This design comes from an exercise in tuning for small area, a short achievable clock period and few clock cycles per item on the open sky130 flow, not from production work. At most, simulation tests tie the RTL to the original design; equivalence was not proved. Some runs may be left out. An edit can pass the tests and still lose a function that they never use. No functional check of the RTL was part of runs 1 to 4. In runs 7 to 11 the design's own scripts or RTL, not TritonCTS, make the clock network. No driver is modelled on the clock port, so clock power and skew are understated where the tree is cut down; a real chip needs a root buffer or a tree.

**Run 1: close-up of the layout**

Region (34, 142) to (74, 182) um. Cells in grey, sequential cells in the stronger grey; small squares are vias.
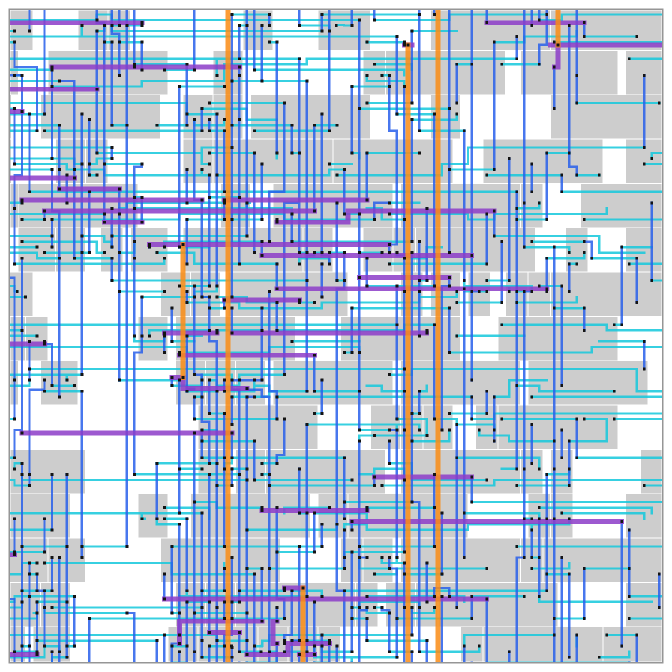
**Run 1: the metal 3 layer**

(3 px per um) Cells faint in the background.
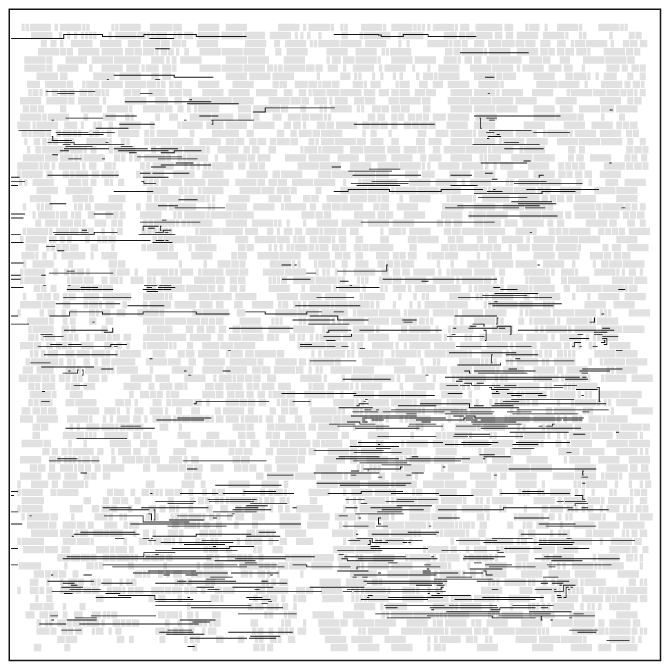
**Run 1: the whole layout, all layers**

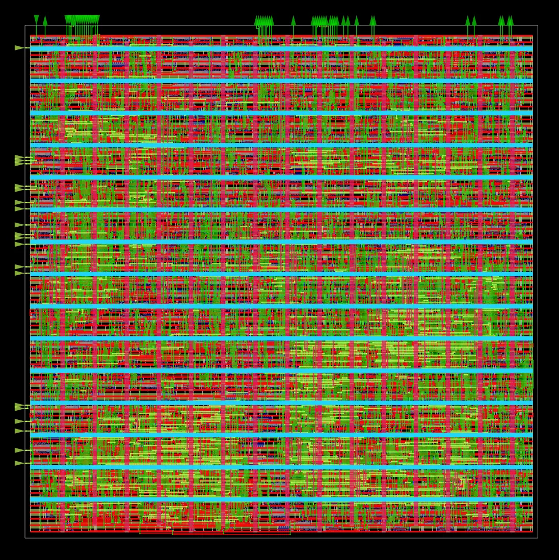
## flow/design.v in outline (module list and top-level ports)
// module sqrt_fa: 4 lines
// module sqrt_ha: 4 lines
// module sqrt_bp: 3 lines
// module sqrt_gc: 3 lines
// module sqrt_bc: 4 lines
// module sqrt_s1: 498 lines
// module sqrt_s2: 192 lines
// module sqrt_mpt: 54 lines
// module sqrt_s3: 1379 lines
// module sqrt_s4: 519 lines
// module SquareRoot: 89 lines
module SquareRoot(
    input clk,
    input rst,
    input in_valid,
    input [31:0] floating_point_in,
    output out_valid,
    output [31:0] result
);
  // ...
==> flow/flow/run.sh <==
#!/bin/bash
# The standard layout, except that the port buffers use buf_1 instead of the
# clkdlybuf4s50_1 that buffer_ports picks by default (smaller and faster).
set -euo pipefail
export BUFFER_PORTS_ARGS="-buffer_cell sky130_fd_sc_hd__buf_1"
bash standard.sh synth > synth.log 2>&1
bash standard.sh > layout.log 2>&1
==> flow/standard.sh <==
#!/bin/bash
# synth_recipe.tcl (not shown) runs the flow's synth.tcl, then flattens the netlist and writes it again
# the make line also repeats each setting of config.mk as NAME=value (left out here)
make -C /OpenROAD-flow-scripts/flow DESIGN_CONFIG=/design/flow/config.mk WORK_HOME=/design/flow/orfs CLKGATE_MAP_FILE= SYNTH_SCRIPT=/design/flow/synth_recipe.tcl "${@:-finish}"
==> flow/config.mk <==
export PLATFORM = sky130hd
export DESIGN_NAME = SquareRoot
export DESIGN_NICKNAME = SquareRoot
export VERILOG_FILES = /design/flow/design.v
export SDC_FILE = /design/flow/constraint.sdc
export NUM_CORES = 4
export LEC_CHECK = 0
export CAP_MARGIN = 20
export CORE_MARGIN = 2
export CORE_UTILIZATION = 65
export CTS_CLUSTER_DIAMETER = 100
export CTS_CLUSTER_SIZE = 30
export SLEW_MARGIN = 20
export SYNTH_HIERARCHICAL = 1
export SYNTH_MINIMUM_KEEP_SIZE = 0
==> flow/constraint.sdc <==
create_clock -name core_clock -period 35.0 [get_ports {clk}]
set_input_delay 7.0000 -clock core_clock [delete_from_list [all_inputs] [get_ports {clk}]]
set_output_delay 7.0000 -clock core_clock [all_outputs]
set_load 0.01 [all_outputs]
==> out/metrics.yaml, run 1 <==
global_route:
  grtUsageMet1_pct: 47.1
  gr-usage-met2_pct: 56.0
  grt_start_max_net_pins: 103
  met3_usage_pct: 6.92
  grt_pass1_wl_mm: 126
  gr-usage-all-layers_pct: 34.7
  grt_busiest_layer: "met2"
  grt_pass1_vias: 24000
  antenna_found_initial: 0
  grt-ovfl-total: 0
critical_path:
  path_cells: "buf_1"
  path_class: "flip-flop to output port"
  reg2reg_depth: 21
  crit_buf_inv: 1
  rrSetupSlack_ps: 27420
  cp_slowest_stage_delay_ps: 330
  critPathRequiredTime_ps: 28000
  crit_fanout: 1
  path_delay_family: "flip-flops"
  cp-start-kind: "flip-flop"
  worstSetupEndpointType: "output port"
  path_depth: 1
  slowest_stage: "dfxtp_1"
  arrival_ps: 970
synthesis:
  synth.avg_cell_area_um2: 9.92
  ys.flop_type: "dfxtp_1"
  synth_area_mm2: 0.0294
  ys_types: 106
  synth_seq_area_share_pct: 12.5
  syn-num-nets: 3779
  async_reset_ff_share_pct: 0
  synth_area_leaders: "fa_1, dfxtp_1, ha_1, nand2_1, a21o_1"
  synth_top_area_share_pct: 41.3
  synth_edf_count: 0
  yosys_warnings: 7
  synth_area_leader_cell: "fa_1"
  synthTopCellsByCount: "fa_1, nand2_1, inv_1"
  synthCells: 2961
  synth.most_common_cell: "fa_1"
  ys_ff_latch: 184
placement:
  place_hpwl_mm: 55.8
  routabilityCongestion: 0.922
  portBuffers: 66
  pre_cts_ws_ps: 27520
  dp.cells: 3488
detailed_routing:
  vias: 22000
  ant_nets: 0
  post-route-drc-count: 0
  routed_via_density: 6.25
  routedWlPerCell_um: 22.0
  initialDrtViolationCount: 2096
  first_pass_iters: 5
floorplanning:
  io_pins: 68
  core_area_mm2: 0.0444
  row_count: 77
  start_util_pct: 66.1
  die_x_um: 217
  die_y_um: 217
cts:
  clock_sinks: 184
  clk_latency_ps: 490
  post_cts_buffers: 0
  h-tree-depth: 4
  cts_tree: "yes"
  cts_buffer_depth: 2
  root_buffer: "clkbuf_16"
  path_clk_slew_ps: 80
  ctsResizeCount: 0
  numCtsBuffers: 17
  postCtsHoldBufs: 0
timing:
  rsz0062_at_grt: "no"
  finalMaxSlewViolations: 0
  slew_headroom_pct: 18.8
  worst_pin_slew_ps: 1220
  finalSetupViolCount: 0
  fin_crit_ps: 7970
  fin_crit_sh_pct: 22.8
  fin_setup_tns_ps: 0
  skew_ps: 13.3
  hold_violations: 0
  timing.final.ws_setup_ps: 27030
  max_clock_freq_mhz: 126
outcome:
  status: "timing/DRC/antenna clean"
finish:
  area_growth_pct: 3.19
  fin_cells: 3520
  nNetsFinal: 3733
  n_antenna_cell: 0
  drive_gt1_share_pct: 4.41
  largest_reg_flops: 32
job:
  drv_cap: 0
min_path:
  hold_class: "flip-flop to flip-flop"
  min_path_cells: 0
-- 'close-up of the layout' (at the start) --
[orange] metal 4
[cyan] metal 1
[blue] metal 2
[purple] metal 3
most frequent: fa_1 (35), nand3_1 (26), nand2_1 (24)
cells with their middle in the window: 108
sequential cells in the window: 0

-- 'the metal 3 layer' (at the start) --
nets with wire on the layer: 353
wire length on this layer: 7150 um
longest straight run: 89.7 um
share of all routed wire: 9.2%

-- 'the whole layout, all layers' (at the start) --
Post-Route WL: 77.5 mm
Die ar.: 0.0469 mm2

-- run 1: cell families (layout without fill, tap and decap cells) --
group / Yosys count / after routing / synth area share, %
and+or+nand+nor: 987 / 987 / 16.0
adders and majority gates: 783 / 783 / 48.8
AOI/OAI and AO/OA: 464 / 464 / 11.5
buffers and inverters: 399 / 366 / 6.30
DFF: 184 / 184 / 12.5
xor gates and xnor gates: 104 / 104 / 3.25
muxes: 39 / 39 / 1.54
other: 1 / 1 / 0.0128
-- run 1: layer usage --
metal	part of all wire (%)	routed length, um
met4	2.9	2240
met1	40	31300
met5	0	0
met2	47	36800
met3	9.2	7150
-- run 1: layout by cell type (no fill, tap or decap), types with 20 or more instances in the layout --
cell type,Yosys,routed
dfxtp_1,184,180
inv_1,224,224
and2_1,171,171
mux2i_1,29,29
nor2b_1,28,28
nand2b_1,38,38
nand3_1,61,61
a21o_1,188,188
o21ai_0,57,57
buf_1,2,66
nand2_1,487,487
or2_1,20,20
xor2_1,84,84
buf_4,16,38
nor2_1,102,102
ha_1,177,177
a21oi_1,58,58
fa_1,606,606
-- run 1: layout make-up --
cell class / instances / area [um2]
multi-input cells: 2378 / 23800
fillers: 3524 / 14100
flip-flops and latches: 184 / 3690
inverters: 230 / 866
well taps: 592 / 741
repair buffers: 104 / 533
clock buffers: 17 / 425
clock inverters: 15 / 219
-- run 1: per-stage QoR --
step	util (%)	hold WS [ps]	area (um2)
6_report	68.2	331	30300
5_1_grt	68.2	335	30300
4_1_cts	68.2	332	30300
3_5_place_dp	66.8	312	29700
3_3_place_gp	66.8	312	29700
2_1_floorplan	-	310	29400
==> inputs of run 2 (changes only) <==
--- a/flow/config.mk
+++ b/flow/config.mk
@@ -9,6 +9,4 @@
 export CORE_MARGIN = 2
 export CORE_UTILIZATION = 65
-export CTS_CLUSTER_DIAMETER = 100
-export CTS_CLUSTER_SIZE = 30
 export SLEW_MARGIN = 20
 export SYNTH_HIERARCHICAL = 1
==> out/metrics.yaml, run 2 <==
synthesis:
  synth_area_leaders: "fa_1, dfxtp_1, ha_1, nand2_1, a21o_1"
  synth_edf_count: 0  # unchanged
  synthAdderAreaFrac_pct: 48.8  # unchanged
  ys.flop_type: "dfxtp_1"
  synth.most_common_cell: "fa_1"
  synth_compound_gate_area_share_pct: 11.5  # unchanged
  synth_area_mm2: 0.0294  # unchanged
  synth.avg_cell_area_um2: 9.92  # unchanged
  yosys.area_share.simple_pct: 16.0  # unchanged
  synth_mux_area_share_pct: 1.54  # unchanged
  synth_top_area_share_pct: 41.3  # unchanged
  syn-num-nets: 3779  # unchanged
  synthCells: 2961  # unchanged
  yosys_warnings: 7  # unchanged
  synthTopCellsByCount: "fa_1, nand2_1, inv_1"
  synth_seq_area_share_pct: 12.5  # unchanged
  ys_ff_latch: 184  # unchanged
  synth-xor-area-share_pct: 3.25  # unchanged
  async_reset_ff_share_pct: 0  # unchanged
  ys_types: 106  # unchanged
  synth_area_leader_cell: "fa_1"
  synth_top_family_by_area: "adder cells"
finish:
  drive_gt1_share_pct: 4.41  # unchanged
  final_util_pct: 68.2  # unchanged
  area_growth_pct: 3.19  # unchanged
  largest_reg_flops: 32  # unchanged
  n_antenna_cell: 0  # unchanged
  nNetsFinal: 3733  # unchanged
  final_cell_area_mm2: 0.0303  # unchanged
  layout_commonest_cell: "fa_1"
  mostFrequentLayoutCells: "fa_1, nand2_1, inv_1, a21o_1, dfxtp_1"
placement:
  routabilityCongestion: 0.922  # unchanged
  portBuffers: 66  # unchanged
  place_hpwl_mm: 55.8  # unchanged
  post_dp_cell_area_mm2: 0.0297  # unchanged
  pre_cts_ws_ps: 27520  # unchanged
cts:
  ctsResizeCount: 0  # unchanged
  post_cts_buffers: 0  # unchanged
  postCtsHoldBufs: 0  # unchanged
  h-tree-depth: 4  # unchanged
  cts_tree: "yes"
  path_clk_slew_ps: 80  # about the same
  clock_sinks: 184  # unchanged
  root_buffer: "clkbuf_16"
  numCtsBuffers: 17  # unchanged
  cts_buffer_depth: 2  # unchanged
  clk_latency_ps: 490  # about the same
global_route:
  gr-usage-all-layers_pct: 34.7  # unchanged
  grtUsageMet1_pct: 47.1  # unchanged
  grt_start_max_net_pins: 103  # unchanged
  grt_pass1_vias: 24000  # unchanged
  grt_pass1_wl_mm: 126  # unchanged
  antenna_found_initial: 0  # unchanged
  grt_busiest_layer: "met2"
  met3_usage_pct: 6.92  # unchanged
  grt-ovfl-total: 0  # unchanged
  gr-usage-met2_pct: 56.0  # unchanged
critical_path:
  crit_buf_inv: 1  # unchanged
  path_depth: 1  # unchanged
  slowest_stage: "dfxtp_1"
  path_class: "flip-flop to output port"
  cp-start-kind: "flip-flop"
  reg2reg_depth: 21  # unchanged
  path_cells: "buf_1"
  arrival_ps: 970  # about the same
  path_delay_family: "flip-flops"
  rrSetupSlack_ps: 27420  # about the same
  worstSetupEndpointType: "output port"
  cp_slowest_stage_delay_ps: 330  # about the same
  critPathRequiredTime_ps: 28000  # about the same
  crit_fanout: 1  # unchanged
outcome:
  status: "timing/DRC/antenna clean"
timing:
  hold_violations: 0  # unchanged
  fin_crit_sh_pct: 22.8  # unchanged
  max_clock_freq_mhz: 126  # unchanged
  fin_setup_tns_ps: 0  # unchanged
  worst_pin_slew_ps: 1220  # unchanged
  timing.final.ws_setup_ps: 27030  # unchanged
  fin_crit_ps: 7970  # unchanged
  finalSetupViolCount: 0  # unchanged
  rsz0062_at_grt: "no"
  slew_headroom_pct: 18.8  # unchanged
  skew_ps: 13.3  # unchanged
  finalMaxSlewViolations: 0  # unchanged
job:
  drv_cap: 0  # unchanged
detailed_routing:
  ant_nets: 0  # unchanged
  initialDrtViolationCount: 2096  # unchanged
  vias: 22000  # unchanged
  routed_via_density: 6.25  # unchanged
  routedWlPerCell_um: 22.0  # unchanged
  routed_wl_mm: 77.5  # unchanged
  first_pass_iters: 5  # unchanged
  post-route-drc-count: 0  # unchanged
floorplanning:
  io_pins: 68  # unchanged
  row_count: 77  # unchanged
  die_area_mm2: 0.0469  # unchanged
  die_y_um: 217  # unchanged
  core_area_mm2: 0.0444  # unchanged
  start_util_pct: 66.1  # unchanged
  die_x_um: 217  # unchanged
min_path:
  min_path_cells: 0  # unchanged
  hold_class: "flip-flop to flip-flop"
-- run 2: routing by layer --
layer | vias up | share of wire, %
li1 | 9497 | -
met1 | 11100 | 40
met2 | 1202 | 47
met3 | 194 | 9.2
met4 | 0 | 2.9
met5 | - | 0
-- run 2: area by class of cell --
cell class                      instances  area (um2)
Clock buffer                           17         425
Clock inverter                         15         219
Timing Repair Buffer                  104         533
Sequential cell                       184        3690
Multi-Input combinational cell       2378       23800
Inverter                              230         866
Tap cell                              592         741
Fill cell                            3524       14100
-- run 2: per-stage QoR --
stage,hold slack (ps),std cells
2_1_floorplan,310,2961
5_1_grt,335,3520
3_5_place_dp,312,3488
6_report,331,3520
3_3_place_gp,312,3488
4_1_cts,332,3520
-- run 2: cells by family (layout without fill, tap and decap cells) --
group,count (synthesis),after routing
AOI/OAI and AO/OA,464,464
xor gates and xnor gates,104,104
adders and majority gates,783,783
buffers and inverters,399,366
DFF,184,184
muxes,39,39
other,1,1
and+or+nand+nor,987,987
-- run 2: worst register-to-register path, stage by stage (launching register included) --
cell and delay (ps):
dfxtp_1 820, inv_1 250, ha_1 490, nor2b_1 250, o2111a_1 290, a31oi_2 810, nand3_1 250, fa_1 570
fa_1 600, fa_1 450, fa_1 490, or2_2 290, and2_1 150, and2_1 150, a21o_1 200, a21o_1 210
a21o_1 240, a21o_1 260, a21o_1 230, a21o_1 190, a21o_1 160, xor2_1 130
**Run 2: where the registers sit**

(1.5 px per um) Other sequential cells in the stronger grey, the rest of the logic in the fainter grey.
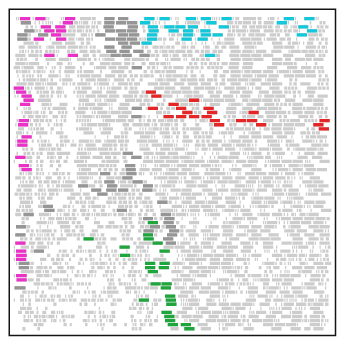
[cyan] res_o_q | placed flops: 31
[red] g_c_q | placed flops: 22
[magenta] x_x_q | placed flops: 32 | where: a vertical strip on the left
[green] mp_b_q | placed flops: 26 | where: bottom centre
not coloured: 73

**Run 2: routed metal per tile**

(1.5 px per um) The die is cut into 22 by 22 equal tiles; dark purple is low, yellow is high, scaled to the fullest tile. Values are wire area over tile area, all layers added.
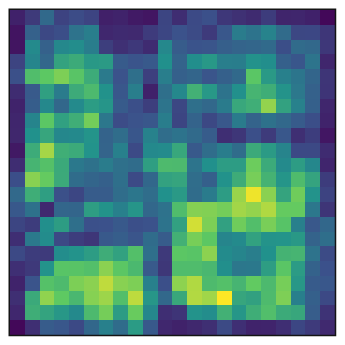
fullest tile: 0.65
mean over tiles: 0.27
densest ninth of the die: bottom centre
tiles over half the peak: 36%
emptiest ninth of the die: top centre

==> inputs of run 3 (changes only) <==
--- a/flow/config.mk
+++ b/flow/config.mk
@@ -6,8 +6,8 @@
 export NUM_CORES = 4
 export LEC_CHECK = 0
-export CAP_MARGIN = 20
+export CAP_MARGIN = 0
 export CORE_MARGIN = 2
-export CORE_UTILIZATION = 65
-export SLEW_MARGIN = 20
+export CORE_UTILIZATION = 40
+export SLEW_MARGIN = 0
 export SYNTH_HIERARCHICAL = 1
 export SYNTH_MINIMUM_KEEP_SIZE = 0
==> out/metrics.yaml, run 3 <==
timing:
  worst_pin_slew_ps: 1210  # -2.19 ps
  fin_crit_ps: 7940  # -24.0 ps
  fin_setup_tns_ps: 0  # unchanged
  finalSetupViolCount: 0  # unchanged
  rsz0062_at_grt: "no"
  fin_crit_sh_pct: 22.7  # -0.069 points
  slew_headroom_pct: 19.0  # +0.15 points
  max_clock_freq_mhz: 126  # +0.30%
  finalMaxSlewViolations: 0  # unchanged
  hold_violations: 0  # unchanged
  timing.final.ws_setup_ps: 27060  # +24.0 ps
  skew_ps: 22.9  # +9.53 ps
  worst_hold_slack_ps: 317  # -13.7 ps
finish:
  nNetsFinal: 3741  # +0.21%
  area_growth_pct: 4.83
  final_util_pct: 42.3  # -26 points
  mostFrequentLayoutCells: "fa_1, nand2_1, inv_1, a21o_1, dfxtp_1"
  largest_reg_flops: 32  # unchanged
  layout_commonest_cell: "fa_1"
  drive_gt1_share_pct: 4.67  # +0.26 points
  n_antenna_cell: 0  # unchanged
cts:
  postCtsHoldBufs: 0  # unchanged
  root_buffer: "clkbuf_16"
  cts_tree: "yes"
  path_clk_slew_ps: 90  # about the same
  clk_latency_ps: 480  # about the same
  ctsResizeCount: 0  # unchanged
  cts_buffer_depth: 2  # unchanged
  clock_sinks: 184  # unchanged
  post_cts_buffers: 0  # unchanged
  h-tree-depth: 4  # unchanged
  numCtsBuffers: 17  # unchanged
global_route:
  gr-usage-all-layers_pct: 20.5  # -14 points
  antenna_found_initial: 1  # +1
  grt_start_max_net_pins: 86  # -17%
  grt_pass1_vias: 22700  # -5.4%
  grt_pass1_wl_mm: 122  # -3.4%
  grt-ovfl-total: 0  # unchanged
min_path:
  min_path_cells: 0  # unchanged
  hold_class: "flip-flop to flip-flop"
floorplanning:
  die_area_mm2: 0.0756  # +61%
  row_count: 99  # +29%
  start_util_pct: 40.3  # -26 points
  io_pins: 68  # unchanged
  core_area_mm2: 0.0728  # +64%
detailed_routing:
  initialDrtViolationCount: 1470  # -30%
  routed_via_density: 5.40  # -14%
  post-route-drc-count: 0  # unchanged
  first_pass_iters: 5  # unchanged
  vias: 21000  # -4.4%
  routedWlPerCell_um: 19.1  # -13%
  ant_nets: 0  # unchanged
placement:
  routabilityCongestion: 0.914  # -0.88%
  place_hpwl_mm: 54.5  # -2.3%
  pre_cts_ws_ps: 27540  # +18.5 ps
  portBuffers: 66  # unchanged
synthesis:
  synth_edf_count: 0  # unchanged
  synth_area_leaders: "fa_1, dfxtp_1, ha_1, nand2_1, a21o_1"
  synth.most_common_cell: "fa_1"
  synth_top_area_share_pct: 41.3  # unchanged
  syn-num-nets: 3779  # unchanged
  synth_area_leader_cell: "fa_1"
  synth_area_mm2: 0.0294  # unchanged
  ys_types: 106  # unchanged
  synthCells: 2961  # unchanged
  synthTopCellsByCount: "fa_1, nand2_1, inv_1"
  synth.avg_cell_area_um2: 9.92  # unchanged
  ys_ff_latch: 184  # unchanged
  yosys_warnings: 7  # unchanged
  ys.flop_type: "dfxtp_1"
  async_reset_ff_share_pct: 0  # unchanged
  synth_seq_area_share_pct: 12.5  # unchanged
outcome:
  status: "timing/DRC/antenna clean"
critical_path:
  arrival_ps: 940  # -30 ps
  path_cells: "buf_1"
  reg2reg_depth: 28  # +33%
  path_depth: 1  # unchanged
  crit_buf_inv: 1  # unchanged
  cp-start-kind: "flip-flop"
  cp_slowest_stage_delay_ps: 320  # about the same
  path_class: "flip-flop to output port"
  rrSetupSlack_ps: 27670  # +250 ps
  worstSetupEndpointType: "output port"
  slowest_stage: "dfxtp_1"
  crit_fanout: 1  # unchanged
  path_delay_family: "flip-flops"
  critPathRequiredTime_ps: 28000  # about the same
job:
  drv_cap: 0  # unchanged
[run 3: cell type report]
class,instances,area (um2)
fill,7161,42000
multi-input combinational,2378,23800
sequential,184,3690
tap,959,1200
inverter,230,866
timing repair buffer,112,593
clock buffer,18,429
clock inverter,14,170
[run 3: kinds of logic (layout without fill, tap and decap cells)]
kind of cell	Yosys count	count (layout)	synth area share [%]
buf+inv	399	374	6.30
fa+ha+maj	783	783	48.8
other cells	1	1	0.0128
compound gates	464	464	11.5
xor+xnor	104	104	3.25
simple gates	987	987	16.0
flops	184	184	12.5
mux	39	39	1.54
[run 3: metrics by stage]
| step | cell area (um2) | std cells |
|---|---|---|
| floorplan | 29400 | 2961 |
| global placement | 30200 | 3863 |
| detailed placement | 30200 | 3863 |
| CTS | 30800 | 3895 |
| global route | 30800 | 3895 |
| finish | 30800 | 3895 |
[run 3: metal layers]
metal,global-route usage (%),vias to the layer above,wire (um)
li1,-,9503,-
met1,27.4,10600,31900
met2,34.0,810,35500
met3,3.82,124,5070
met4,5.85,2,1730
met5,0,-,9
**Run 3: the metal 3 layer**

(2 px per um) Cells faint in the background.
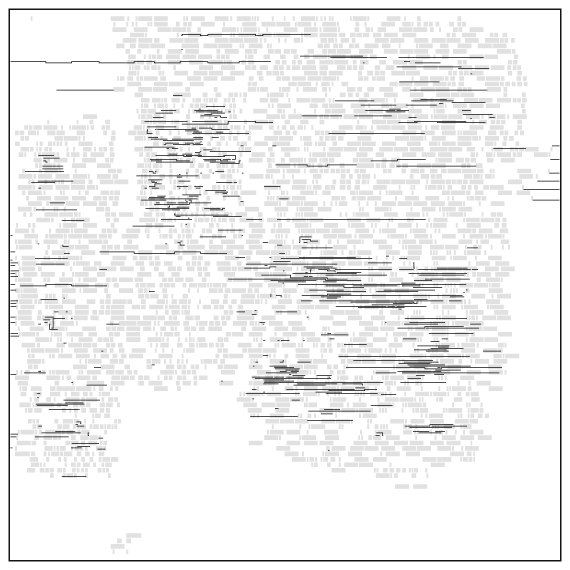
wire length on this layer: 5070 um
main direction: horizontal
nets with wire on the layer: 258

**Run 3: routed metal per tile**

(1.5 px per um) The die is cut into 27 by 27 equal tiles; dark purple is low, yellow is high, scaled to the fullest tile. Values are wire area over tile area, all layers added.
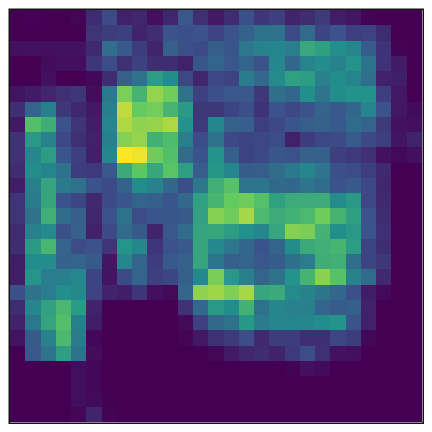
densest ninth of the die: centre
nearly empty tiles: 25%
mean over tiles: 0.16
tiles over half the peak: 15%
emptiest ninth of the die: lower right

**Run 3: the whole layout, all layers**

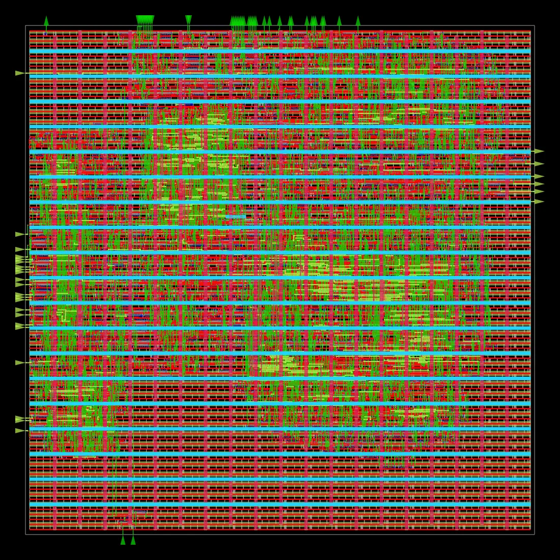
Die W: 275 um
Post-Route WL: 74.3 mm

==> inputs of run 4 (changes only) <==
--- a/flow/config.mk
+++ b/flow/config.mk
@@ -9,4 +9,5 @@
 export CORE_MARGIN = 2
 export CORE_UTILIZATION = 40
+export GPL_TIMING_DRIVEN = 0
 export SLEW_MARGIN = 0
 export SYNTH_HIERARCHICAL = 1
==> out/metrics.yaml, run 4 <==
synthesis:
  ys_types: 106  # unchanged
  ys.flop_type: "dfxtp_1"
  yosys_warnings: 7  # unchanged
  async_reset_ff_share_pct: 0  # unchanged
  synth_seq_area_share_pct: 12.5  # unchanged
  synth_edf_count: 0  # unchanged
  synth_area_mm2: 0.0294  # unchanged
  synth_top_area_share_pct: 41.3  # unchanged
  synth_area_leader_cell: "fa_1"
  synthCells: 2961  # unchanged
  ys_ff_latch: 184  # unchanged
  synth_area_leaders: "fa_1, dfxtp_1, ha_1, nand2_1, a21o_1"
  synth.avg_cell_area_um2: 9.92  # unchanged
  syn-num-nets: 3779  # unchanged
  synthTopCellsByCount: "fa_1, nand2_1, inv_1"
  synth.most_common_cell: "fa_1"
floorplanning:
  die_area_mm2: 0.0756  # unchanged
  core_area_mm2: 0.0728  # unchanged
  start_util_pct: 40.3  # unchanged
  die_y_um: 275
  io_pins: 68  # unchanged
  row_count: 99  # unchanged
  die_x_um: 275  # unchanged
global_route:
  antenna_found_initial: 0  # -1
  grt-ovfl-total: 0  # unchanged
  grt_busiest_layer: "met2"
  gr-usage-all-layers_pct: 23.2  # +2.7 points
  grt_pass1_wl_mm: 134  # +10%
  grtUsageMet1_pct: 31.9  # +4.5 points
  met3_usage_pct: 4.61  # +0.79 points
  gr-usage-met2_pct: 37.1  # +3.1 points
  grt_start_max_net_pins: 20  # -77%
  grt_pass1_vias: 23200  # +2.2%
finish:
  multi_input_area_mm2: 0.0238  # about the same
  area_growth_pct: 7.03
  fill_cells: 7225  # +0.89%
  final_cell_area_mm2: 0.0314  # +2.1%
  n_antenna_cell: 0  # unchanged
  ff_latch_area_mm2: 0.00368  # -0.20%
  drive_gt1_share_pct: 7.49  # +2.8 points
  nNetsFinal: 3864  # +3.3%
  layout_commonest_cell: "fa_1"
  mostFrequentLayoutCells: "fa_1, nand2_1, inv_1, a21o_1, dfxtp_1"
  largest_reg_flops: 32  # unchanged
cts:
  postCtsHoldBufs: 0  # unchanged
  cts_buffer_depth: 2  # unchanged
  numCtsBuffers: 17  # unchanged
  clk_latency_ps: 460  # -20 ps
  cts_tree: "yes"
  root_buffer: "clkbuf_16"
  ctsResizeCount: 0  # unchanged
  path_clk_slew_ps: 80  # about the same
  post_cts_buffers: 0  # unchanged
  h-tree-depth: 4  # unchanged
  clock_sinks: 184  # unchanged
critical_path:
  rrSetupSlack_ps: 27630  # -40 ps
  slowest_stage: "dfxtp_1"
  worstSetupEndpointType: "output port"
  path_class: "flip-flop to output port"
  path_cells: "buf_1"
  path_delay_family: "flip-flops"
  crit_fanout: 1  # unchanged
  cp_slowest_stage_delay_ps: 320  # about the same
  reg2reg_depth: 24  # -14%
  crit_buf_inv: 1  # unchanged
  cp-start-kind: "flip-flop"
  critPathRequiredTime_ps: 28000  # about the same
  path_depth: 1  # unchanged
  arrival_ps: 920  # -20 ps
timing:
  rsz0062_at_grt: "no"
  fin_crit_ps: 7920  # -18.1 ps
  skew_ps: 19.5  # -3.32 ps
  finalSetupViolCount: 0  # unchanged
  fin_setup_tns_ps: 0  # unchanged
  worst_pin_slew_ps: 901  # -312 ps
  finalMaxSlewViolations: 0  # unchanged
  hold_violations: 0  # unchanged
  slew_headroom_pct: 39.9  # +21 points
  max_clock_freq_mhz: 126  # +0.23%
  fin_crit_sh_pct: 22.6  # -0.052 points
placement:
  routabilityCongestion: 0.970  # +6.2%
  place_hpwl_mm: 67.9  # +25%
  portBuffers: 66  # unchanged
  post_dp_cell_area_mm2: 0.0308  # +2.1%
detailed_routing:
  routedWlPerCell_um: 21.1  # +10%
  vias: 21900  # +4.2%
  post-route-drc-count: 0  # unchanged
  initialDrtViolationCount: 1804  # +23%
  first_pass_iters: 6  # +1
  ant_nets: 0  # unchanged
  routed_via_density: 5.46  # +1.1%
  routed_wl_mm: 84.6  # +14%
outcome:
  status: "timing/DRC/antenna clean"
min_path:
  hold_class: "flip-flop to flip-flop"
  min_path_cells: 0  # unchanged
job:
  drv_cap: 0  # unchanged
run 4: cell counts after synthesis:
No cell type changed its count.
run 4: area by class of cell:
type                    count  area share [%]
clock buffers              18            1.40
flip-flops and latches    184            11.7
well taps                 959            3.82
clock inverters            14           0.565
repair buffers             66           0.788
plain buffers             169            3.14
multi-input cells        2378            75.8
inverters                 230            2.75
run 4: through the flow:
step           setup WS [ps]  hold WS [ps]  cells  utilization (%)
5_1_grt                27000           334   4018             43.2
2_1_floorplan          27670           310   2961                -
6_report               27080           327   4018             43.2
3_3_place_gp           27550           311   3986             42.3
3_5_place_dp           27550           312   3986             42.3
4_1_cts                27040           326   4018             43.2
run 4: logic make-up after synthesis:
| family | after synthesis | share of synthesized area (%) |
|---|---|---|
| other | 1 | 0.0128 |
| buffers and inverters | 399 | 6.30 |
| muxes | 39 | 1.54 |
| xor gates and xnor gates | 104 | 3.25 |
| adders and majority gates | 783 | 48.8 |
| DFF | 184 | 12.5 |
| AOI/OAI and AO/OA | 464 | 11.5 |
| and+or+nand+nor | 987 | 16.0 |
run 4: metal layers:
metal,vias up,share of wire (%)
met1,11000,43
met3,179,8.2
met5,-,0
met4,0,2.9
met2,997,46
li1,9749,-
**Run 4: where the registers sit**

(1.5 px per um) Other sequential cells in the stronger grey, the rest of the logic in the fainter grey.
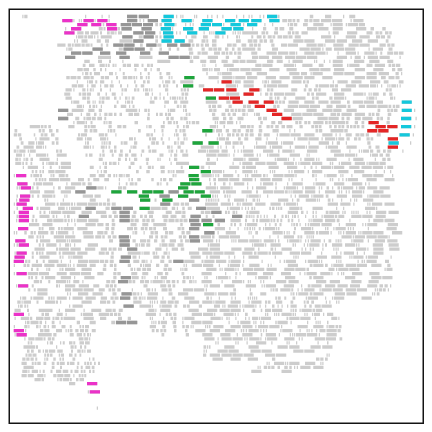
[cyan] res_o_q | placed flops: 31
[magenta] x_x_q | placed flops: 32 | where: a vertical strip on the left
[red] g_c_q | placed flops: 22
[green] mp_b_q | placed flops: 26 | where: centre

**Run 4: routed metal per tile**

(1.5 px per um) The die is cut into 27 by 27 equal tiles; dark purple is low, yellow is high, scaled to the fullest tile. Values are wire area over tile area, all layers added.
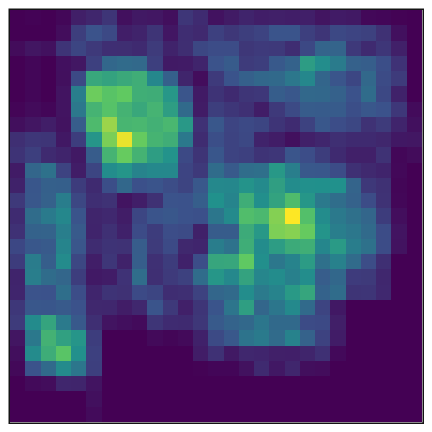
tiles over half the peak: 10%
mean over tiles: 0.18
nearly empty tiles: 22%
emptiest ninth of the die: lower right

**Run 4: close-up of the layout**

Region (49, 186) to (89, 226) um. Cells in grey, sequential cells in the stronger grey; small squares are vias.
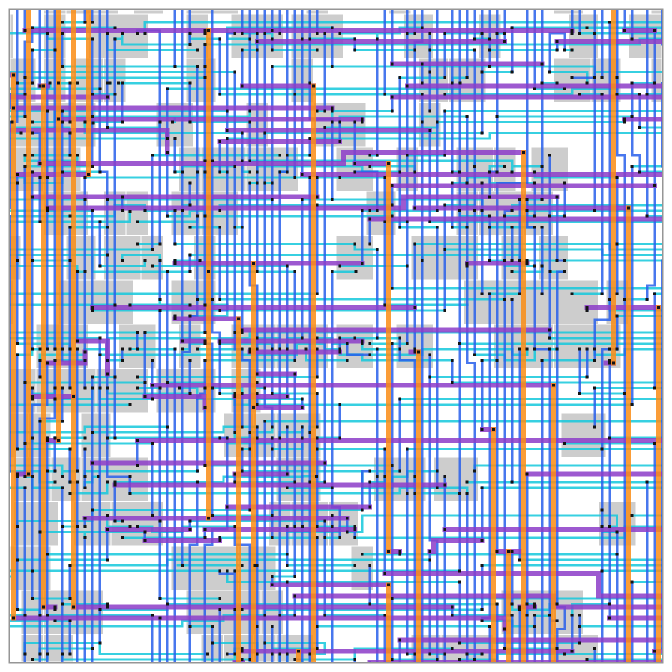
[orange] metal 4
[purple] metal 3
[cyan] metal 1
[blue] metal 2
cells with their middle in the window: 108
sequential cells in the window: 0
most frequent: nand2_1 (13), a311oi_1 (7), nor2_1 (7)

## Run 5: large edit since run 4, in outline
flow/design.v: 2751 -> 2840 lines; modules unchanged: 7
  sqrt_g2_1: new, 3 lines
  sqrt_g2_2: new, 3 lines
  sqrt_g2_4: new, 3 lines
  sqrt_g2_7: new, 3 lines
  sqrt_g2_e: new, 3 lines
  sqrt_s1: edited, 498 -> 506 lines
  sqrt_s2: edited, 192 -> 208 lines
  sqrt_s3: edited, 1379 -> 1420 lines
  sqrt_s4: edited, 519 -> 528 lines
==> module sqrt_s2 as of run 5 <==
module sqrt_s2(input [17:0] ar, output [16:0] d);
wire neg = ar[17];
wire az = (ar[8:0] == 9'd0);
wire [6:0] a2 = (ar[15:9] ^ {7{neg}}) + {6'd0, neg & az};
wire [5:0] t3;
wire sq_0_1 = a2[0] & a2[1];
wire sq_0_2 = a2[0] & a2[2];
wire sq_0_3 = a2[0] & a2[3];
wire sq_0_4 = a2[0] & a2[4];
wire sq_0_5 = a2[0] & a2[5];
wire sq_0_6 = a2[0] & a2[6];
wire sq_1_2 = a2[1] & a2[2];
wire sq_1_3 = a2[1] & a2[3];
wire sq_1_4 = a2[1] & a2[4];
wire sq_1_5 = a2[1] & a2[5];
wire sq_1_6 = a2[1] & a2[6];
wire sq_2_3 = a2[2] & a2[3];
wire sq_2_4 = a2[2] & a2[4];
wire sq_2_5 = a2[2] & a2[5];
wire sq_2_6 = a2[2] & a2[6];
wire sq_3_4 = a2[3] & a2[4];
wire sq_3_5 = a2[3] & a2[5];
wire sq_3_6 = a2[3] & a2[6];
wire sq_4_5 = a2[4] & a2[5];
wire sq_4_6 = a2[4] & a2[6];
wire sq_5_6 = a2[5] & a2[6];
wire t2q_1, t2q_2;
sqrt_ha t2q_1_c(.a(sq_0_5), .b(sq_1_4), .s(t2q_1), .co(t2q_2));
wire t2q_3, t2q_4;
sqrt_ha t2q_3_c(.a(sq_0_6), .b(sq_1_5), .s(t2q_3), .co(t2q_4));
wire t2q_5, t2q_6;
sqrt_fa t2q_5_c(.a(sq_1_6), .b(sq_2_5), .c(sq_3_4), .s(t2q_5), .co(t2q_6));
wire t2q_7, t2q_8;
sqrt_ha t2q_7_c(.a(sq_0_3), .b(sq_1_2), .s(t2q_7), .co(t2q_8));
wire t2q_9, t2q_10;
sqrt_ha t2q_9_c(.a(sq_0_4), .b(sq_1_3), .s(t2q_9), .co(t2q_10));
wire t2q_11, t2q_12;
sqrt_fa t2q_11_c(.a(sq_2_3), .b(a2[3]), .c(t2q_1), .s(t2q_11), .co(t2q_12));
wire t2q_13, t2q_14;
sqrt_fa t2q_13_c(.a(sq_2_4), .b(t2q_3), .c(t2q_2), .s(t2q_13), .co(t2q_14));
wire t2q_15, t2q_16;
sqrt_fa t2q_15_c(.a(a2[4]), .b(t2q_5), .c(t2q_4), .s(t2q_15), .co(t2q_16));
wire t2q_17, t2q_18;
sqrt_fa t2q_17_c(.a(sq_2_6), .b(sq_3_5), .c(t2q_6), .s(t2q_17), .co(t2q_18));
wire t2q_19, t2q_20;
sqrt_fa t2q_19_c(.a(sq_3_6), .b(sq_4_5), .c(a2[5]), .s(t2q_19), .co(t2q_20));
wire t2q_21 = sq_0_1 & a2[1];
wire t2q_22 = sq_0_1 | a2[1];
wire t2q_23 = a2[2] & t2q_7;
wire t2q_24 = a2[2] | t2q_7;
wire t2q_25 = t2q_9 & t2q_8;
wire t2q_26 = t2q_9 | t2q_8;
wire t2q_27 = t2q_11 & t2q_10;
wire t2q_28 = t2q_11 | t2q_10;
wire t2q_29 = t2q_13 & t2q_12;
wire t2q_30 = t2q_13 | t2q_12;
wire t2q_31 = t2q_15 & t2q_14;
wire t2q_32 = t2q_15 ^ t2q_14;
wire t2q_33 = t2q_17 & t2q_16;
wire t2q_34 = t2q_17 ^ t2q_16;
wire t2q_35 = t2q_19 & t2q_18;
wire t2q_36 = t2q_19 ^ t2q_18;
wire t2q_37 = sq_4_6 & t2q_20;
wire t2q_38 = sq_4_6 ^ t2q_20;
wire t2q_39 = sq_5_6 & a2[6];
wire t2q_40 = sq_5_6 ^ a2[6];
wire t2q_41 = sq_0_2 & t2q_21;
wire t2q_42 = sq_0_2 & t2q_22;
wire t2q_43, t2q_44;
sqrt_bc t2q_43_c(.gh(t2q_25), .ph(t2q_26), .gl(t2q_23), .pl(t2q_24), .g(t2q_43), .p(t2q_44));
wire t2q_45, t2q_46;
sqrt_bc t2q_45_c(.gh(t2q_29), .ph(t2q_30), .gl(t2q_27), .pl(t2q_28), .g(t2q_45), .p(t2q_46));
wire t2q_47, t2q_48;
sqrt_bc t2q_47_c(.gh(t2q_45), .ph(t2q_46), .gl(t2q_43), .pl(t2q_44), .g(t2q_47), .p(t2q_48));
wire t2q_49;
sqrt_gc t2q_49_c(.gh(t2q_47), .ph(t2q_48), .gl(t2q_41), .g(t2q_49));
wire t2q_50;
sqrt_gc t2q_50_c(.gh(t2q_31), .ph(t2q_32), .gl(t2q_49), .g(t2q_50));
wire t2q_51, t2q_52;
sqrt_bc t2q_51_c(.gh(t2q_35), .ph(t2q_36), .gl(t2q_33), .pl(t2q_34), .g(t2q_51), .p(t2q_52));
wire t2q_53, t2q_54;
sqrt_bc t2q_53_c(.gh(t2q_39), .ph(t2q_40), .gl(t2q_37), .pl(t2q_38), .g(t2q_53), .p(t2q_54));
wire t2q_55;
sqrt_gc t2q_55_c(.gh(t2q_51), .ph(t2q_52), .gl(t2q_50), .g(t2q_55));
wire t2q_56;
sqrt_gc t2q_56_c(.gh(t2q_53), .ph(t2q_54), .gl(t2q_55), .g(t2q_56));
wire t2q_57;
sqrt_gc t2q_57_c(.gh(t2q_33), .ph(t2q_34), .gl(t2q_50), .g(t2q_57));
wire t2q_58;
sqrt_gc t2q_58_c(.gh(t2q_37), .ph(t2q_38), .gl(t2q_55), .g(t2q_58));
assign t3 = {t2q_56, (t2q_40 ^ t2q_58), (t2q_38 ^ t2q_55), (t2q_36 ^ t2q_57), (t2q_34 ^ t2q_50), (t2q_32 ^ t2q_49)};
wire nb = neg & ar[0];
wire t2d_1, t2d_2;
sqrt_ha t2d_1_c(.a(ar[1]), .b(nb), .s(t2d_1), .co(t2d_2));
wire t2d_3, t2d_4;
sqrt_fa t2d_3_c(.a(ar[2]), .b(~t3[1]), .c(t2d_2), .s(t2d_3), .co(t2d_4));
wire t2d_5 = ~(ar[3] ^ t3[2]);
wire t2d_6;
sqrt_g2_4 t2d_6_c(.a(ar[3]), .b(t3[2]), .y(t2d_6));
wire t2d_7 = ~(ar[4] ^ t3[3]);
wire t2d_8;
sqrt_g2_4 t2d_8_c(.a(ar[4]), .b(t3[3]), .y(t2d_8));
wire t2d_9 = ~(ar[5] ^ t3[4]);
wire t2d_10;
sqrt_g2_4 t2d_10_c(.a(ar[5]), .b(t3[4]), .y(t2d_10));
wire t2d_11 = ~(ar[6] ^ t3[5]);
wire t2d_12;
sqrt_g2_4 t2d_12_c(.a(ar[6]), .b(t3[5]), .y(t2d_12));
wire t2d_13 = t2d_1 & t3[0];
wire t2d_14 = t2d_1 ^ t3[0];
wire t2d_15;
sqrt_g2_4 t2d_15_c(.a(t2d_3), .b(t3[0]), .y(t2d_15));
wire t2d_16 = ~(t2d_3 ^ t3[0]);
wire t2d_17 = t2d_5 & t2d_4;
wire t2d_18 = t2d_5 ^ t2d_4;
wire t2d_19 = t2d_7 & t2d_6;
wire t2d_20 = t2d_7 ^ t2d_6;
wire t2d_21 = t2d_9 & t2d_8;
wire t2d_22 = t2d_9 ^ t2d_8;
wire t2d_23 = t2d_11 & t2d_10;
wire t2d_24 = t2d_11 ^ t2d_10;
wire t2d_25;
sqrt_g2_2 t2d_25_c(.a(ar[7]), .b(t2d_12), .y(t2d_25));
wire t2d_26 = ~(ar[7] ^ t2d_12);
wire t2d_27;
sqrt_g2_2 t2d_27_c(.a(ar[8]), .b(ar[7]), .y(t2d_27));
wire t2d_28 = ~(ar[8] ^ ar[7]);
wire t2d_29;
sqrt_g2_2 t2d_29_c(.a(ar[9]), .b(ar[8]), .y(t2d_29));
wire t2d_30 = ~(ar[9] ^ ar[8]);
wire t2d_31;
sqrt_g2_2 t2d_31_c(.a(ar[10]), .b(ar[9]), .y(t2d_31));
wire t2d_32 = ~(ar[10] ^ ar[9]);
wire t2d_33;
sqrt_g2_2 t2d_33_c(.a(ar[11]), .b(ar[10]), .y(t2d_33));
wire t2d_34 = ~(ar[11] ^ ar[10]);
wire t2d_35;
sqrt_g2_2 t2d_35_c(.a(ar[12]), .b(ar[11]), .y(t2d_35));
wire t2d_36 = ~(ar[12] ^ ar[11]);
wire t2d_37;
sqrt_g2_2 t2d_37_c(.a(ar[13]), .b(ar[12]), .y(t2d_37));
wire t2d_38 = ~(ar[13] ^ ar[12]);
wire t2d_39;
sqrt_g2_2 t2d_39_c(.a(ar[14]), .b(ar[13]), .y(t2d_39));
wire t2d_40 = ~(ar[14] ^ ar[13]);
wire t2d_41;
sqrt_g2_2 t2d_41_c(.a(ar[15]), .b(ar[14]), .y(t2d_41));
wire t2d_42 = ~(ar[15] ^ ar[14]);
wire t2d_43;
sqrt_g2_2 t2d_43_c(.a(ar[16]), .b(ar[15]), .y(t2d_43));
wire t2d_44 = ~(ar[16] ^ ar[15]);
wire t2d_45;
sqrt_g2_2 t2d_45_c(.a(ar[17]), .b(ar[16]), .y(t2d_45));
wire t2d_46 = ~(ar[17] ^ ar[16]);
wire t2d_47, t2d_48;
sqrt_bc t2d_47_c(.gh(t2d_17), .ph(t2d_18), .gl(t2d_15), .pl(t2d_16), .g(t2d_47), .p(t2d_48));
wire t2d_49, t2d_50;
sqrt_bc t2d_49_c(.gh(t2d_21), .ph(t2d_22), .gl(t2d_19), .pl(t2d_20), .g(t2d_49), .p(t2d_50));
wire t2d_51, t2d_52;
sqrt_bc t2d_51_c(.gh(t2d_25), .ph(t2d_26), .gl(t2d_23), .pl(t2d_24), .g(t2d_51), .p(t2d_52));
wire t2d_53, t2d_54;
sqrt_bc t2d_53_c(.gh(t2d_29), .ph(t2d_30), .gl(t2d_27), .pl(t2d_28), .g(t2d_53), .p(t2d_54));
wire t2d_55, t2d_56;
sqrt_bc t2d_55_c(.gh(t2d_33), .ph(t2d_34), .gl(t2d_31), .pl(t2d_32), .g(t2d_55), .p(t2d_56));
wire t2d_57, t2d_58;
sqrt_bc t2d_57_c(.gh(t2d_37), .ph(t2d_38), .gl(t2d_35), .pl(t2d_36), .g(t2d_57), .p(t2d_58));
wire t2d_59, t2d_60;
sqrt_bc t2d_59_c(.gh(t2d_41), .ph(t2d_42), .gl(t2d_39), .pl(t2d_40), .g(t2d_59), .p(t2d_60));
wire t2d_61;
sqrt_gc t2d_61_c(.gh(t2d_47), .ph(t2d_48), .gl(t2d_13), .g(t2d_61));
wire t2d_62, t2d_63;
sqrt_bc t2d_62_c(.gh(t2d_51), .ph(t2d_52), .gl(t2d_49), .pl(t2d_50), .g(t2d_62), .p(t2d_63));
wire t2d_64, t2d_65;
sqrt_bc t2d_64_c(.gh(t2d_55), .ph(t2d_56), .gl(t2d_53), .pl(t2d_54), .g(t2d_64), .p(t2d_65));
wire t2d_66, t2d_67;
sqrt_bc t2d_66_c(.gh(t2d_59), .ph(t2d_60), .gl(t2d_57), .pl(t2d_58), .g(t2d_66), .p(t2d_67));
wire t2d_68;
sqrt_gc t2d_68_c(.gh(t2d_62), .ph(t2d_63), .gl(t2d_61), .g(t2d_68));
wire t2d_69, t2d_70;
sqrt_bc t2d_69_c(.gh(t2d_66), .ph(t2d_67), .gl(t2d_64), .pl(t2d_65), .g(t2d_69), .p(t2d_70));
wire t2d_71;
sqrt_gc t2d_71_c(.gh(t2d_69), .ph(t2d_70), .gl(t2d_68), .g(t2d_71));
wire t2d_72;
sqrt_gc t2d_72_c(.gh(t2d_64), .ph(t2d_65), .gl(t2d_68), .g(t2d_72));
wire t2d_73;
sqrt_gc t2d_73_c(.gh(t2d_49), .ph(t2d_50), .gl(t2d_61), .g(t2d_73));
wire t2d_74;
sqrt_gc t2d_74_c(.gh(t2d_53), .ph(t2d_54), .gl(t2d_68), .g(t2d_74));
wire t2d_75;
sqrt_gc t2d_75_c(.gh(t2d_57), .ph(t2d_58), .gl(t2d_72), .g(t2d_75));
wire t2d_76;
sqrt_gc t2d_76_c(.gh(t2d_15), .ph(t2d_16), .gl(t2d_13), .g(t2d_76));
wire t2d_77;
sqrt_gc t2d_77_c(.gh(t2d_19), .ph(t2d_20), .gl(t2d_61), .g(t2d_77));
wire t2d_78;
sqrt_gc t2d_78_c(.gh(t2d_23), .ph(t2d_24), .gl(t2d_73), .g(t2d_78));
wire t2d_79;
sqrt_gc t2d_79_c(.gh(t2d_27), .ph(t2d_28), .gl(t2d_68), .g(t2d_79));
wire t2d_80;
sqrt_gc t2d_80_c(.gh(t2d_31), .ph(t2d_32), .gl(t2d_74), .g(t2d_80));
wire t2d_81;
sqrt_gc t2d_81_c(.gh(t2d_35), .ph(t2d_36), .gl(t2d_72), .g(t2d_81));
wire t2d_82;
sqrt_gc t2d_82_c(.gh(t2d_39), .ph(t2d_40), .gl(t2d_75), .g(t2d_82));
wire t2d_83;
sqrt_gc t2d_83_c(.gh(t2d_43), .ph(t2d_44), .gl(t2d_71), .g(t2d_83));
assign d = {(t2d_46 ^ t2d_83), (t2d_44 ^ t2d_71), (t2d_42 ^ t2d_82), (t2d_40 ^ t2d_75), (t2d_38 ^ t2d_81), (t2d_36 ^ t2d_72), (t2d_34 ^ t2d_80), (t2d_32 ^ t2d_74), (t2d_30 ^ t2d_79), (t2d_28 ^ t2d_68), (t2d_26 ^ t2d_78), (t2d_24 ^ t2d_73), (t2d_22 ^ t2d_77), (t2d_20 ^ t2d_61), (t2d_18 ^ t2d_76), (t2d_16 ^ t2d_13), t2d_14};
endmodule
==> module sqrt_g2_1 as of run 5 <==
module sqrt_g2_1(input a, input b, output y);
    assign y = (~a & ~b);
endmodule
==> module sqrt_g2_e as of run 5 <==
module sqrt_g2_e(input a, input b, output y);
    assign y = (~a & b) | (a & ~b) | (a & b);
endmodule
==> module sqrt_g2_2 as of run 5 <==
module sqrt_g2_2(input a, input b, output y);
    assign y = (~a & b);
endmodule
==> module sqrt_g2_4 as of run 5 <==
module sqrt_g2_4(input a, input b, output y);
    assign y = (a & ~b);
endmodule
==> module sqrt_g2_7 as of run 5 <==
module sqrt_g2_7(input a, input b, output y);
    assign y = (~a & ~b) | (~a & b) | (a & ~b);
endmodule
==> flow/flow/run.sh (replaced) <==
#!/bin/bash
# The standard layout, except: port buffers use buf_1 instead of the clkdlybuf4s50_1
# that buffer_ports picks by default (smaller and faster), and clock tree synthesis uses
# larger sink clusters (fewer, more heavily loaded leaf buffers) for a shorter insertion delay.
set -euo pipefail
export BUFFER_PORTS_ARGS="-buffer_cell sky130_fd_sc_hd__buf_1"
export CTS_ARGS="-sink_clustering_enable -repair_clock_nets -sink_clustering_size 64 -sink_clustering_max_diameter 300 -sink_buffer_max_cap_derate 1.0 -root_buf sky130_fd_sc_hd__clkbuf_16 -buf_list sky130_fd_sc_hd__clkbuf_16"
bash standard.sh synth > synth.log 2>&1
bash standard.sh > layout.log 2>&1
--- a/flow/config.mk
+++ b/flow/config.mk
@@ -6,9 +6,8 @@
 export NUM_CORES = 4
 export LEC_CHECK = 0
-export CAP_MARGIN = 0
+export CAP_MARGIN = 20
 export CORE_MARGIN = 2
 export CORE_UTILIZATION = 40
-export GPL_TIMING_DRIVEN = 0
-export SLEW_MARGIN = 0
+export SLEW_MARGIN = 20
 export SYNTH_HIERARCHICAL = 1
 export SYNTH_MINIMUM_KEEP_SIZE = 0
==> out/metrics.yaml, run 5 <==
outcome:
  status: "timing/DRC/antenna clean"
finish:
  mostFrequentLayoutCells: "fa_1, nand2_1, a21o_1, dfxtp_1, and2_1"
  drive_gt1_share_pct: 5.00  # -2.5 points
  nNetsFinal: 3635  # -5.9%
  layout_commonest_cell: "fa_1"
  area_growth_pct: 4.96
  fill_cells: 6923  # -4.2%
  largest_reg_flops: 32  # unchanged
  final_cell_area_mm2: 0.0305  # -2.9%
timing:
  timing.final.ws_setup_ps: 27050  # -27.6 ps
  worst_pin_slew_ps: 1200  # +303 ps
  max_clock_freq_mhz: 126  # -0.35%
  fin_crit_ps: 7950  # +27.6 ps
  rsz0062_at_grt: "no"
  worst_hold_slack_ps: 326  # -1.15 ps
  skew_ps: 27.7  # +8.15 ps
  slew_headroom_pct: 19.6  # -20 points
  fin_crit_sh_pct: 22.7  # +0.079 points
  hold_violations: 0  # unchanged
  finalSetupViolCount: 0  # unchanged
cts:
  h-tree-depth: 4  # unchanged
  numCtsBuffers: 17  # unchanged
  postCtsHoldBufs: 0  # unchanged
  root_buffer: "clkbuf_16"
  clk_latency_ps: 480  # +20 ps
  post_cts_buffers: 0  # unchanged
  path_clk_slew_ps: 70  # about the same
  ctsResizeCount: 0  # unchanged
  cts_buffer_depth: 2  # unchanged
  clock_sinks: 184  # unchanged
  cts_tree: "yes"
floorplanning:
  die_y_um: 274  # -0.51%
  die_area_mm2: 0.0749  # -1.0%
  row_count: 98  # -1.0%
  core_area_mm2: 0.0717  # -1.5%
  io_pins: 68  # unchanged
  die_x_um: 274  # -0.51%
  start_util_pct: 40.5  # +0.20 points
min_path:
  hold_class: "flip-flop to flip-flop"
  min_path_cells: 0  # unchanged
critical_path:
  critPathRequiredTime_ps: 28000  # about the same
  crit_buf_inv: 1  # unchanged
  path_depth: 1  # unchanged
  reg2reg_depth: 23  # -4.2%
  rrSetupSlack_ps: 27610  # -20 ps
  path_delay_family: "flip-flops"
  crit_fanout: 1  # unchanged
  cp-start-kind: "flip-flop"
  path_class: "flip-flop to output port"
  cp_slowest_stage_delay_ps: 320  # about the same
  slowest_stage: "dfxtp_1"
  path_cells: "buf_1"
  arrival_ps: 950  # +30 ps
synthesis:
  syn-num-nets: 3689  # -2.4%
  synth_area_leader_cell: "fa_1"
  synth.avg_cell_area_um2: 9.89  # -0.32%
  synthCells: 2940  # -0.71%
  async_reset_ff_share_pct: 0  # unchanged
  ys_types: 96  # -9.4%
  synth_area_mm2: 0.0291  # -1.0%
  synth_seq_area_share_pct: 12.7  # +0.13 points
  synthTopCellsByCount: "fa_1, nand2_1, a21o_1"
  synth_top_area_share_pct: 41.7  # +0.43 points
  ys_ff_latch: 184  # unchanged
  synth.most_common_cell: "fa_1"
  ys.flop_type: "dfxtp_1"
  yosys_warnings: 7  # unchanged
  synth_edf_count: 0  # unchanged
  synth_area_leaders: "fa_1, dfxtp_1, nand2_1, a21o_1, ha_1"
detailed_routing:
  ant_nets: 0  # unchanged
  routed_via_density: 5.51  # +0.99%
  vias: 21200  # -3.2%
  initialDrtViolationCount: 1624  # -10%
  first_pass_iters: 11  # +5
  routed_wl_mm: 77.8  # -8.1%
  routedWlPerCell_um: 20.2  # -4.1%
  post-route-drc-count: 0  # unchanged
placement:
  post_dp_cell_area_mm2: 0.0299  # -3.1%
  pre_cts_ws_ps: 27540  # -8.50 ps
  place_hpwl_mm: 56.7  # -17%
  portBuffers: 66  # unchanged
  routabilityCongestion: 0.901  # -7.1%
global_route:
  grt_pass1_vias: 23400  # +0.77%
  grt_start_max_net_pins: 71  # +250%
  antenna_found_initial: 2  # +2
  gr-usage-all-layers_pct: 21.5  # -1.7 points
  grt-ovfl-total: 0  # unchanged
job:
  drv_cap: 0  # unchanged
Testbench counts for the RTL of run 5, summed over its fixed seeds: cycles 16,040, items 16,000.
run 5: metrics by stage:
step / util, % / instances
5_1_grt: 42.5 / 3849
2_1_floorplan: - / 2940
6_report: 42.5 / 3850
3_3_place_gp: 41.7 / 3817
3_5_place_dp: 41.7 / 3817
4_1_cts: 42.5 / 3849
run 5: layout make-up:
| type | instances | area (um2) | share of cell area (%) |
|---|---|---|---|
| antenna | 1 | 2.50 | 0.00820 |
| tap | 950 | 1190 | 3.90 |
| inverter | 115 | 432 | 1.41 |
| multi-input combinational | 2461 | 24000 | 78.7 |
| timing repair buffer | 107 | 556 | 1.82 |
| clock inverter | 15 | 206 | 0.677 |
| sequential | 184 | 3690 | 12.1 |
| clock buffer | 17 | 425 | 1.39 |
run 5: routing by layer:
metal | part of all wire [%] | up-vias | track usage [%]
met3 | 7.4 | 157 | 4.35
met5 | 0.031 | - | 0
met2 | 49 | 892 | 36.6
met4 | 2.7 | 4 | 6.41
li1 | - | 9363 | -
met1 | 41 | 10800 | 27.7
run 5: kinds of logic (layout without fill, tap and decap cells):
| group | Yosys count | after routing | share of synthesized area, % |
|---|---|---|---|
| and+or+nand+nor | 1079 | 1079 | 17.9 |
| adders and majority gates | 714 | 714 | 46.4 |
| AOI/OAI and AO/OA | 443 | 443 | 10.9 |
| buffers and inverters | 295 | 254 | 4.73 |
| DFF | 184 | 184 | 12.7 |
| xor gates and xnor gates | 175 | 175 | 5.41 |
| muxes | 49 | 49 | 2.05 |
| other | 1 | 2 | 0.0129 |
**Run 5: where the registers sit**

(1.5 px per um) Other sequential cells in the stronger grey, the rest of the logic in the fainter grey.
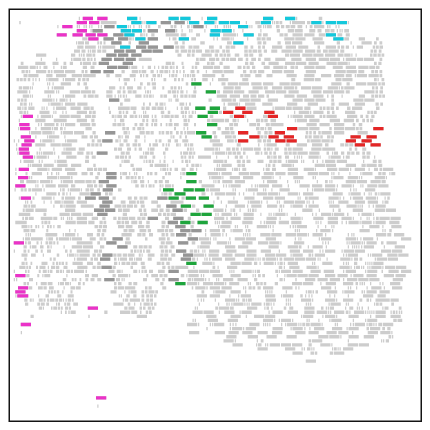
[cyan] res_o_q | placed flops: 31
[green] mp_b_q | placed flops: 26 | where: centre
[magenta] x_x_q | placed flops: 32 | where: a vertical strip on the left
[red] g_c_q | placed flops: 22
not coloured: 73

**Run 5: the metal 3 layer**

(2 px per um) Cells faint in the background.
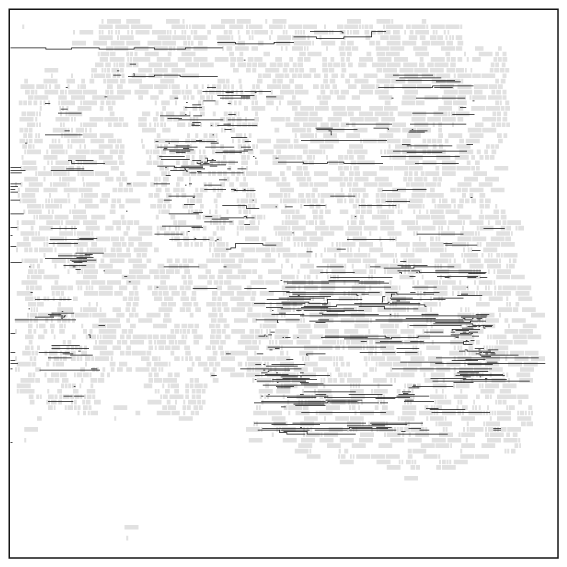
nets with wire on the layer: 251
main direction: horizontal
wire length on this layer: 5750 um
longest straight run: 93.4 um
share of all routed wire: 7.4%

**Run 5: close-up of the layout**

Region (48, 185) to (88, 225) um. Cells in grey, sequential cells in the stronger grey; small squares are vias.
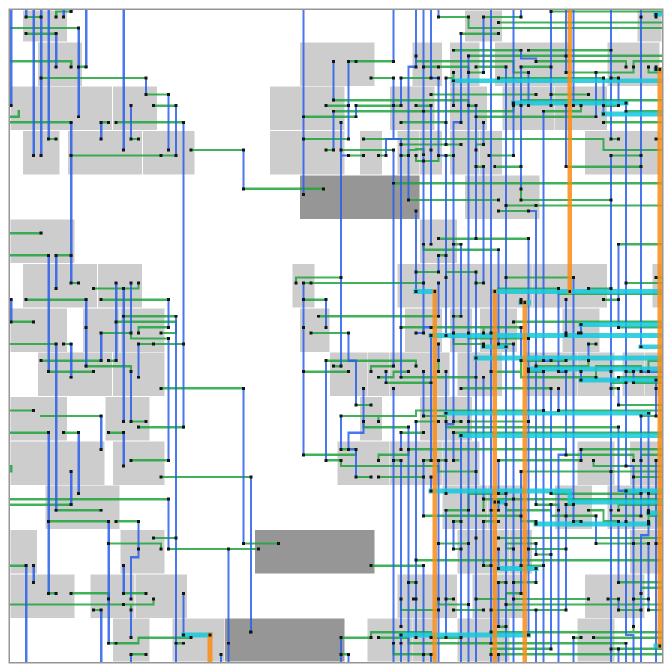
[green] metal 1
[blue] metal 2
[orange] metal 4
[cyan] metal 3
most frequent: ha_1 (12), a21o_1 (8), nand2_1 (8)
cells with their middle in the window: 85
sequential cells in the window: 3

==> inputs of run 6 (changes only) <==
==> flow/flow/run.sh (replaced) <==
#!/bin/bash
# The standard layout, except that the port buffers use buf_1 instead of the
# clkdlybuf4s50_1 that buffer_ports picks by default (smaller and faster).
set -euo pipefail
export BUFFER_PORTS_ARGS="-buffer_cell sky130_fd_sc_hd__buf_1"
bash standard.sh synth > synth.log 2>&1
bash standard.sh > layout.log 2>&1
==> out/metrics.yaml, run 6 <==
cts:
  clk_latency_ps: 480  # about the same
  clock_sinks: 184  # unchanged
  ctsResizeCount: 0  # unchanged
  path_clk_slew_ps: 70  # about the same
  post_cts_buffers: 0  # unchanged
  numCtsBuffers: 17  # unchanged
  h-tree-depth: 4  # unchanged
  postCtsHoldBufs: 0  # unchanged
  cts_buffer_depth: 2  # unchanged
  root_buffer: "clkbuf_16"
  cts_tree: "yes"
critical_path:
  rrSetupSlack_ps: 27580  # -30 ps
  path_cells: "buf_1"
  path_class: "flip-flop to output port"
  reg2reg_depth: 23  # unchanged
  worstSetupEndpointType: "output port"
  path_delay_family: "flip-flops"
  critPathRequiredTime_ps: 28000  # about the same
  slowest_stage: "dfxtp_1"
  cp-start-kind: "flip-flop"
  cp_slowest_stage_delay_ps: 320  # about the same
  crit_buf_inv: 1  # unchanged
  arrival_ps: 950  # about the same
  crit_fanout: 1  # unchanged
  path_depth: 1  # unchanged
timing:
  finalMaxSlewViolations: 0
  fin_crit_sh_pct: 22.7  # about the same
  worst_pin_slew_ps: 1190  # -14.8 ps
  max_clock_freq_mhz: 126  # about the same
  timing.final.ws_setup_ps: 27050  # +1.10 ps
  hold_violations: 0  # unchanged
  fin_setup_tns_ps: 0
  skew_ps: 28.9  # +1.25 ps
  finalSetupViolCount: 0  # unchanged
  fin_crit_ps: 7950  # -1.10 ps
  slew_headroom_pct: 20.6  # +0.99 points
  rsz0062_at_grt: "no"
floorplanning:
  row_count: 98  # unchanged
  core_area_mm2: 0.0717  # unchanged
  io_pins: 68  # unchanged
  die_x_um: 274  # unchanged
  start_util_pct: 40.5  # unchanged
  die_y_um: 274  # unchanged
detailed_routing:
  first_pass_iters: 5  # -6
  post-route-drc-count: 0  # unchanged
  initialDrtViolationCount: 1650  # +1.6%
  routedWlPerCell_um: 20.2  # -0.20%
  routed_via_density: 5.52  # +0.14%
  vias: 21300  # +0.14%
  ant_nets: 0  # unchanged
outcome:
  status: "timing/DRC/antenna clean"
job:
  drv_cap: 0  # unchanged
placement:
  place_hpwl_mm: 56.7  # unchanged
  routabilityCongestion: 0.901  # unchanged
  portBuffers: 66  # unchanged
  pre_cts_ws_ps: 27540  # unchanged
synthesis:
  synthCells: 2940  # unchanged
  synthTopCellsByCount: "fa_1, nand2_1, a21o_1"
  yosys_warnings: 7  # unchanged
  async_reset_ff_share_pct: 0  # unchanged
  synth_seq_area_share_pct: 12.7  # unchanged
  synth_area_mm2: 0.0291  # unchanged
  synth_edf_count: 0  # unchanged
  synth_area_leaders: "fa_1, dfxtp_1, nand2_1, a21o_1, ha_1"
  synth.most_common_cell: "fa_1"
  ys_ff_latch: 184  # unchanged
  synth_area_leader_cell: "fa_1"
  ys.flop_type: "dfxtp_1"
  ys_types: 96  # unchanged
  synth.avg_cell_area_um2: 9.89  # unchanged
  synth_top_area_share_pct: 41.7  # unchanged
  syn-num-nets: 3689  # unchanged
global_route:
  grt_pass1_wl_mm: 127
  grt_start_max_net_pins: 71  # unchanged
  grt_pass1_vias: 23400  # +0.056%
  antenna_found_initial: 2  # unchanged
  grt-ovfl-total: 0  # unchanged
  gr-usage-all-layers_pct: 21.5  # about the same
min_path:
  hold_class: "flip-flop to flip-flop"
  min_path_cells: 0  # unchanged
finish:
  mostFrequentLayoutCells: "fa_1, nand2_1, a21o_1, dfxtp_1, and2_1"
  nNetsFinal: 3635  # unchanged
  area_growth_pct: 5.00  # about the same
  drive_gt1_share_pct: 5.04  # +0.034 points
  largest_reg_flops: 32  # unchanged
  layout_commonest_cell: "fa_1"
  fill_cells: 6927  # +0.058%
-- run 6: per-stage QoR --
step	hold slack [ps]	instances	cell area [um2]	util, %
floorplan	310	2940	29100	-
global placement	311	3817	29900	41.7
global route	332	3849	30500	42.6
CTS	327	3849	30500	42.5
detailed placement	312	3817	29900	41.7
finish	326	3850	30500	42.6
-- run 6: layout make-up --
type,count,area [um2],area share [%]
Antenna cell,1,2.50,0.00820
Clock buffer,18,439,1.44
Clock inverter,14,203,0.664
Inverter,115,432,1.41
Multi-Input combinational cell,2461,24000,78.7
Sequential cell,184,3690,12.1
Tap cell,950,1190,3.89
Timing Repair Buffer,107,556,1.82
-- run 6: kinds of logic (layout without fill, tap and decap cells) --
kind of cell / Yosys count / count (layout) / share of synthesized area [%]
and+or+nand+nor: 1079 / 1079 / 17.9
adders and majority gates: 714 / 714 / 46.4
AOI/OAI and AO/OA: 443 / 443 / 10.9
buffers and inverters: 295 / 254 / 4.73
DFF: 184 / 184 / 12.7
xor gates and xnor gates: 175 / 175 / 5.41
muxes: 49 / 49 / 2.05
other: 1 / 2 / 0.0129
-- run 6: layer usage --
layer	vias to the layer above	share of wire, %	GRT usage (%)
li1	9375	-	-
met1	10800	41	27.7
met2	883	49	36.6
met3	152	7.2	4.37
met4	4	2.3	6.41
met5	-	0.031	0
**Run 6: routed metal per tile**

(1.5 px per um) The die is cut into 27 by 27 equal tiles; dark purple is low, yellow is high, scaled to the fullest tile. Values are wire area over tile area, all layers added.
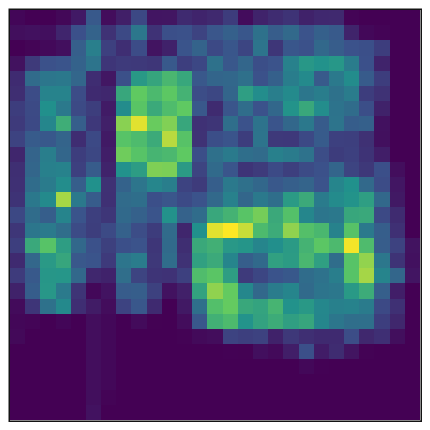
mean over tiles: 0.17
tiles over half the peak: 16%
emptiest ninth of the die: lower left

**Run 6: the whole layout, all layers**

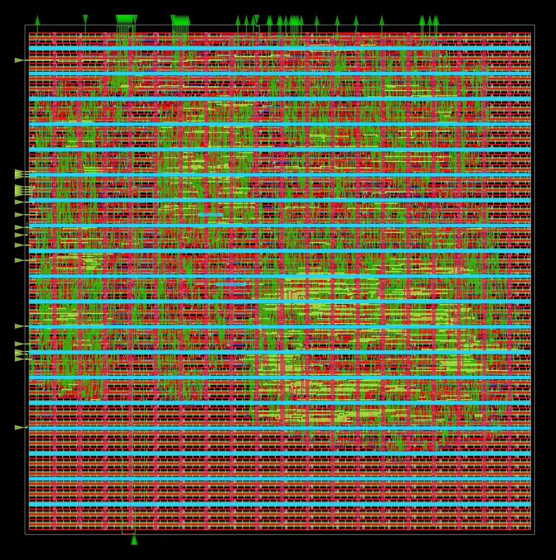
Post-Route WL: 77.6 mm
fin util: 42.6%
Die ar.: 0.0749 mm2
fin area: 0.0305 mm2

**Run 6: where the registers sit**

(1.5 px per um) Other sequential cells in the stronger grey, the rest of the logic in the fainter grey.
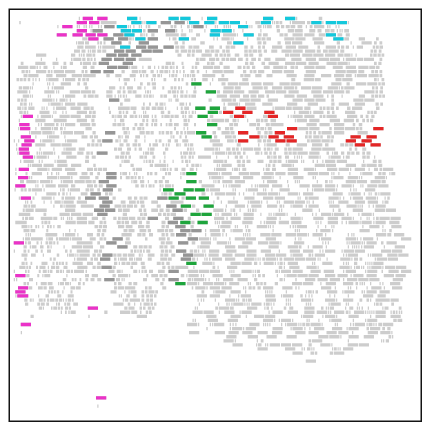
[magenta] x_x_q | placed flops: 32 | where: a vertical strip on the left
[cyan] res_o_q | placed flops: 31
[red] g_c_q | placed flops: 22
[green] mp_b_q | placed flops: 26 | where: centre

==> inputs of run 7 (changes only) <==
==> flow/flow/run.sh (replaced) <==
#!/bin/bash
# The standard layout, except:
#  - port buffers use buf_1 instead of the clkdlybuf4s50_1 that buffer_ports picks by default;
#  - the clock tree has two levels: the clock port drives four clkbuf_16, which drive sixteen
#    leaf clkbuf_16 near the register clusters (flow/mycts.tcl, sourced as ORFS's PRE_CTS_TCL hook,
#    stands in for TritonCTS). The rest of ORFS's CTS step (legalisation, repair) runs as usual.
set -euo pipefail
export BUFFER_PORTS_ARGS="-buffer_cell sky130_fd_sc_hd__buf_1"
export PRE_CTS_TCL="$(pwd)/flow/mycts.tcl"
bash standard.sh synth > synth.log 2>&1
bash standard.sh > layout.log 2>&1
==> flow/flow/mycts.tcl (new file) <==
# PRE_CTS hook: replaces TritonCTS with a two-level clock tree. The clock port drives four
# clkbuf_16; each drives the leaf clkbuf_16 of nearby register clusters (k-means on the placed
# register positions), so no single buffer has to span the die.
proc mycts_kmeans {xs ys k} {
  set n [llength $xs]
  set order [lsort -real -indices $xs]
  set cx {}; set cy {}
  for {set j 0} {$j < $k} {incr j} {
    set i [lindex $order [expr {int(($j + 0.5) * $n / $k)}]]
    lappend cx [lindex $xs $i]; lappend cy [lindex $ys $i]
  }
  set asg [lrepeat $n 0]
  for {set iter 0} {$iter < 100} {incr iter} {
    for {set i 0} {$i < $n} {incr i} {
      set best 0; set bd 1e30
      for {set j 0} {$j < $k} {incr j} {
        set d [expr {abs([lindex $xs $i] - [lindex $cx $j]) + abs([lindex $ys $i] - [lindex $cy $j])}]
        if {$d < $bd} { set bd $d; set best $j }
      }
      lset asg $i $best
    }
    for {set j 0} {$j < $k} {incr j} {
      set sx 0; set sy 0; set c 0
      for {set i 0} {$i < $n} {incr i} {
        if {[lindex $asg $i] == $j} { set sx [expr {$sx + [lindex $xs $i]}]; set sy [expr {$sy + [lindex $ys $i]}]; incr c }
      }
      if {$c > 0} { lset cx $j [expr {$sx / $c}]; lset cy $j [expr {$sy / $c}] }
    }
  }
  return [list $asg $cx $cy]
}

proc mycts_buffer {block master name innet x y} {
  set inst [odb::dbInst_create $block $master $name]
  set net [odb::dbNet_create $block "net_$name"]
  $net setSigType CLOCK
  [$inst findITerm A] connect $innet
  [$inst findITerm X] connect $net
  $inst setLocation [expr {int($x)}] [expr {int($y)}]
  $inst setPlacementStatus PLACED
  return $net
}

proc clock_tree_synthesis {args} {
  set n1 4
  set n2 16
  set block [ord::get_db_block]
  set clk [$block findNet clk]
  $clk setSigType CLOCK
  set master [[ord::get_db] findMaster sky130_fd_sc_hd__clkbuf_16]
  set sinks {}
  foreach it [$clk getITerms] {
    if {[$it isInputSignal]} { lappend sinks $it }
  }
  set xs {}; set ys {}
  foreach it $sinks {
    set bb [[$it getInst] getBBox]
    lappend xs [expr {([$bb xMin] + [$bb xMax]) / 2.0}]
    lappend ys [expr {([$bb yMin] + [$bb yMax]) / 2.0}]
  }
  lassign [mycts_kmeans $xs $ys $n2] asg2 cx2 cy2
  lassign [mycts_kmeans $cx2 $cy2 $n1] asg1 cx1 cy1
  puts "mycts: [llength $sinks] clock sinks, $n1 + $n2 buffers"
  for {set a 0} {$a < $n1} {incr a} {
    set net1 [mycts_buffer $block $master "clkbuf_my1_$a" $clk [lindex $cx1 $a] [lindex $cy1 $a]]
    for {set b 0} {$b < $n2} {incr b} {
      if {[lindex $asg1 $b] != $a} continue
      set net2 [mycts_buffer $block $master "clkbuf_my2_$b" $net1 [lindex $cx2 $b] [lindex $cy2 $b]]
      set c 0
      for {set i 0} {$i < [llength $sinks]} {incr i} {
        if {[lindex $asg2 $i] == $b} {
          set it [lindex $sinks $i]
          $it disconnect
          $it connect $net2
          incr c
        }
      }
      puts "mycts: leaf $b under $a drives $c sinks"
    }
  }
}
==> out/metrics.yaml, run 7 <==
timing:
  fin_setup_tns_ps: 0  # unchanged
  timing.final.ws_setup_ps: 27190  # +143 ps
  finalMaxSlewViolations: 0  # unchanged
  finalSetupViolCount: 0  # unchanged
  skew_ps: 52.4  # +23.5 ps
  rsz0062_at_grt: "no"
  worst_hold_slack_ps: 300  # -25.3 ps
  hold_violations: 0  # unchanged
  fin_crit_ps: 7810  # -143 ps
  worst_pin_slew_ps: 1210  # +21.0 ps
  fin_crit_sh_pct: 22.3  # -0.41 points
  max_clock_freq_mhz: 128  # +1.8%
  slew_headroom_pct: 19.2  # -1.4 points
synthesis:
  synth_compound_gate_area_share_pct: 10.9  # unchanged
  synth_seq_area_share_pct: 12.7  # unchanged
  synth_mux_area_share_pct: 2.05  # unchanged
  synth_area_mm2: 0.0291  # unchanged
  synthTopCellsByCount: "fa_1, nand2_1, a21o_1"
  yosys.area_share.simple_pct: 17.9  # unchanged
  async_reset_ff_share_pct: 0  # unchanged
  synth_top_family_by_area: "adder cells"
  ys_ff_latch: 184  # unchanged
  ys.flop_type: "dfxtp_1"
  synth_area_leaders: "fa_1, dfxtp_1, nand2_1, a21o_1, ha_1"
  synth_edf_count: 0  # unchanged
  synth_area_leader_cell: "fa_1"
  synth.avg_cell_area_um2: 9.89  # unchanged
  synthCells: 2940  # unchanged
  ys_types: 96  # unchanged
  synthAdderAreaFrac_pct: 46.4  # unchanged
  syn-num-nets: 3689  # unchanged
  synth.most_common_cell: "fa_1"
  yosys_warnings: 7  # unchanged
  synth_top_area_share_pct: 41.7  # unchanged
  synth-xor-area-share_pct: 5.41  # unchanged
critical_path:
  critPathRequiredTime_ps: 28000  # about the same
  path_delay_family: "flip-flops"
  arrival_ps: 810  # -140 ps
  path_cells: "buf_1"
  path_class: "flip-flop to output port"
  crit_buf_inv: 1  # unchanged
  reg2reg_depth: 23  # unchanged
  rrSetupSlack_ps: 27650  # +70 ps
  crit_fanout: 1  # unchanged
  slowest_stage: "dfxtp_1"
  worstSetupEndpointType: "output port"
  path_depth: 1  # unchanged
  cp-start-kind: "flip-flop"
  cp_slowest_stage_delay_ps: 330  # about the same
min_path:
  hold_class: "flip-flop to flip-flop"
  min_path_cells: 0  # unchanged
cts:
  path_clk_slew_ps: 70  # about the same
  clk_latency_ps: 330  # -150 ps
  postCtsHoldBufs: 0  # unchanged
  ctsResizeCount: 0  # unchanged
  post_cts_buffers: 0  # unchanged
floorplanning:
  die_area_mm2: 0.0749  # unchanged
  die_x_um: 274  # unchanged
  core_area_mm2: 0.0717  # unchanged
  die_y_um: 274  # unchanged
  start_util_pct: 40.5  # unchanged
  io_pins: 68  # unchanged
  row_count: 98  # unchanged
global_route:
  antenna_found_initial: 1  # -1
  grt_pass1_wl_mm: 127  # -0.35%
  grt-ovfl-total: 0  # unchanged
  grt_start_max_net_pins: 71  # unchanged
  gr-usage-all-layers_pct: 21.0  # -0.50 points
  grt_pass1_vias: 23400  # -0.047%
finish:
  mostFrequentLayoutCells: "fa_1, nand2_1, a21o_1, dfxtp_1, and2_1"
  layout_commonest_cell: "fa_1"
  largest_reg_flops: 32  # unchanged
  area_growth_pct: 4.50
  drive_gt1_share_pct: 4.64  # -0.39 points
  nNetsFinal: 3638  # +0.083%
  n_antenna_cell: 0  # -1
detailed_routing:
  routedWlPerCell_um: 20.2  # +0.14%
  first_pass_iters: 6  # +1
  vias: 21100  # -0.81%
  routed_wl_mm: 77.5  # -0.20%
  ant_nets: 0  # unchanged
  initialDrtViolationCount: 1634  # -0.97%
  routed_via_density: 5.49  # -0.48%
  post-route-drc-count: 0  # unchanged
outcome:
  status: "timing/DRC/antenna clean"
placement:
  place_hpwl_mm: 56.7  # unchanged
  pre_cts_ws_ps: 27540  # unchanged
  routabilityCongestion: 0.901  # unchanged
  portBuffers: 66  # unchanged
job:
  drv_cap: 0  # unchanged
run 7: cells by family (layout without fill, tap and decap cells):
kind of cell	after synthesis	in the layout
muxes	49	49
xor gates and xnor gates	175	175
adders and majority gates	714	714
and+or+nand+nor	1079	1079
DFF	184	184
other	1	1
AOI/OAI and AO/OA	443	443
buffers and inverters	295	242
run 7: layout make-up:
class / instances / area [um2]
multi-input combinational: 2461 / 24000
tap: 950 / 1190
buffer: 20 / 500
timing repair buffer: 107 / 556
inverter: 115 / 432
fill: 6931 / 41400
sequential: 184 / 3690
run 7: stage by stage:
stage | utilization (%) | cell area (um2) | std cells
floorplan | - | 29100 | 2940
global placement | 41.7 | 29900 | 3817
detailed placement | 41.7 | 29900 | 3817
CTS | 42.3 | 30400 | 3837
global route | 42.4 | 30400 | 3837
finish | 42.4 | 30400 | 3837
run 7: routing by layer:
| layer | up-vias | global-route usage (%) | part of all wire, % |
|---|---|---|---|
| met5 | - | 0 | 0.014 |
| met4 | 2 | 5.18 | 2.6 |
| met3 | 142 | 3.37 | 7.5 |
| met2 | 856 | 36.4 | 49 |
| met1 | 10700 | 27.5 | 41 |
| li1 | 9360 | - | - |
**Run 7: the whole layout, all layers**

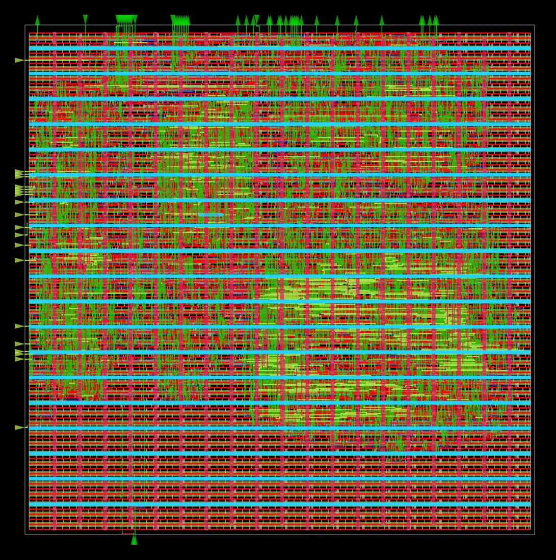
fin area: 0.0304 mm2
fin util: 42.4%
Layout Cells excl Fill: 3837

**Run 7: routed metal per tile**

(1.5 px per um) The die is cut into 27 by 27 equal tiles; dark purple is low, yellow is high, scaled to the fullest tile. Values are wire area over tile area, all layers added.
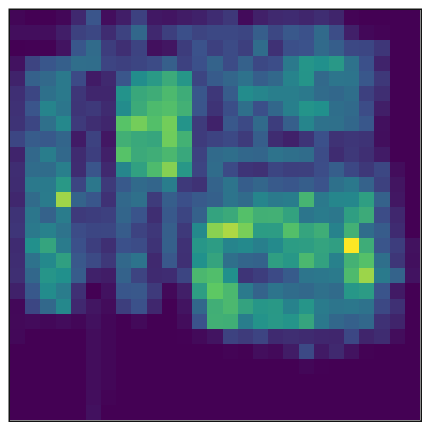
tiles over half the peak: 13%
densest ninth of the die: centre
emptiest ninth of the die: lower left

**Run 7: close-up of the layout**

Region (48, 185) to (88, 225) um. Cells in grey, sequential cells in the stronger grey; small squares are vias.
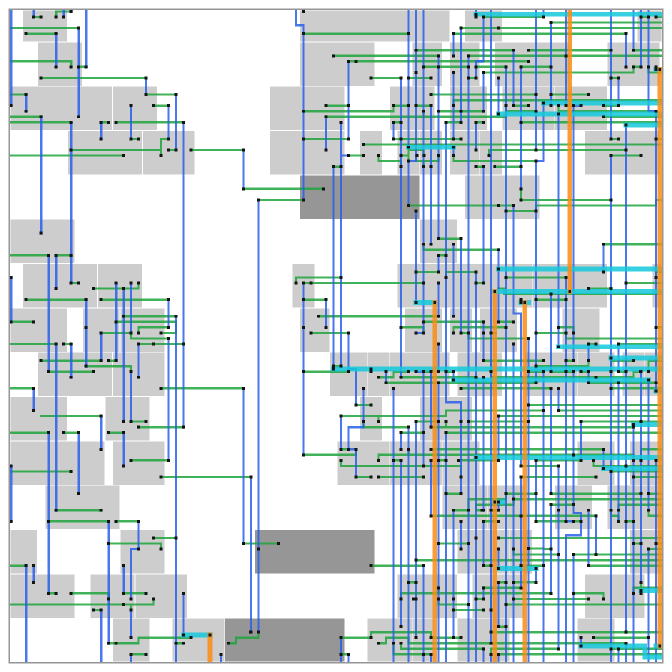
[cyan] metal 3
[blue] metal 2
[orange] metal 4
[green] metal 1
most frequent: ha_1 (12), a21o_1 (8), nand2_1 (8)
sequential cells in the window: 3
cells with their middle in the window: 85

==> inputs of run 8 (changes only) <==
--- a/flow/flow/run.sh
+++ b/flow/flow/run.sh
@@ -1,5 +1,6 @@
 #!/bin/bash
 # The standard layout, except:
-#  - port buffers use buf_1 instead of the clkdlybuf4s50_1 that buffer_ports picks by default;
+#  - port buffers use buf_1 instead of the clkdlybuf4s50_1 that buffer_ports picks by default,
+#    and the output port buffers are then swapped to buf_2 (in flow/mycts.tcl);
 #  - the clock tree has two levels: the clock port drives four clkbuf_16, which drive sixteen
 #    leaf clkbuf_16 near the register clusters (flow/mycts.tcl, sourced as ORFS's PRE_CTS_TCL hook,
--- a/flow/flow/mycts.tcl
+++ b/flow/flow/mycts.tcl
@@ -43,4 +43,11 @@
 
 proc clock_tree_synthesis {args} {
+  # output port buffers: buf_2 instead of buf_1 (0.01 pF port load)
+  set b2 [[ord::get_db] findMaster sky130_fd_sc_hd__buf_2]
+  foreach inst [[ord::get_db_block] getInsts] {
+    if {[string match "output*" [$inst getName]] && [[$inst getMaster] getName] eq "sky130_fd_sc_hd__buf_1"} {
+      $inst swapMaster $b2
+    }
+  }
   set n1 4
   set n2 16
--- a/flow/config.mk
+++ b/flow/config.mk
@@ -9,4 +9,5 @@
 export CORE_MARGIN = 2
 export CORE_UTILIZATION = 40
+export PLACE_DENSITY = 0.75
 export SLEW_MARGIN = 20
 export SYNTH_HIERARCHICAL = 1
==> out/metrics.yaml, run 8 <==
outcome:
  status: "timing/DRC/antenna clean"
timing:
  worst_pin_slew_ps: 1130  # -82.7 ps
  finalSetupViolCount: 0  # unchanged
  fin_setup_tns_ps: 0  # unchanged
  rsz0062_at_grt: "no"
  finalMaxSlewViolations: 0  # unchanged
  fin_crit_ps: 7780  # -25.3 ps
  slew_headroom_pct: 24.7  # +5.5 points
  hold_violations: 0  # unchanged
  skew_ps: 51.4  # -1.01 ps
  max_clock_freq_mhz: 128  # +0.33%
  fin_crit_sh_pct: 22.2  # -0.072 points
min_path:
  hold_class: "flip-flop to flip-flop"
  min_path_cells: 0  # unchanged
detailed_routing:
  ant_nets: 0  # unchanged
  met2_length_mm: 34.3  # -9.9%
  routed_via_density: 5.56  # +1.3%
  wl_met3_mm: 6.48  # +12%
  first_pass_iters: 5  # -1
  routed_wl_mm: 71.4  # -7.8%
  top_layer_used: "met5"
  post-route-drc-count: 0  # unchanged
  initialDrtViolationCount: 1970  # +21%
  routedWlPerCell_um: 18.6  # -7.8%
  met1_length_mm: 28.2  # -10%
  vias: 21300  # +1.2%
cts:
  clk_latency_ps: 330  # about the same
  ctsResizeCount: 0  # unchanged
  postCtsHoldBufs: 0  # unchanged
  path_clk_slew_ps: 110  # +40 ps
  post_cts_buffers: 0  # unchanged
floorplanning:
  die_area_mm2: 0.0749  # unchanged
  core_area_mm2: 0.0717  # unchanged
  start_util_pct: 40.5  # unchanged
  die_y_um: 274  # unchanged
  io_pins: 68  # unchanged
  die_x_um: 274  # unchanged
  row_count: 98  # unchanged
placement:
  place_hpwl_mm: 52.2  # -7.9%
  routabilityCongestion: 0.939  # +4.2%
  dp.cells: 3814  # -0.079%
  portBuffers: 66  # unchanged
finish:
  fin_cells: 3834  # -0.078%
  drive_gt1_share_pct: 5.58  # +0.94 points
  layout_commonest_cell: "fa_1"
  mostFrequentLayoutCells: "fa_1, nand2_1, a21o_1, dfxtp_1, and2_1"
  n_antenna_cell: 0  # unchanged
  largest_reg_flops: 32  # unchanged
  nNetsFinal: 3635  # -0.082%
  area_growth_pct: 4.55  # about the same
critical_path:
  worstSetupEndpointType: "output port"
  slowest_stage: "dfxtp_1"
  critPathRequiredTime_ps: 28000  # about the same
  rrSetupSlack_ps: 27460  # -190 ps
  crit_fanout: 1  # unchanged
  path_depth: 1  # unchanged
  crit_buf_inv: 1  # unchanged
  arrival_ps: 780  # -30 ps
  path_cells: "buf_2"
  path_delay_family: "flip-flops"
  cp-start-kind: "flip-flop"
  path_class: "flip-flop to output port"
  reg2reg_depth: 23  # unchanged
  cp_slowest_stage_delay_ps: 330  # about the same
synthesis:
  syn-num-nets: 3689  # unchanged
  synthCells: 2940  # unchanged
  synth_area_leaders: "fa_1, dfxtp_1, nand2_1, a21o_1, ha_1"
  synthTopCellsByCount: "fa_1, nand2_1, a21o_1"
  yosys_warnings: 7  # unchanged
  ys.flop_type: "dfxtp_1"
  async_reset_ff_share_pct: 0  # unchanged
  ys_ff_latch: 184  # unchanged
  synth.avg_cell_area_um2: 9.89  # unchanged
  synth_area_mm2: 0.0291  # unchanged
  synth_area_leader_cell: "fa_1"
  ys_types: 96  # unchanged
  synth_top_area_share_pct: 41.7  # unchanged
  synth_edf_count: 0  # unchanged
  synth.most_common_cell: "fa_1"
  synth_seq_area_share_pct: 12.7  # unchanged
global_route:
  grt-ovfl-total: 0  # unchanged
  grt_start_max_net_pins: 86  # +21%
  grt_pass1_wl_mm: 117  # -7.7%
  gr-usage-all-layers_pct: 19.1  # -1.9 points
  antenna_found_initial: 1  # unchanged
  grt_pass1_vias: 22500  # -3.8%
job:
  drv_cap: 0  # unchanged
run 8: layout make-up:
class	instances	area (um2)
inverters	115	432
well taps	950	1190
plain buffers	20	500
multi-input cells	2461	24000
fillers	6743	41300
flip-flops and latches	184	3690
repair buffers	104	573
run 8: cells by family after synthesis:
family | count (synthesis) | synth area share, %
and+or+nand+nor | 1079 | 17.9
adders and majority gates | 714 | 46.4
other | 1 | 0.0129
muxes | 49 | 2.05
xor gates and xnor gates | 175 | 5.41
AOI/OAI and AO/OA | 443 | 10.9
buffers and inverters | 295 | 4.73
DFF | 184 | 12.7
run 8: metal layers:
metal / up-vias / global-route usage, %
met2: 1139 / 32.2
met4: 2 / 5.78
met3: 209 / 3.39
met5: - / 0
met1: 10600 / 25.0
li1: 9364 / -
run 8: stage by stage:
| step | hold WS (ps) | area [um2] | utilization, % | setup slack (ps) |
|---|---|---|---|---|
| after floorplan | 310 | 29100 | - | 27670 |
| after global placement | 310 | 29900 | 41.6 | 27550 |
| after detailed placement | 312 | 29900 | 41.6 | 27480 |
| after CTS | 312 | 30400 | 42.4 | 27490 |
| after global routing | 294 | 30400 | 42.4 | 26960 |
| final | 283 | 30400 | 42.4 | 27220 |
**Run 8: the metal 3 layer**

(2 px per um) Cells faint in the background.
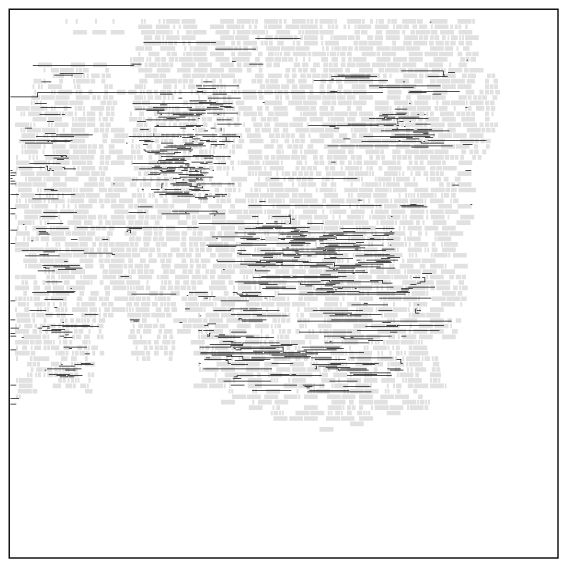
share of all routed wire: 9.1%
nets with wire on the layer: 331
main direction: horizontal
wire length on this layer: 6480 um
longest straight run: 173 um

**Run 8: close-up of the layout**

Region (48, 185) to (88, 225) um. Cells in grey, sequential cells in the stronger grey; small squares are vias.
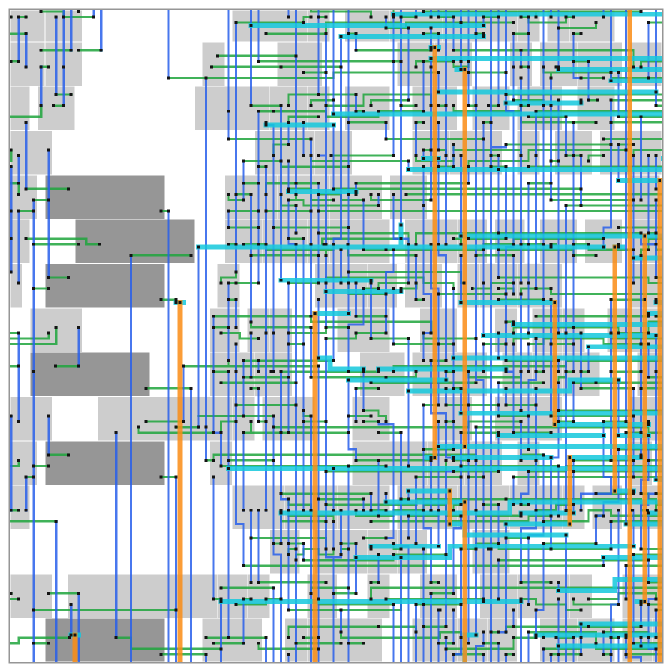
[green] metal 1
[blue] metal 2
[cyan] metal 3
[orange] metal 4
most frequent: nand2_1 (16), nand2b_1 (13), nor2_1 (9)
cells with their middle in the window: 137
sequential cells in the window: 6

**Run 8: where the registers sit**

(1.5 px per um) Other sequential cells in the stronger grey, the rest of the logic in the fainter grey.
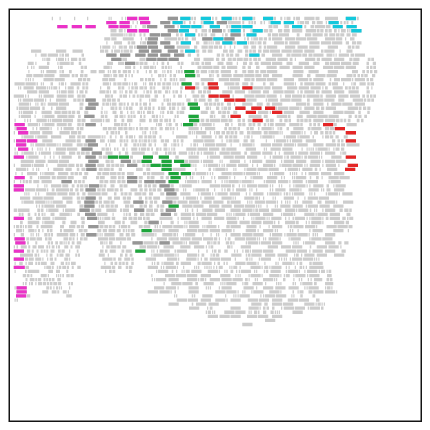
[red] g_c_q | placed flops: 22
[green] mp_b_q | placed flops: 26
[cyan] res_o_q | placed flops: 31
[magenta] x_x_q | placed flops: 32
not coloured: 73

==> inputs of run 9 (changes only) <==
--- a/flow/config.mk
+++ b/flow/config.mk
@@ -9,5 +9,4 @@
 export CORE_MARGIN = 2
 export CORE_UTILIZATION = 40
-export PLACE_DENSITY = 0.75
 export SLEW_MARGIN = 20
 export SYNTH_HIERARCHICAL = 1
==> out/metrics.yaml, run 9 <==
global_route:
  antenna_found_initial: 1  # unchanged
  grt_pass1_wl_mm: 127  # +8.4%
  grt_start_max_net_pins: 71  # -17%
  grt_pass1_vias: 23400  # +4.0%
  grt-ovfl-total: 0  # unchanged
  gr-usage-all-layers_pct: 21.0  # +1.9 points
timing:
  skew_ps: 52.2  # +0.769 ps
  fin_setup_tns_ps: 0  # unchanged
  fin_crit_ps: 7780  # -7.70 ps
  slew_headroom_pct: 18.9  # -5.8 points
  hold_violations: 0  # unchanged
  worst_pin_slew_ps: 1210  # +86.7 ps
  finalSetupViolCount: 0  # unchanged
  rsz0062_at_grt: "no"
  fin_crit_sh_pct: 22.2  # about the same
  finalMaxSlewViolations: 0  # unchanged
  max_clock_freq_mhz: 129  # about the same
floorplanning:
  die_y_um: 274  # unchanged
  core_area_mm2: 0.0717  # unchanged
  start_util_pct: 40.5  # unchanged
  io_pins: 68  # unchanged
  die_x_um: 274  # unchanged
  row_count: 98  # unchanged
  die_area_mm2: 0.0749  # unchanged
critical_path:
  path_cells: "buf_2"
  arrival_ps: 780  # about the same
  path_class: "flip-flop to output port"
  crit_buf_inv: 1  # unchanged
  critPathRequiredTime_ps: 28000  # about the same
  cp_slowest_stage_delay_ps: 320  # about the same
  reg2reg_depth: 23  # unchanged
  rrSetupSlack_ps: 27650  # +190 ps
  path_depth: 1  # unchanged
  slowest_stage: "dfxtp_1"
  worstSetupEndpointType: "output port"
  cp-start-kind: "flip-flop"
  path_delay_family: "flip-flops"
  crit_fanout: 1  # unchanged
detailed_routing:
  ant_nets: 0  # unchanged
  routedWlPerCell_um: 20.2  # +8.4%
  post-route-drc-count: 0  # unchanged
  routed_wl_mm: 77.4  # +8.5%
  first_pass_iters: 6  # +1
  initialDrtViolationCount: 1640  # -17%
  routed_via_density: 5.52  # -0.73%
  vias: 21200  # -0.66%
finish:
  layout_commonest_cell: "fa_1"
  area_growth_pct: 4.64  # about the same
  fill_cells: 6929  # +2.8%
  nNetsFinal: 3638  # +0.083%
  drive_gt1_share_pct: 5.75  # +0.17 points
  final_cell_area_mm2: 0.0304  # about the same
  largest_reg_flops: 32  # unchanged
  mostFrequentLayoutCells: "fa_1, nand2_1, a21o_1, dfxtp_1, and2_1"
  n_antenna_cell: 0  # unchanged
cts:
  ctsResizeCount: 0  # unchanged
  post_cts_buffers: 0  # unchanged
  path_clk_slew_ps: 70  # -40 ps
  clk_latency_ps: 330  # about the same
  postCtsHoldBufs: 0  # unchanged
outcome:
  status: "timing/DRC/antenna clean"
synthesis:
  ys.flop_type: "dfxtp_1"
  synth.avg_cell_area_um2: 9.89  # unchanged
  synthCells: 2940  # unchanged
  synth_area_leaders: "fa_1, dfxtp_1, nand2_1, a21o_1, ha_1"
  ys_ff_latch: 184  # unchanged
  synth_area_leader_cell: "fa_1"
  synth_top_area_share_pct: 41.7  # unchanged
  yosys_warnings: 7  # unchanged
  async_reset_ff_share_pct: 0  # unchanged
  synthTopCellsByCount: "fa_1, nand2_1, a21o_1"
  ys_types: 96  # unchanged
  synth_edf_count: 0  # unchanged
  synth_seq_area_share_pct: 12.7  # unchanged
  syn-num-nets: 3689  # unchanged
  synth_area_mm2: 0.0291  # unchanged
  synth.most_common_cell: "fa_1"
job:
  drv_cap: 0  # unchanged
placement:
  portBuffers: 66  # unchanged
  place_hpwl_mm: 56.7  # +8.6%
  routabilityCongestion: 0.901  # -4.0%
  post_dp_cell_area_mm2: 0.0299  # about the same
min_path:
  min_path_cells: 0  # unchanged
  hold_class: "flip-flop to flip-flop"
-- run 9: cell counts after synthesis --
No cell type changed its count.
-- run 9: kinds of logic after synthesis --
group,Yosys count,synth area share (%)
buf+inv,295,4.73
flops,184,12.7
compound gates,443,10.9
other cells,1,0.0129
simple gates,1079,17.9
xor+xnor,175,5.41
fa+ha+maj,714,46.4
mux,49,2.05
-- run 9: final cells by class --
type / instances / area, um2 / share of cell area, %
sequential: 184 / 3690 / 12.1
inverter: 115 / 432 / 1.42
buffer: 20 / 500 / 1.65
tap: 950 / 1190 / 3.91
multi-input combinational: 2461 / 24000 / 78.9
timing repair buffer: 107 / 596 / 1.96
-- run 9: metal layers --
layer | wire [um] | track usage, % | vias to the layer above
li1 | - | - | 9350
met1 | 31400 | 27.5 | 10800
met2 | 38100 | 36.4 | 916
met3 | 5920 | 3.37 | 146
met4 | 2040 | 5.18 | 2
met5 | 11 | 0 | -
-- run 9: per-stage QoR --
| stage | setup slack, ps | hold slack [ps] | utilization [%] | instances |
|---|---|---|---|---|
| final | 27220 | 300 | 42.4 | 3837 |
| after global routing | 27180 | 313 | 42.4 | 3837 |
| after CTS | 27570 | 312 | 42.4 | 3837 |
| after detailed placement | 27540 | 312 | 41.7 | 3817 |
| after global placement | 27560 | 311 | 41.7 | 3817 |
| after floorplan | 27670 | 310 | - | 2940 |
**Run 9: close-up of the layout**

Region (48, 185) to (88, 225) um. Cells in grey, sequential cells in the stronger grey; small squares are vias.
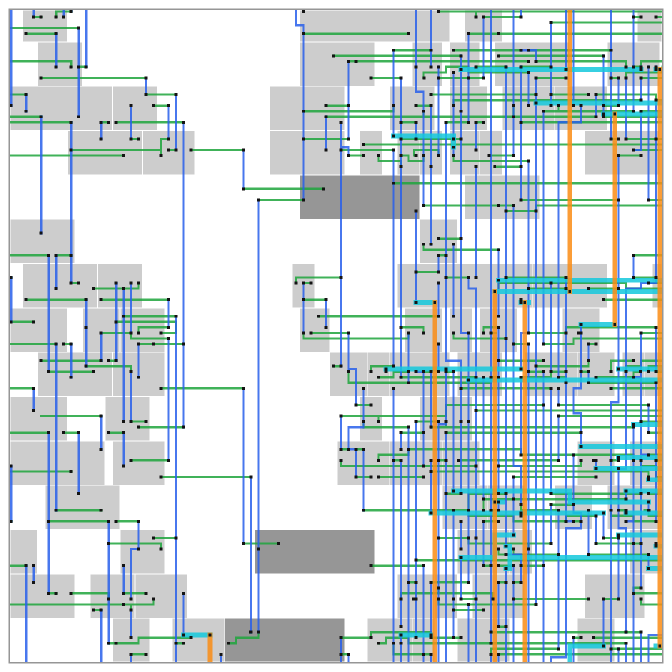
[green] metal 1
[cyan] metal 3
[orange] metal 4
[blue] metal 2
sequential cells in the window: 3
most frequent: ha_1 (12), a21o_1 (8), nand2_1 (8)
cells with their middle in the window: 85

**Run 9: routed metal per tile**

(1.5 px per um) The die is cut into 27 by 27 equal tiles; dark purple is low, yellow is high, scaled to the fullest tile. Values are wire area over tile area, all layers added.
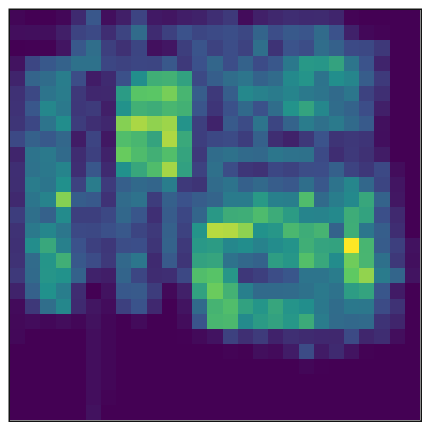
nearly empty tiles: 25%
densest ninth of the die: centre
fullest tile: 0.70

**Run 9: where the registers sit**

(1.5 px per um) Other sequential cells in the stronger grey, the rest of the logic in the fainter grey.
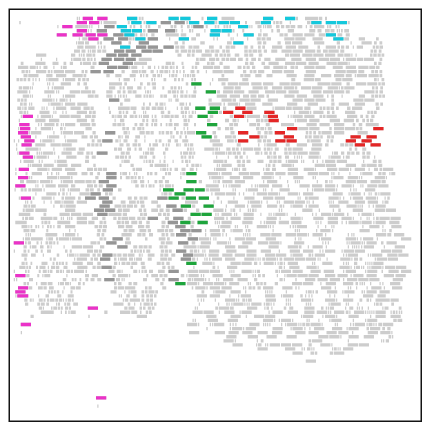
[green] mp_b_q | placed flops: 26 | where: centre
[red] g_c_q | placed flops: 22
[magenta] x_x_q | placed flops: 32 | where: a vertical strip on the left
[cyan] res_o_q | placed flops: 31

==> inputs of run 10 (changes only) <==
--- a/flow/config.mk
+++ b/flow/config.mk
@@ -8,5 +8,5 @@
 export CAP_MARGIN = 20
 export CORE_MARGIN = 2
-export CORE_UTILIZATION = 40
+export CORE_UTILIZATION = 60
 export SLEW_MARGIN = 20
 export SYNTH_HIERARCHICAL = 1
==> out/metrics.yaml, run 10 <==
critical_path:
  worstSetupEndpointType: "output port"
  cp-start-kind: "flip-flop"
  path_delay_family: "flip-flops"
  critPathRequiredTime_ps: 28000  # about the same
  path_class: "flip-flop to output port"
  slowest_stage: "dfxtp_1"
  crit_buf_inv: 1  # unchanged
  arrival_ps: 740  # -40 ps
  cp_slowest_stage_delay_ps: 320  # about the same
  path_cells: "buf_2"
  reg2reg_depth: 23  # unchanged
  path_depth: 1  # unchanged
  rrSetupSlack_ps: 27390  # -260 ps
  crit_fanout: 1  # unchanged
timing:
  slew_headroom_pct: 20.1  # +1.2 points
  finalMaxSlewViolations: 0  # unchanged
  fin_crit_sh_pct: 22.1  # -0.096 points
  fin_setup_tns_ps: 0  # unchanged
  finalSetupViolCount: 0  # unchanged
  skew_ps: 31.1  # -21.1 ps
  worst_pin_slew_ps: 1200  # -18.0 ps
  max_clock_freq_mhz: 129  # +0.43%
  rsz0062_at_grt: "no"
  fin_crit_ps: 7740  # -33.5 ps
  hold_violations: 0  # unchanged
synthesis:
  yosys.area_share.simple_pct: 17.9  # unchanged
  synth_area_leaders: "fa_1, dfxtp_1, nand2_1, a21o_1, ha_1"
  synth-xor-area-share_pct: 5.41  # unchanged
  synthCells: 2940  # unchanged
  ys.flop_type: "dfxtp_1"
  async_reset_ff_share_pct: 0  # unchanged
  synth_mux_area_share_pct: 2.05  # unchanged
  synth_top_family_by_area: "adder cells"
  synth.most_common_cell: "fa_1"
  synth_top_area_share_pct: 41.7  # unchanged
  yosys_warnings: 7  # unchanged
  syn-num-nets: 3689  # unchanged
  ys_ff_latch: 184  # unchanged
  synth_edf_count: 0  # unchanged
  synth.avg_cell_area_um2: 9.89  # unchanged
  synth_seq_area_share_pct: 12.7  # unchanged
  ys_types: 96  # unchanged
  synth_area_leader_cell: "fa_1"
  synth_area_mm2: 0.0291  # unchanged
  synthTopCellsByCount: "fa_1, nand2_1, a21o_1"
  synth_compound_gate_area_share_pct: 10.9  # unchanged
  synthAdderAreaFrac_pct: 46.4  # unchanged
floorplanning:
  row_count: 80  # -18%
  io_pins: 68  # unchanged
  core_area_mm2: 0.0477  # -33%
  start_util_pct: 60.9  # +20 points
cts:
  post_cts_buffers: 0  # unchanged
  path_clk_slew_ps: 60  # about the same
  ctsResizeCount: 0  # unchanged
  postCtsHoldBufs: 0  # unchanged
  clk_latency_ps: 310  # -20 ps
detailed_routing:
  initialDrtViolationCount: 1945  # +19%
  routed_via_density: 6.09  # +10%
  routedWlPerCell_um: 22.0  # +9.0%
  first_pass_iters: 6  # unchanged
  routed_wl_mm: 77.1  # -0.51%
  ant_nets: 0  # unchanged
  vias: 21300  # +0.53%
  post-route-drc-count: 0  # unchanged
finish:
  drive_gt1_share_pct: 5.68  # -0.065 points
  area_growth_pct: 3.15
  nNetsFinal: 3636  # -0.055%
  largest_reg_flops: 32  # unchanged
  mostFrequentLayoutCells: "fa_1, nand2_1, a21o_1, dfxtp_1, and2_1"
  layout_commonest_cell: "fa_1"
min_path:
  hold_class: "flip-flop to flip-flop"
  min_path_cells: 0  # unchanged
placement:
  place_hpwl_mm: 55.9  # -1.5%
  portBuffers: 66  # unchanged
  routabilityCongestion: 0.931  # +3.3%
global_route:
  grt_start_max_net_pins: 115  # +62%
  grt_pass1_vias: 23300  # -0.18%
  gr-usage-all-layers_pct: 31.6  # +11 points
  antenna_found_initial: 0  # -1
  grt_pass1_wl_mm: 125  # -1.6%
  grt-ovfl-total: 0  # unchanged
outcome:
  status: "timing/DRC/antenna clean"
job:
  drv_cap: 0  # unchanged
==> run 10: cell counts after synthesis <==
Identical to the previous run, type by type.
==> run 10: logic make-up after synthesis <==
kind of cell,Yosys count
buf+inv,295
xor+xnor,175
mux,49
fa+ha+maj,714
simple gates,1079
other cells,1
compound gates,443
flops,184
==> run 10: final cells by class <==
type,instances,area [um2]
inverters,115,432
plain buffers,20,500
fillers,4024,17800
multi-input cells,2461,24000
flip-flops and latches,184,3690
diodes,1,2.50
well taps,615,769
repair buffers,105,581
==> run 10: routing by layer <==
layer | up-vias | GRT usage (%) | part of all wire [%]
met5 | - | 0 | 0
met4 | 0 | 10.8 | 3.7
met3 | 195 | 5.47 | 7.8
met2 | 961 | 54.2 | 49
met1 | 10800 | 40.6 | 39
li1 | 9357 | - | -
==> run 10: metrics by stage <==
step | cells | hold WS (ps) | worst slack, ps | utilization (%) | instance area, um2
4_1_cts | 3500 | 312 | 27450 | 62.8 | 30000
3_5_place_dp | 3480 | 312 | 27470 | 61.7 | 29400
3_3_place_gp | 3480 | 312 | 27570 | 61.7 | 29400
6_report | 3501 | 309 | 27260 | 62.8 | 30000
2_1_floorplan | 2940 | 310 | 27670 | - | 29100
5_1_grt | 3500 | 311 | 27090 | 62.8 | 30000
**Run 10: close-up of the layout**

Region (36, 148) to (76, 188) um. Cells in grey, sequential cells in the stronger grey; small squares are vias.
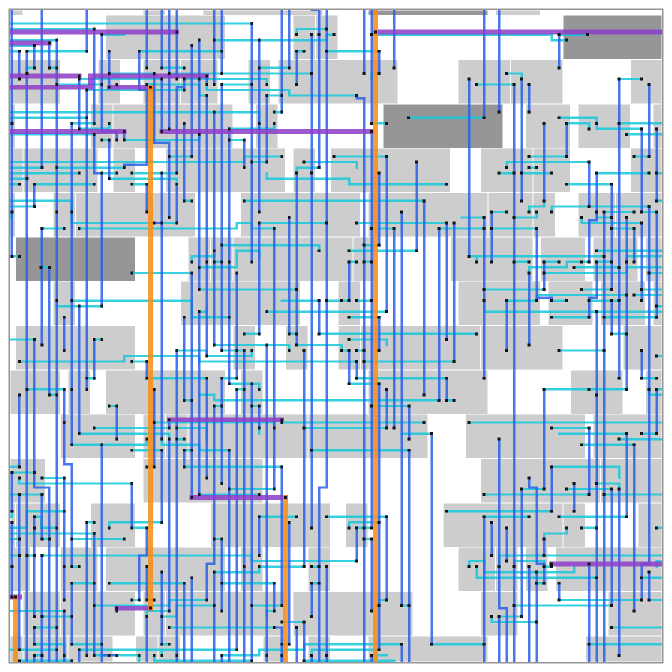
[blue] metal 2
[cyan] metal 1
[purple] metal 3
[orange] metal 4
most frequent: nand2_1 (32), fa_1 (28), a21o_1 (13)
sequential cells in the window: 3
cells with their middle in the window: 102

**Run 10: where the registers sit**

(1.5 px per um) Other sequential cells in the stronger grey, the rest of the logic in the fainter grey.
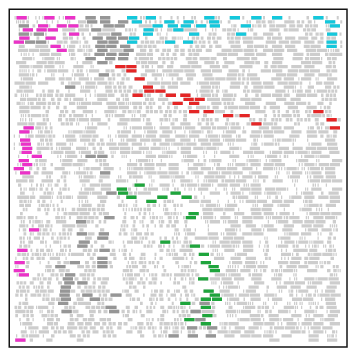
[magenta] x_x_q | placed flops: 32 | where: a vertical strip on the left
[red] g_c_q | placed flops: 22
[green] mp_b_q | placed flops: 26
[cyan] res_o_q | placed flops: 31

**Run 10: the whole layout, all layers**

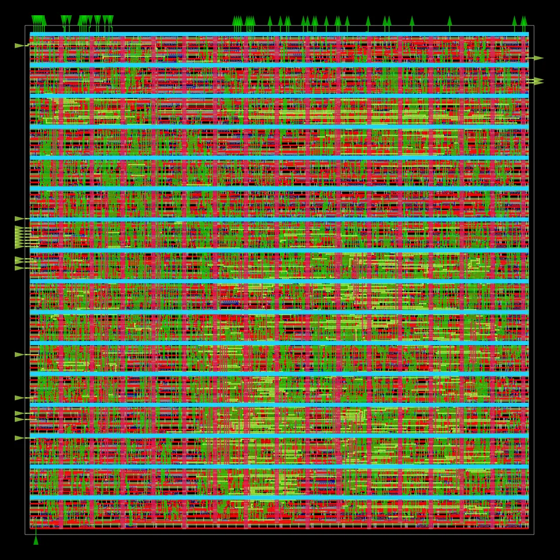
fin area: 0.0300 mm2
Die W: 224 um
Die ar.: 0.0502 mm2

==> inputs of run 11 (changes only) <==
--- a/flow/flow/run.sh
+++ b/flow/flow/run.sh
@@ -3,5 +3,5 @@
 #  - port buffers use buf_1 instead of the clkdlybuf4s50_1 that buffer_ports picks by default,
 #    and the output port buffers are then swapped to buf_2 (in flow/mycts.tcl);
-#  - the clock tree has two levels: the clock port drives four clkbuf_16, which drive sixteen
+#  - the clock tree has two levels: the clock port drives four clkbuf_16, which drive twelve
 #    leaf clkbuf_16 near the register clusters (flow/mycts.tcl, sourced as ORFS's PRE_CTS_TCL hook,
 #    stands in for TritonCTS). The rest of ORFS's CTS step (legalisation, repair) runs as usual.
--- a/flow/flow/mycts.tcl
+++ b/flow/flow/mycts.tcl
@@ -51,5 +51,5 @@
   }
   set n1 4
-  set n2 16
+  set n2 12
   set block [ord::get_db_block]
   set clk [$block findNet clk]
--- a/flow/config.mk
+++ b/flow/config.mk
@@ -8,5 +8,5 @@
 export CAP_MARGIN = 20
 export CORE_MARGIN = 2
-export CORE_UTILIZATION = 60
+export CORE_UTILIZATION = 40
 export SLEW_MARGIN = 20
 export SYNTH_HIERARCHICAL = 1
==> out/metrics.yaml, run 11 <==
synthesis:
  ys_ff_latch: 184  # unchanged
  syn-num-nets: 3689  # unchanged
  synth_top_area_share_pct: 41.7  # unchanged
  synth_edf_count: 0  # unchanged
  async_reset_ff_share_pct: 0  # unchanged
  ys.flop_type: "dfxtp_1"
  yosys_warnings: 7  # unchanged
  synth.most_common_cell: "fa_1"
  synthTopCellsByCount: "fa_1, nand2_1, a21o_1"
  synth_area_mm2: 0.0291  # unchanged
  synth_area_leaders: "fa_1, dfxtp_1, nand2_1, a21o_1, ha_1"
  synth_seq_area_share_pct: 12.7  # unchanged
  synth_area_leader_cell: "fa_1"
  ys_types: 96  # unchanged
  synthCells: 2940  # unchanged
  synth.avg_cell_area_um2: 9.89  # unchanged
cts:
  post_cts_buffers: 0  # unchanged
  ctsResizeCount: 0  # unchanged
  path_clk_slew_ps: 120  # +60 ps
  clk_latency_ps: 340  # +30 ps
  postCtsHoldBufs: 0  # unchanged
job:
  drv_cap: 0  # unchanged
min_path:
  min_path_cells: 0  # unchanged
  hold_class: "flip-flop to flip-flop"
critical_path:
  rrSetupSlack_ps: 27610  # +220 ps
  cp-start-kind: "flip-flop"
  path_class: "flip-flop to output port"
  worstSetupEndpointType: "output port"
  cp_slowest_stage_delay_ps: 340  # +20 ps
  path_delay_family: "flip-flops"
  slowest_stage: "dfxtp_1"
  path_cells: "buf_2"
  crit_fanout: 1  # unchanged
  critPathRequiredTime_ps: 28000  # about the same
  crit_buf_inv: 1  # unchanged
  path_depth: 1  # unchanged
  reg2reg_depth: 23  # unchanged
  arrival_ps: 810  # +70 ps
placement:
  pre_cts_ws_ps: 27540  # +64.3 ps
  portBuffers: 66  # unchanged
  place_hpwl_mm: 56.7  # +1.5%
  routabilityCongestion: 0.901  # -3.2%
global_route:
  antenna_found_initial: 1  # +1
  grt_pass1_vias: 23300  # -0.17%
  grt_start_max_net_pins: 71  # -38%
  grt-ovfl-total: 0  # unchanged
  gr-usage-all-layers_pct: 21.0  # -11 points
  grt_pass1_wl_mm: 126  # +1.6%
finish:
  nNetsFinal: 3634  # -0.055%
  area_growth_pct: 4.30
  n_antenna_cell: 0  # -1
  largest_reg_flops: 32  # unchanged
  drive_gt1_share_pct: 5.62  # -0.065 points
  layout_commonest_cell: "fa_1"
  fill_cells: 6936  # +72%
  mostFrequentLayoutCells: "fa_1, nand2_1, a21o_1, dfxtp_1, and2_1"
timing:
  rsz0062_at_grt: "no"
  fin_setup_tns_ps: 0  # unchanged
  finalMaxSlewViolations: 0  # unchanged
  slew_headroom_pct: 19.9  # -0.17 points
  hold_violations: 0  # unchanged
  skew_ps: 88.1  # +57.0 ps
  worst_pin_slew_ps: 1200  # +2.54 ps
  timing.final.ws_setup_ps: 27190  # -69.8 ps
  finalSetupViolCount: 0  # unchanged
  worst_hold_slack_ps: 276  # -32.9 ps
  fin_crit_ps: 7810  # +69.8 ps
  fin_crit_sh_pct: 22.3  # +0.20 points
  max_clock_freq_mhz: 128  # -0.89%
detailed_routing:
  routedWlPerCell_um: 20.1  # -8.5%
  vias: 21100  # -0.82%
  initialDrtViolationCount: 1531  # -21%
  routed_via_density: 5.51  # -9.4%
  ant_nets: 0  # unchanged
  first_pass_iters: 6  # unchanged
  post-route-drc-count: 0  # unchanged
floorplanning:
  start_util_pct: 40.5  # -20 points
  die_area_mm2: 0.0749  # +49%
  die_x_um: 274  # +22%
  core_area_mm2: 0.0717  # +50%
outcome:
  status: "timing/DRC/antenna clean"
==> run 11: cell counts after synthesis <==
Identical to the previous run, type by type.
==> run 11: cell type report <==
class / instances / area (um2) / area share (%)
multi-input cells: 2461 / 24000 / 79.2
well taps: 950 / 1190 / 3.92
plain buffers: 16 / 400 / 1.32
flip-flops and latches: 184 / 3690 / 12.2
inverters: 115 / 432 / 1.42
repair buffers: 107 / 596 / 1.96
==> run 11: metrics by stage <==
step	cell area, um2	cells
2_1_floorplan	29100	2940
6_report	30300	3833
3_3_place_gp	29900	3817
4_1_cts	30300	3833
5_1_grt	30300	3833
3_5_place_dp	29900	3817
==> run 11: cell families (layout without fill, tap and decap cells) <==
kind of cell	Yosys count	in the layout	share of synthesized area (%)
AND/OR/NAND/NOR	1079	1079	17.9
adder cells (fa/ha/maj)	714	714	46.4
AO/OA/AOI/OAI	443	443	10.9
buffers and inverters	295	238	4.73
flip-flops	184	184	12.7
XOR/XNOR	175	175	5.41
multiplexers	49	49	2.05
other	1	1	0.0129
==> run 11: per-layer routing <==
layer | vias up | routed length [um] | track usage [%]
met5 | - | 11 | 0
met4 | 2 | 1900 | 4.83
met3 | 147 | 5920 | 3.42
met2 | 910 | 38100 | 36.4
met1 | 10700 | 31200 | 27.6
li1 | 9355 | - | -
**Run 11: where the registers sit**

(1.5 px per um) Other sequential cells in the stronger grey, the rest of the logic in the fainter grey.
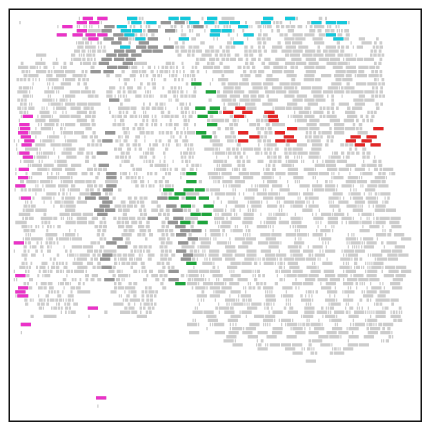
[green] mp_b_q | placed flops: 26 | where: centre
[cyan] res_o_q | placed flops: 31
[red] g_c_q | placed flops: 22
[magenta] x_x_q | placed flops: 32 | where: a vertical strip on the left

**Run 11: the metal 3 layer**

(2 px per um) Cells faint in the background.
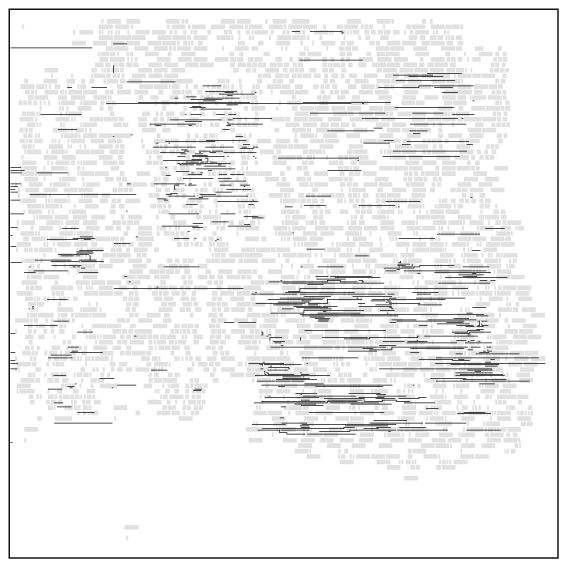
share of all routed wire: 7.7%
nets with wire on the layer: 241

**Run 11: the whole layout, all layers**

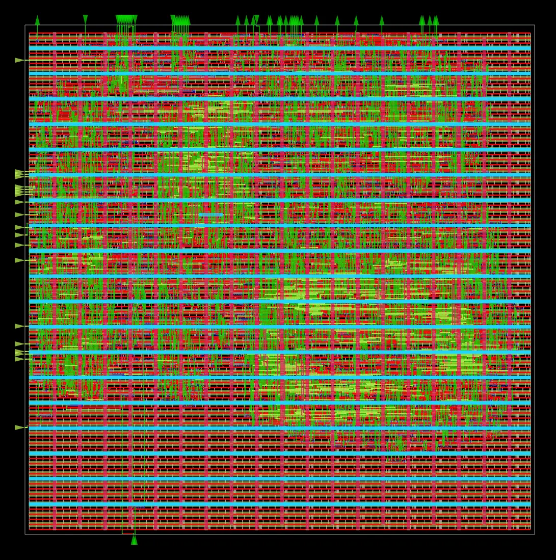
fin util: 42.3%
Post-Route WL: 77.2 mm
row count: 98
Top-Level Pins: 68
chip height: 274 um

## what the ideal ports hide
The results above use ideal ports. As a check the final layouts listed here were re-extracted and re-timed, cells and wires unchanged.
Step 1 assumes that a clkbuf_16 drives the clock port and a buf_2 every other input.
Step 2 adds t to the input delays and takes it off the output delays; t is the mean of the earliest and latest rising clock arrival at the registers after step 1. Input paths then give back, and output paths get back, about the clock's delay inside the block.
Three values: ideal, step 1, step 2; two values: the first two.
run | t, ns | setup slack, ns | hold slack, ns | slew at the worst register clock pin (ns)
run 1 | 0.545 | 27.034 / 26.975 / 27.419 | 0.331 / 0.331 / 0.331 | 0.09 / 0.09
run 2 | 0.545 | 27.034 / 26.975 / 27.419 | 0.331 / 0.331 / 0.331 | 0.09 / 0.09
run 3 | 0.530 | 27.058 / 26.997 / 27.527 | 0.317 / 0.317 / 0.317 | 0.09 / 0.09
run 4 | 0.518 | 27.076 / 27.014 / 27.531 | 0.327 / 0.327 / 0.327 | 0.09 / 0.09
run 5 | 0.526 | 27.048 / 26.993 / 27.519 | 0.326 / 0.326 / 0.326 | 0.09 / 0.09
run 6 | 0.524 | 27.049 / 26.994 / 27.519 | 0.326 / 0.326 / 0.326 | 0.09 / 0.09
run 7 | 0.418 | 27.192 / 27.071 / 27.489 | 0.300 / 0.300 / 0.300 | 0.09 / 0.09
run 8 | 0.419 | 27.217 / 27.099 / 27.459 | 0.283 / 0.283 / 0.283 | 0.11 / 0.11
run 9 | 0.418 | 27.225 / 27.104 / 27.523 | 0.300 / 0.300 / 0.300 | 0.08 / 0.08
run 10 | 0.411 | 27.258 / 27.138 / 27.389 | 0.309 / 0.309 / 0.309 | 0.08 / 0.08
run 11 | 0.412 | 27.189 / 27.071 / 27.484 | 0.276 / 0.276 / 0.276 | 0.12 / 0.12
After both steps setup and hold are still met in every run listed.
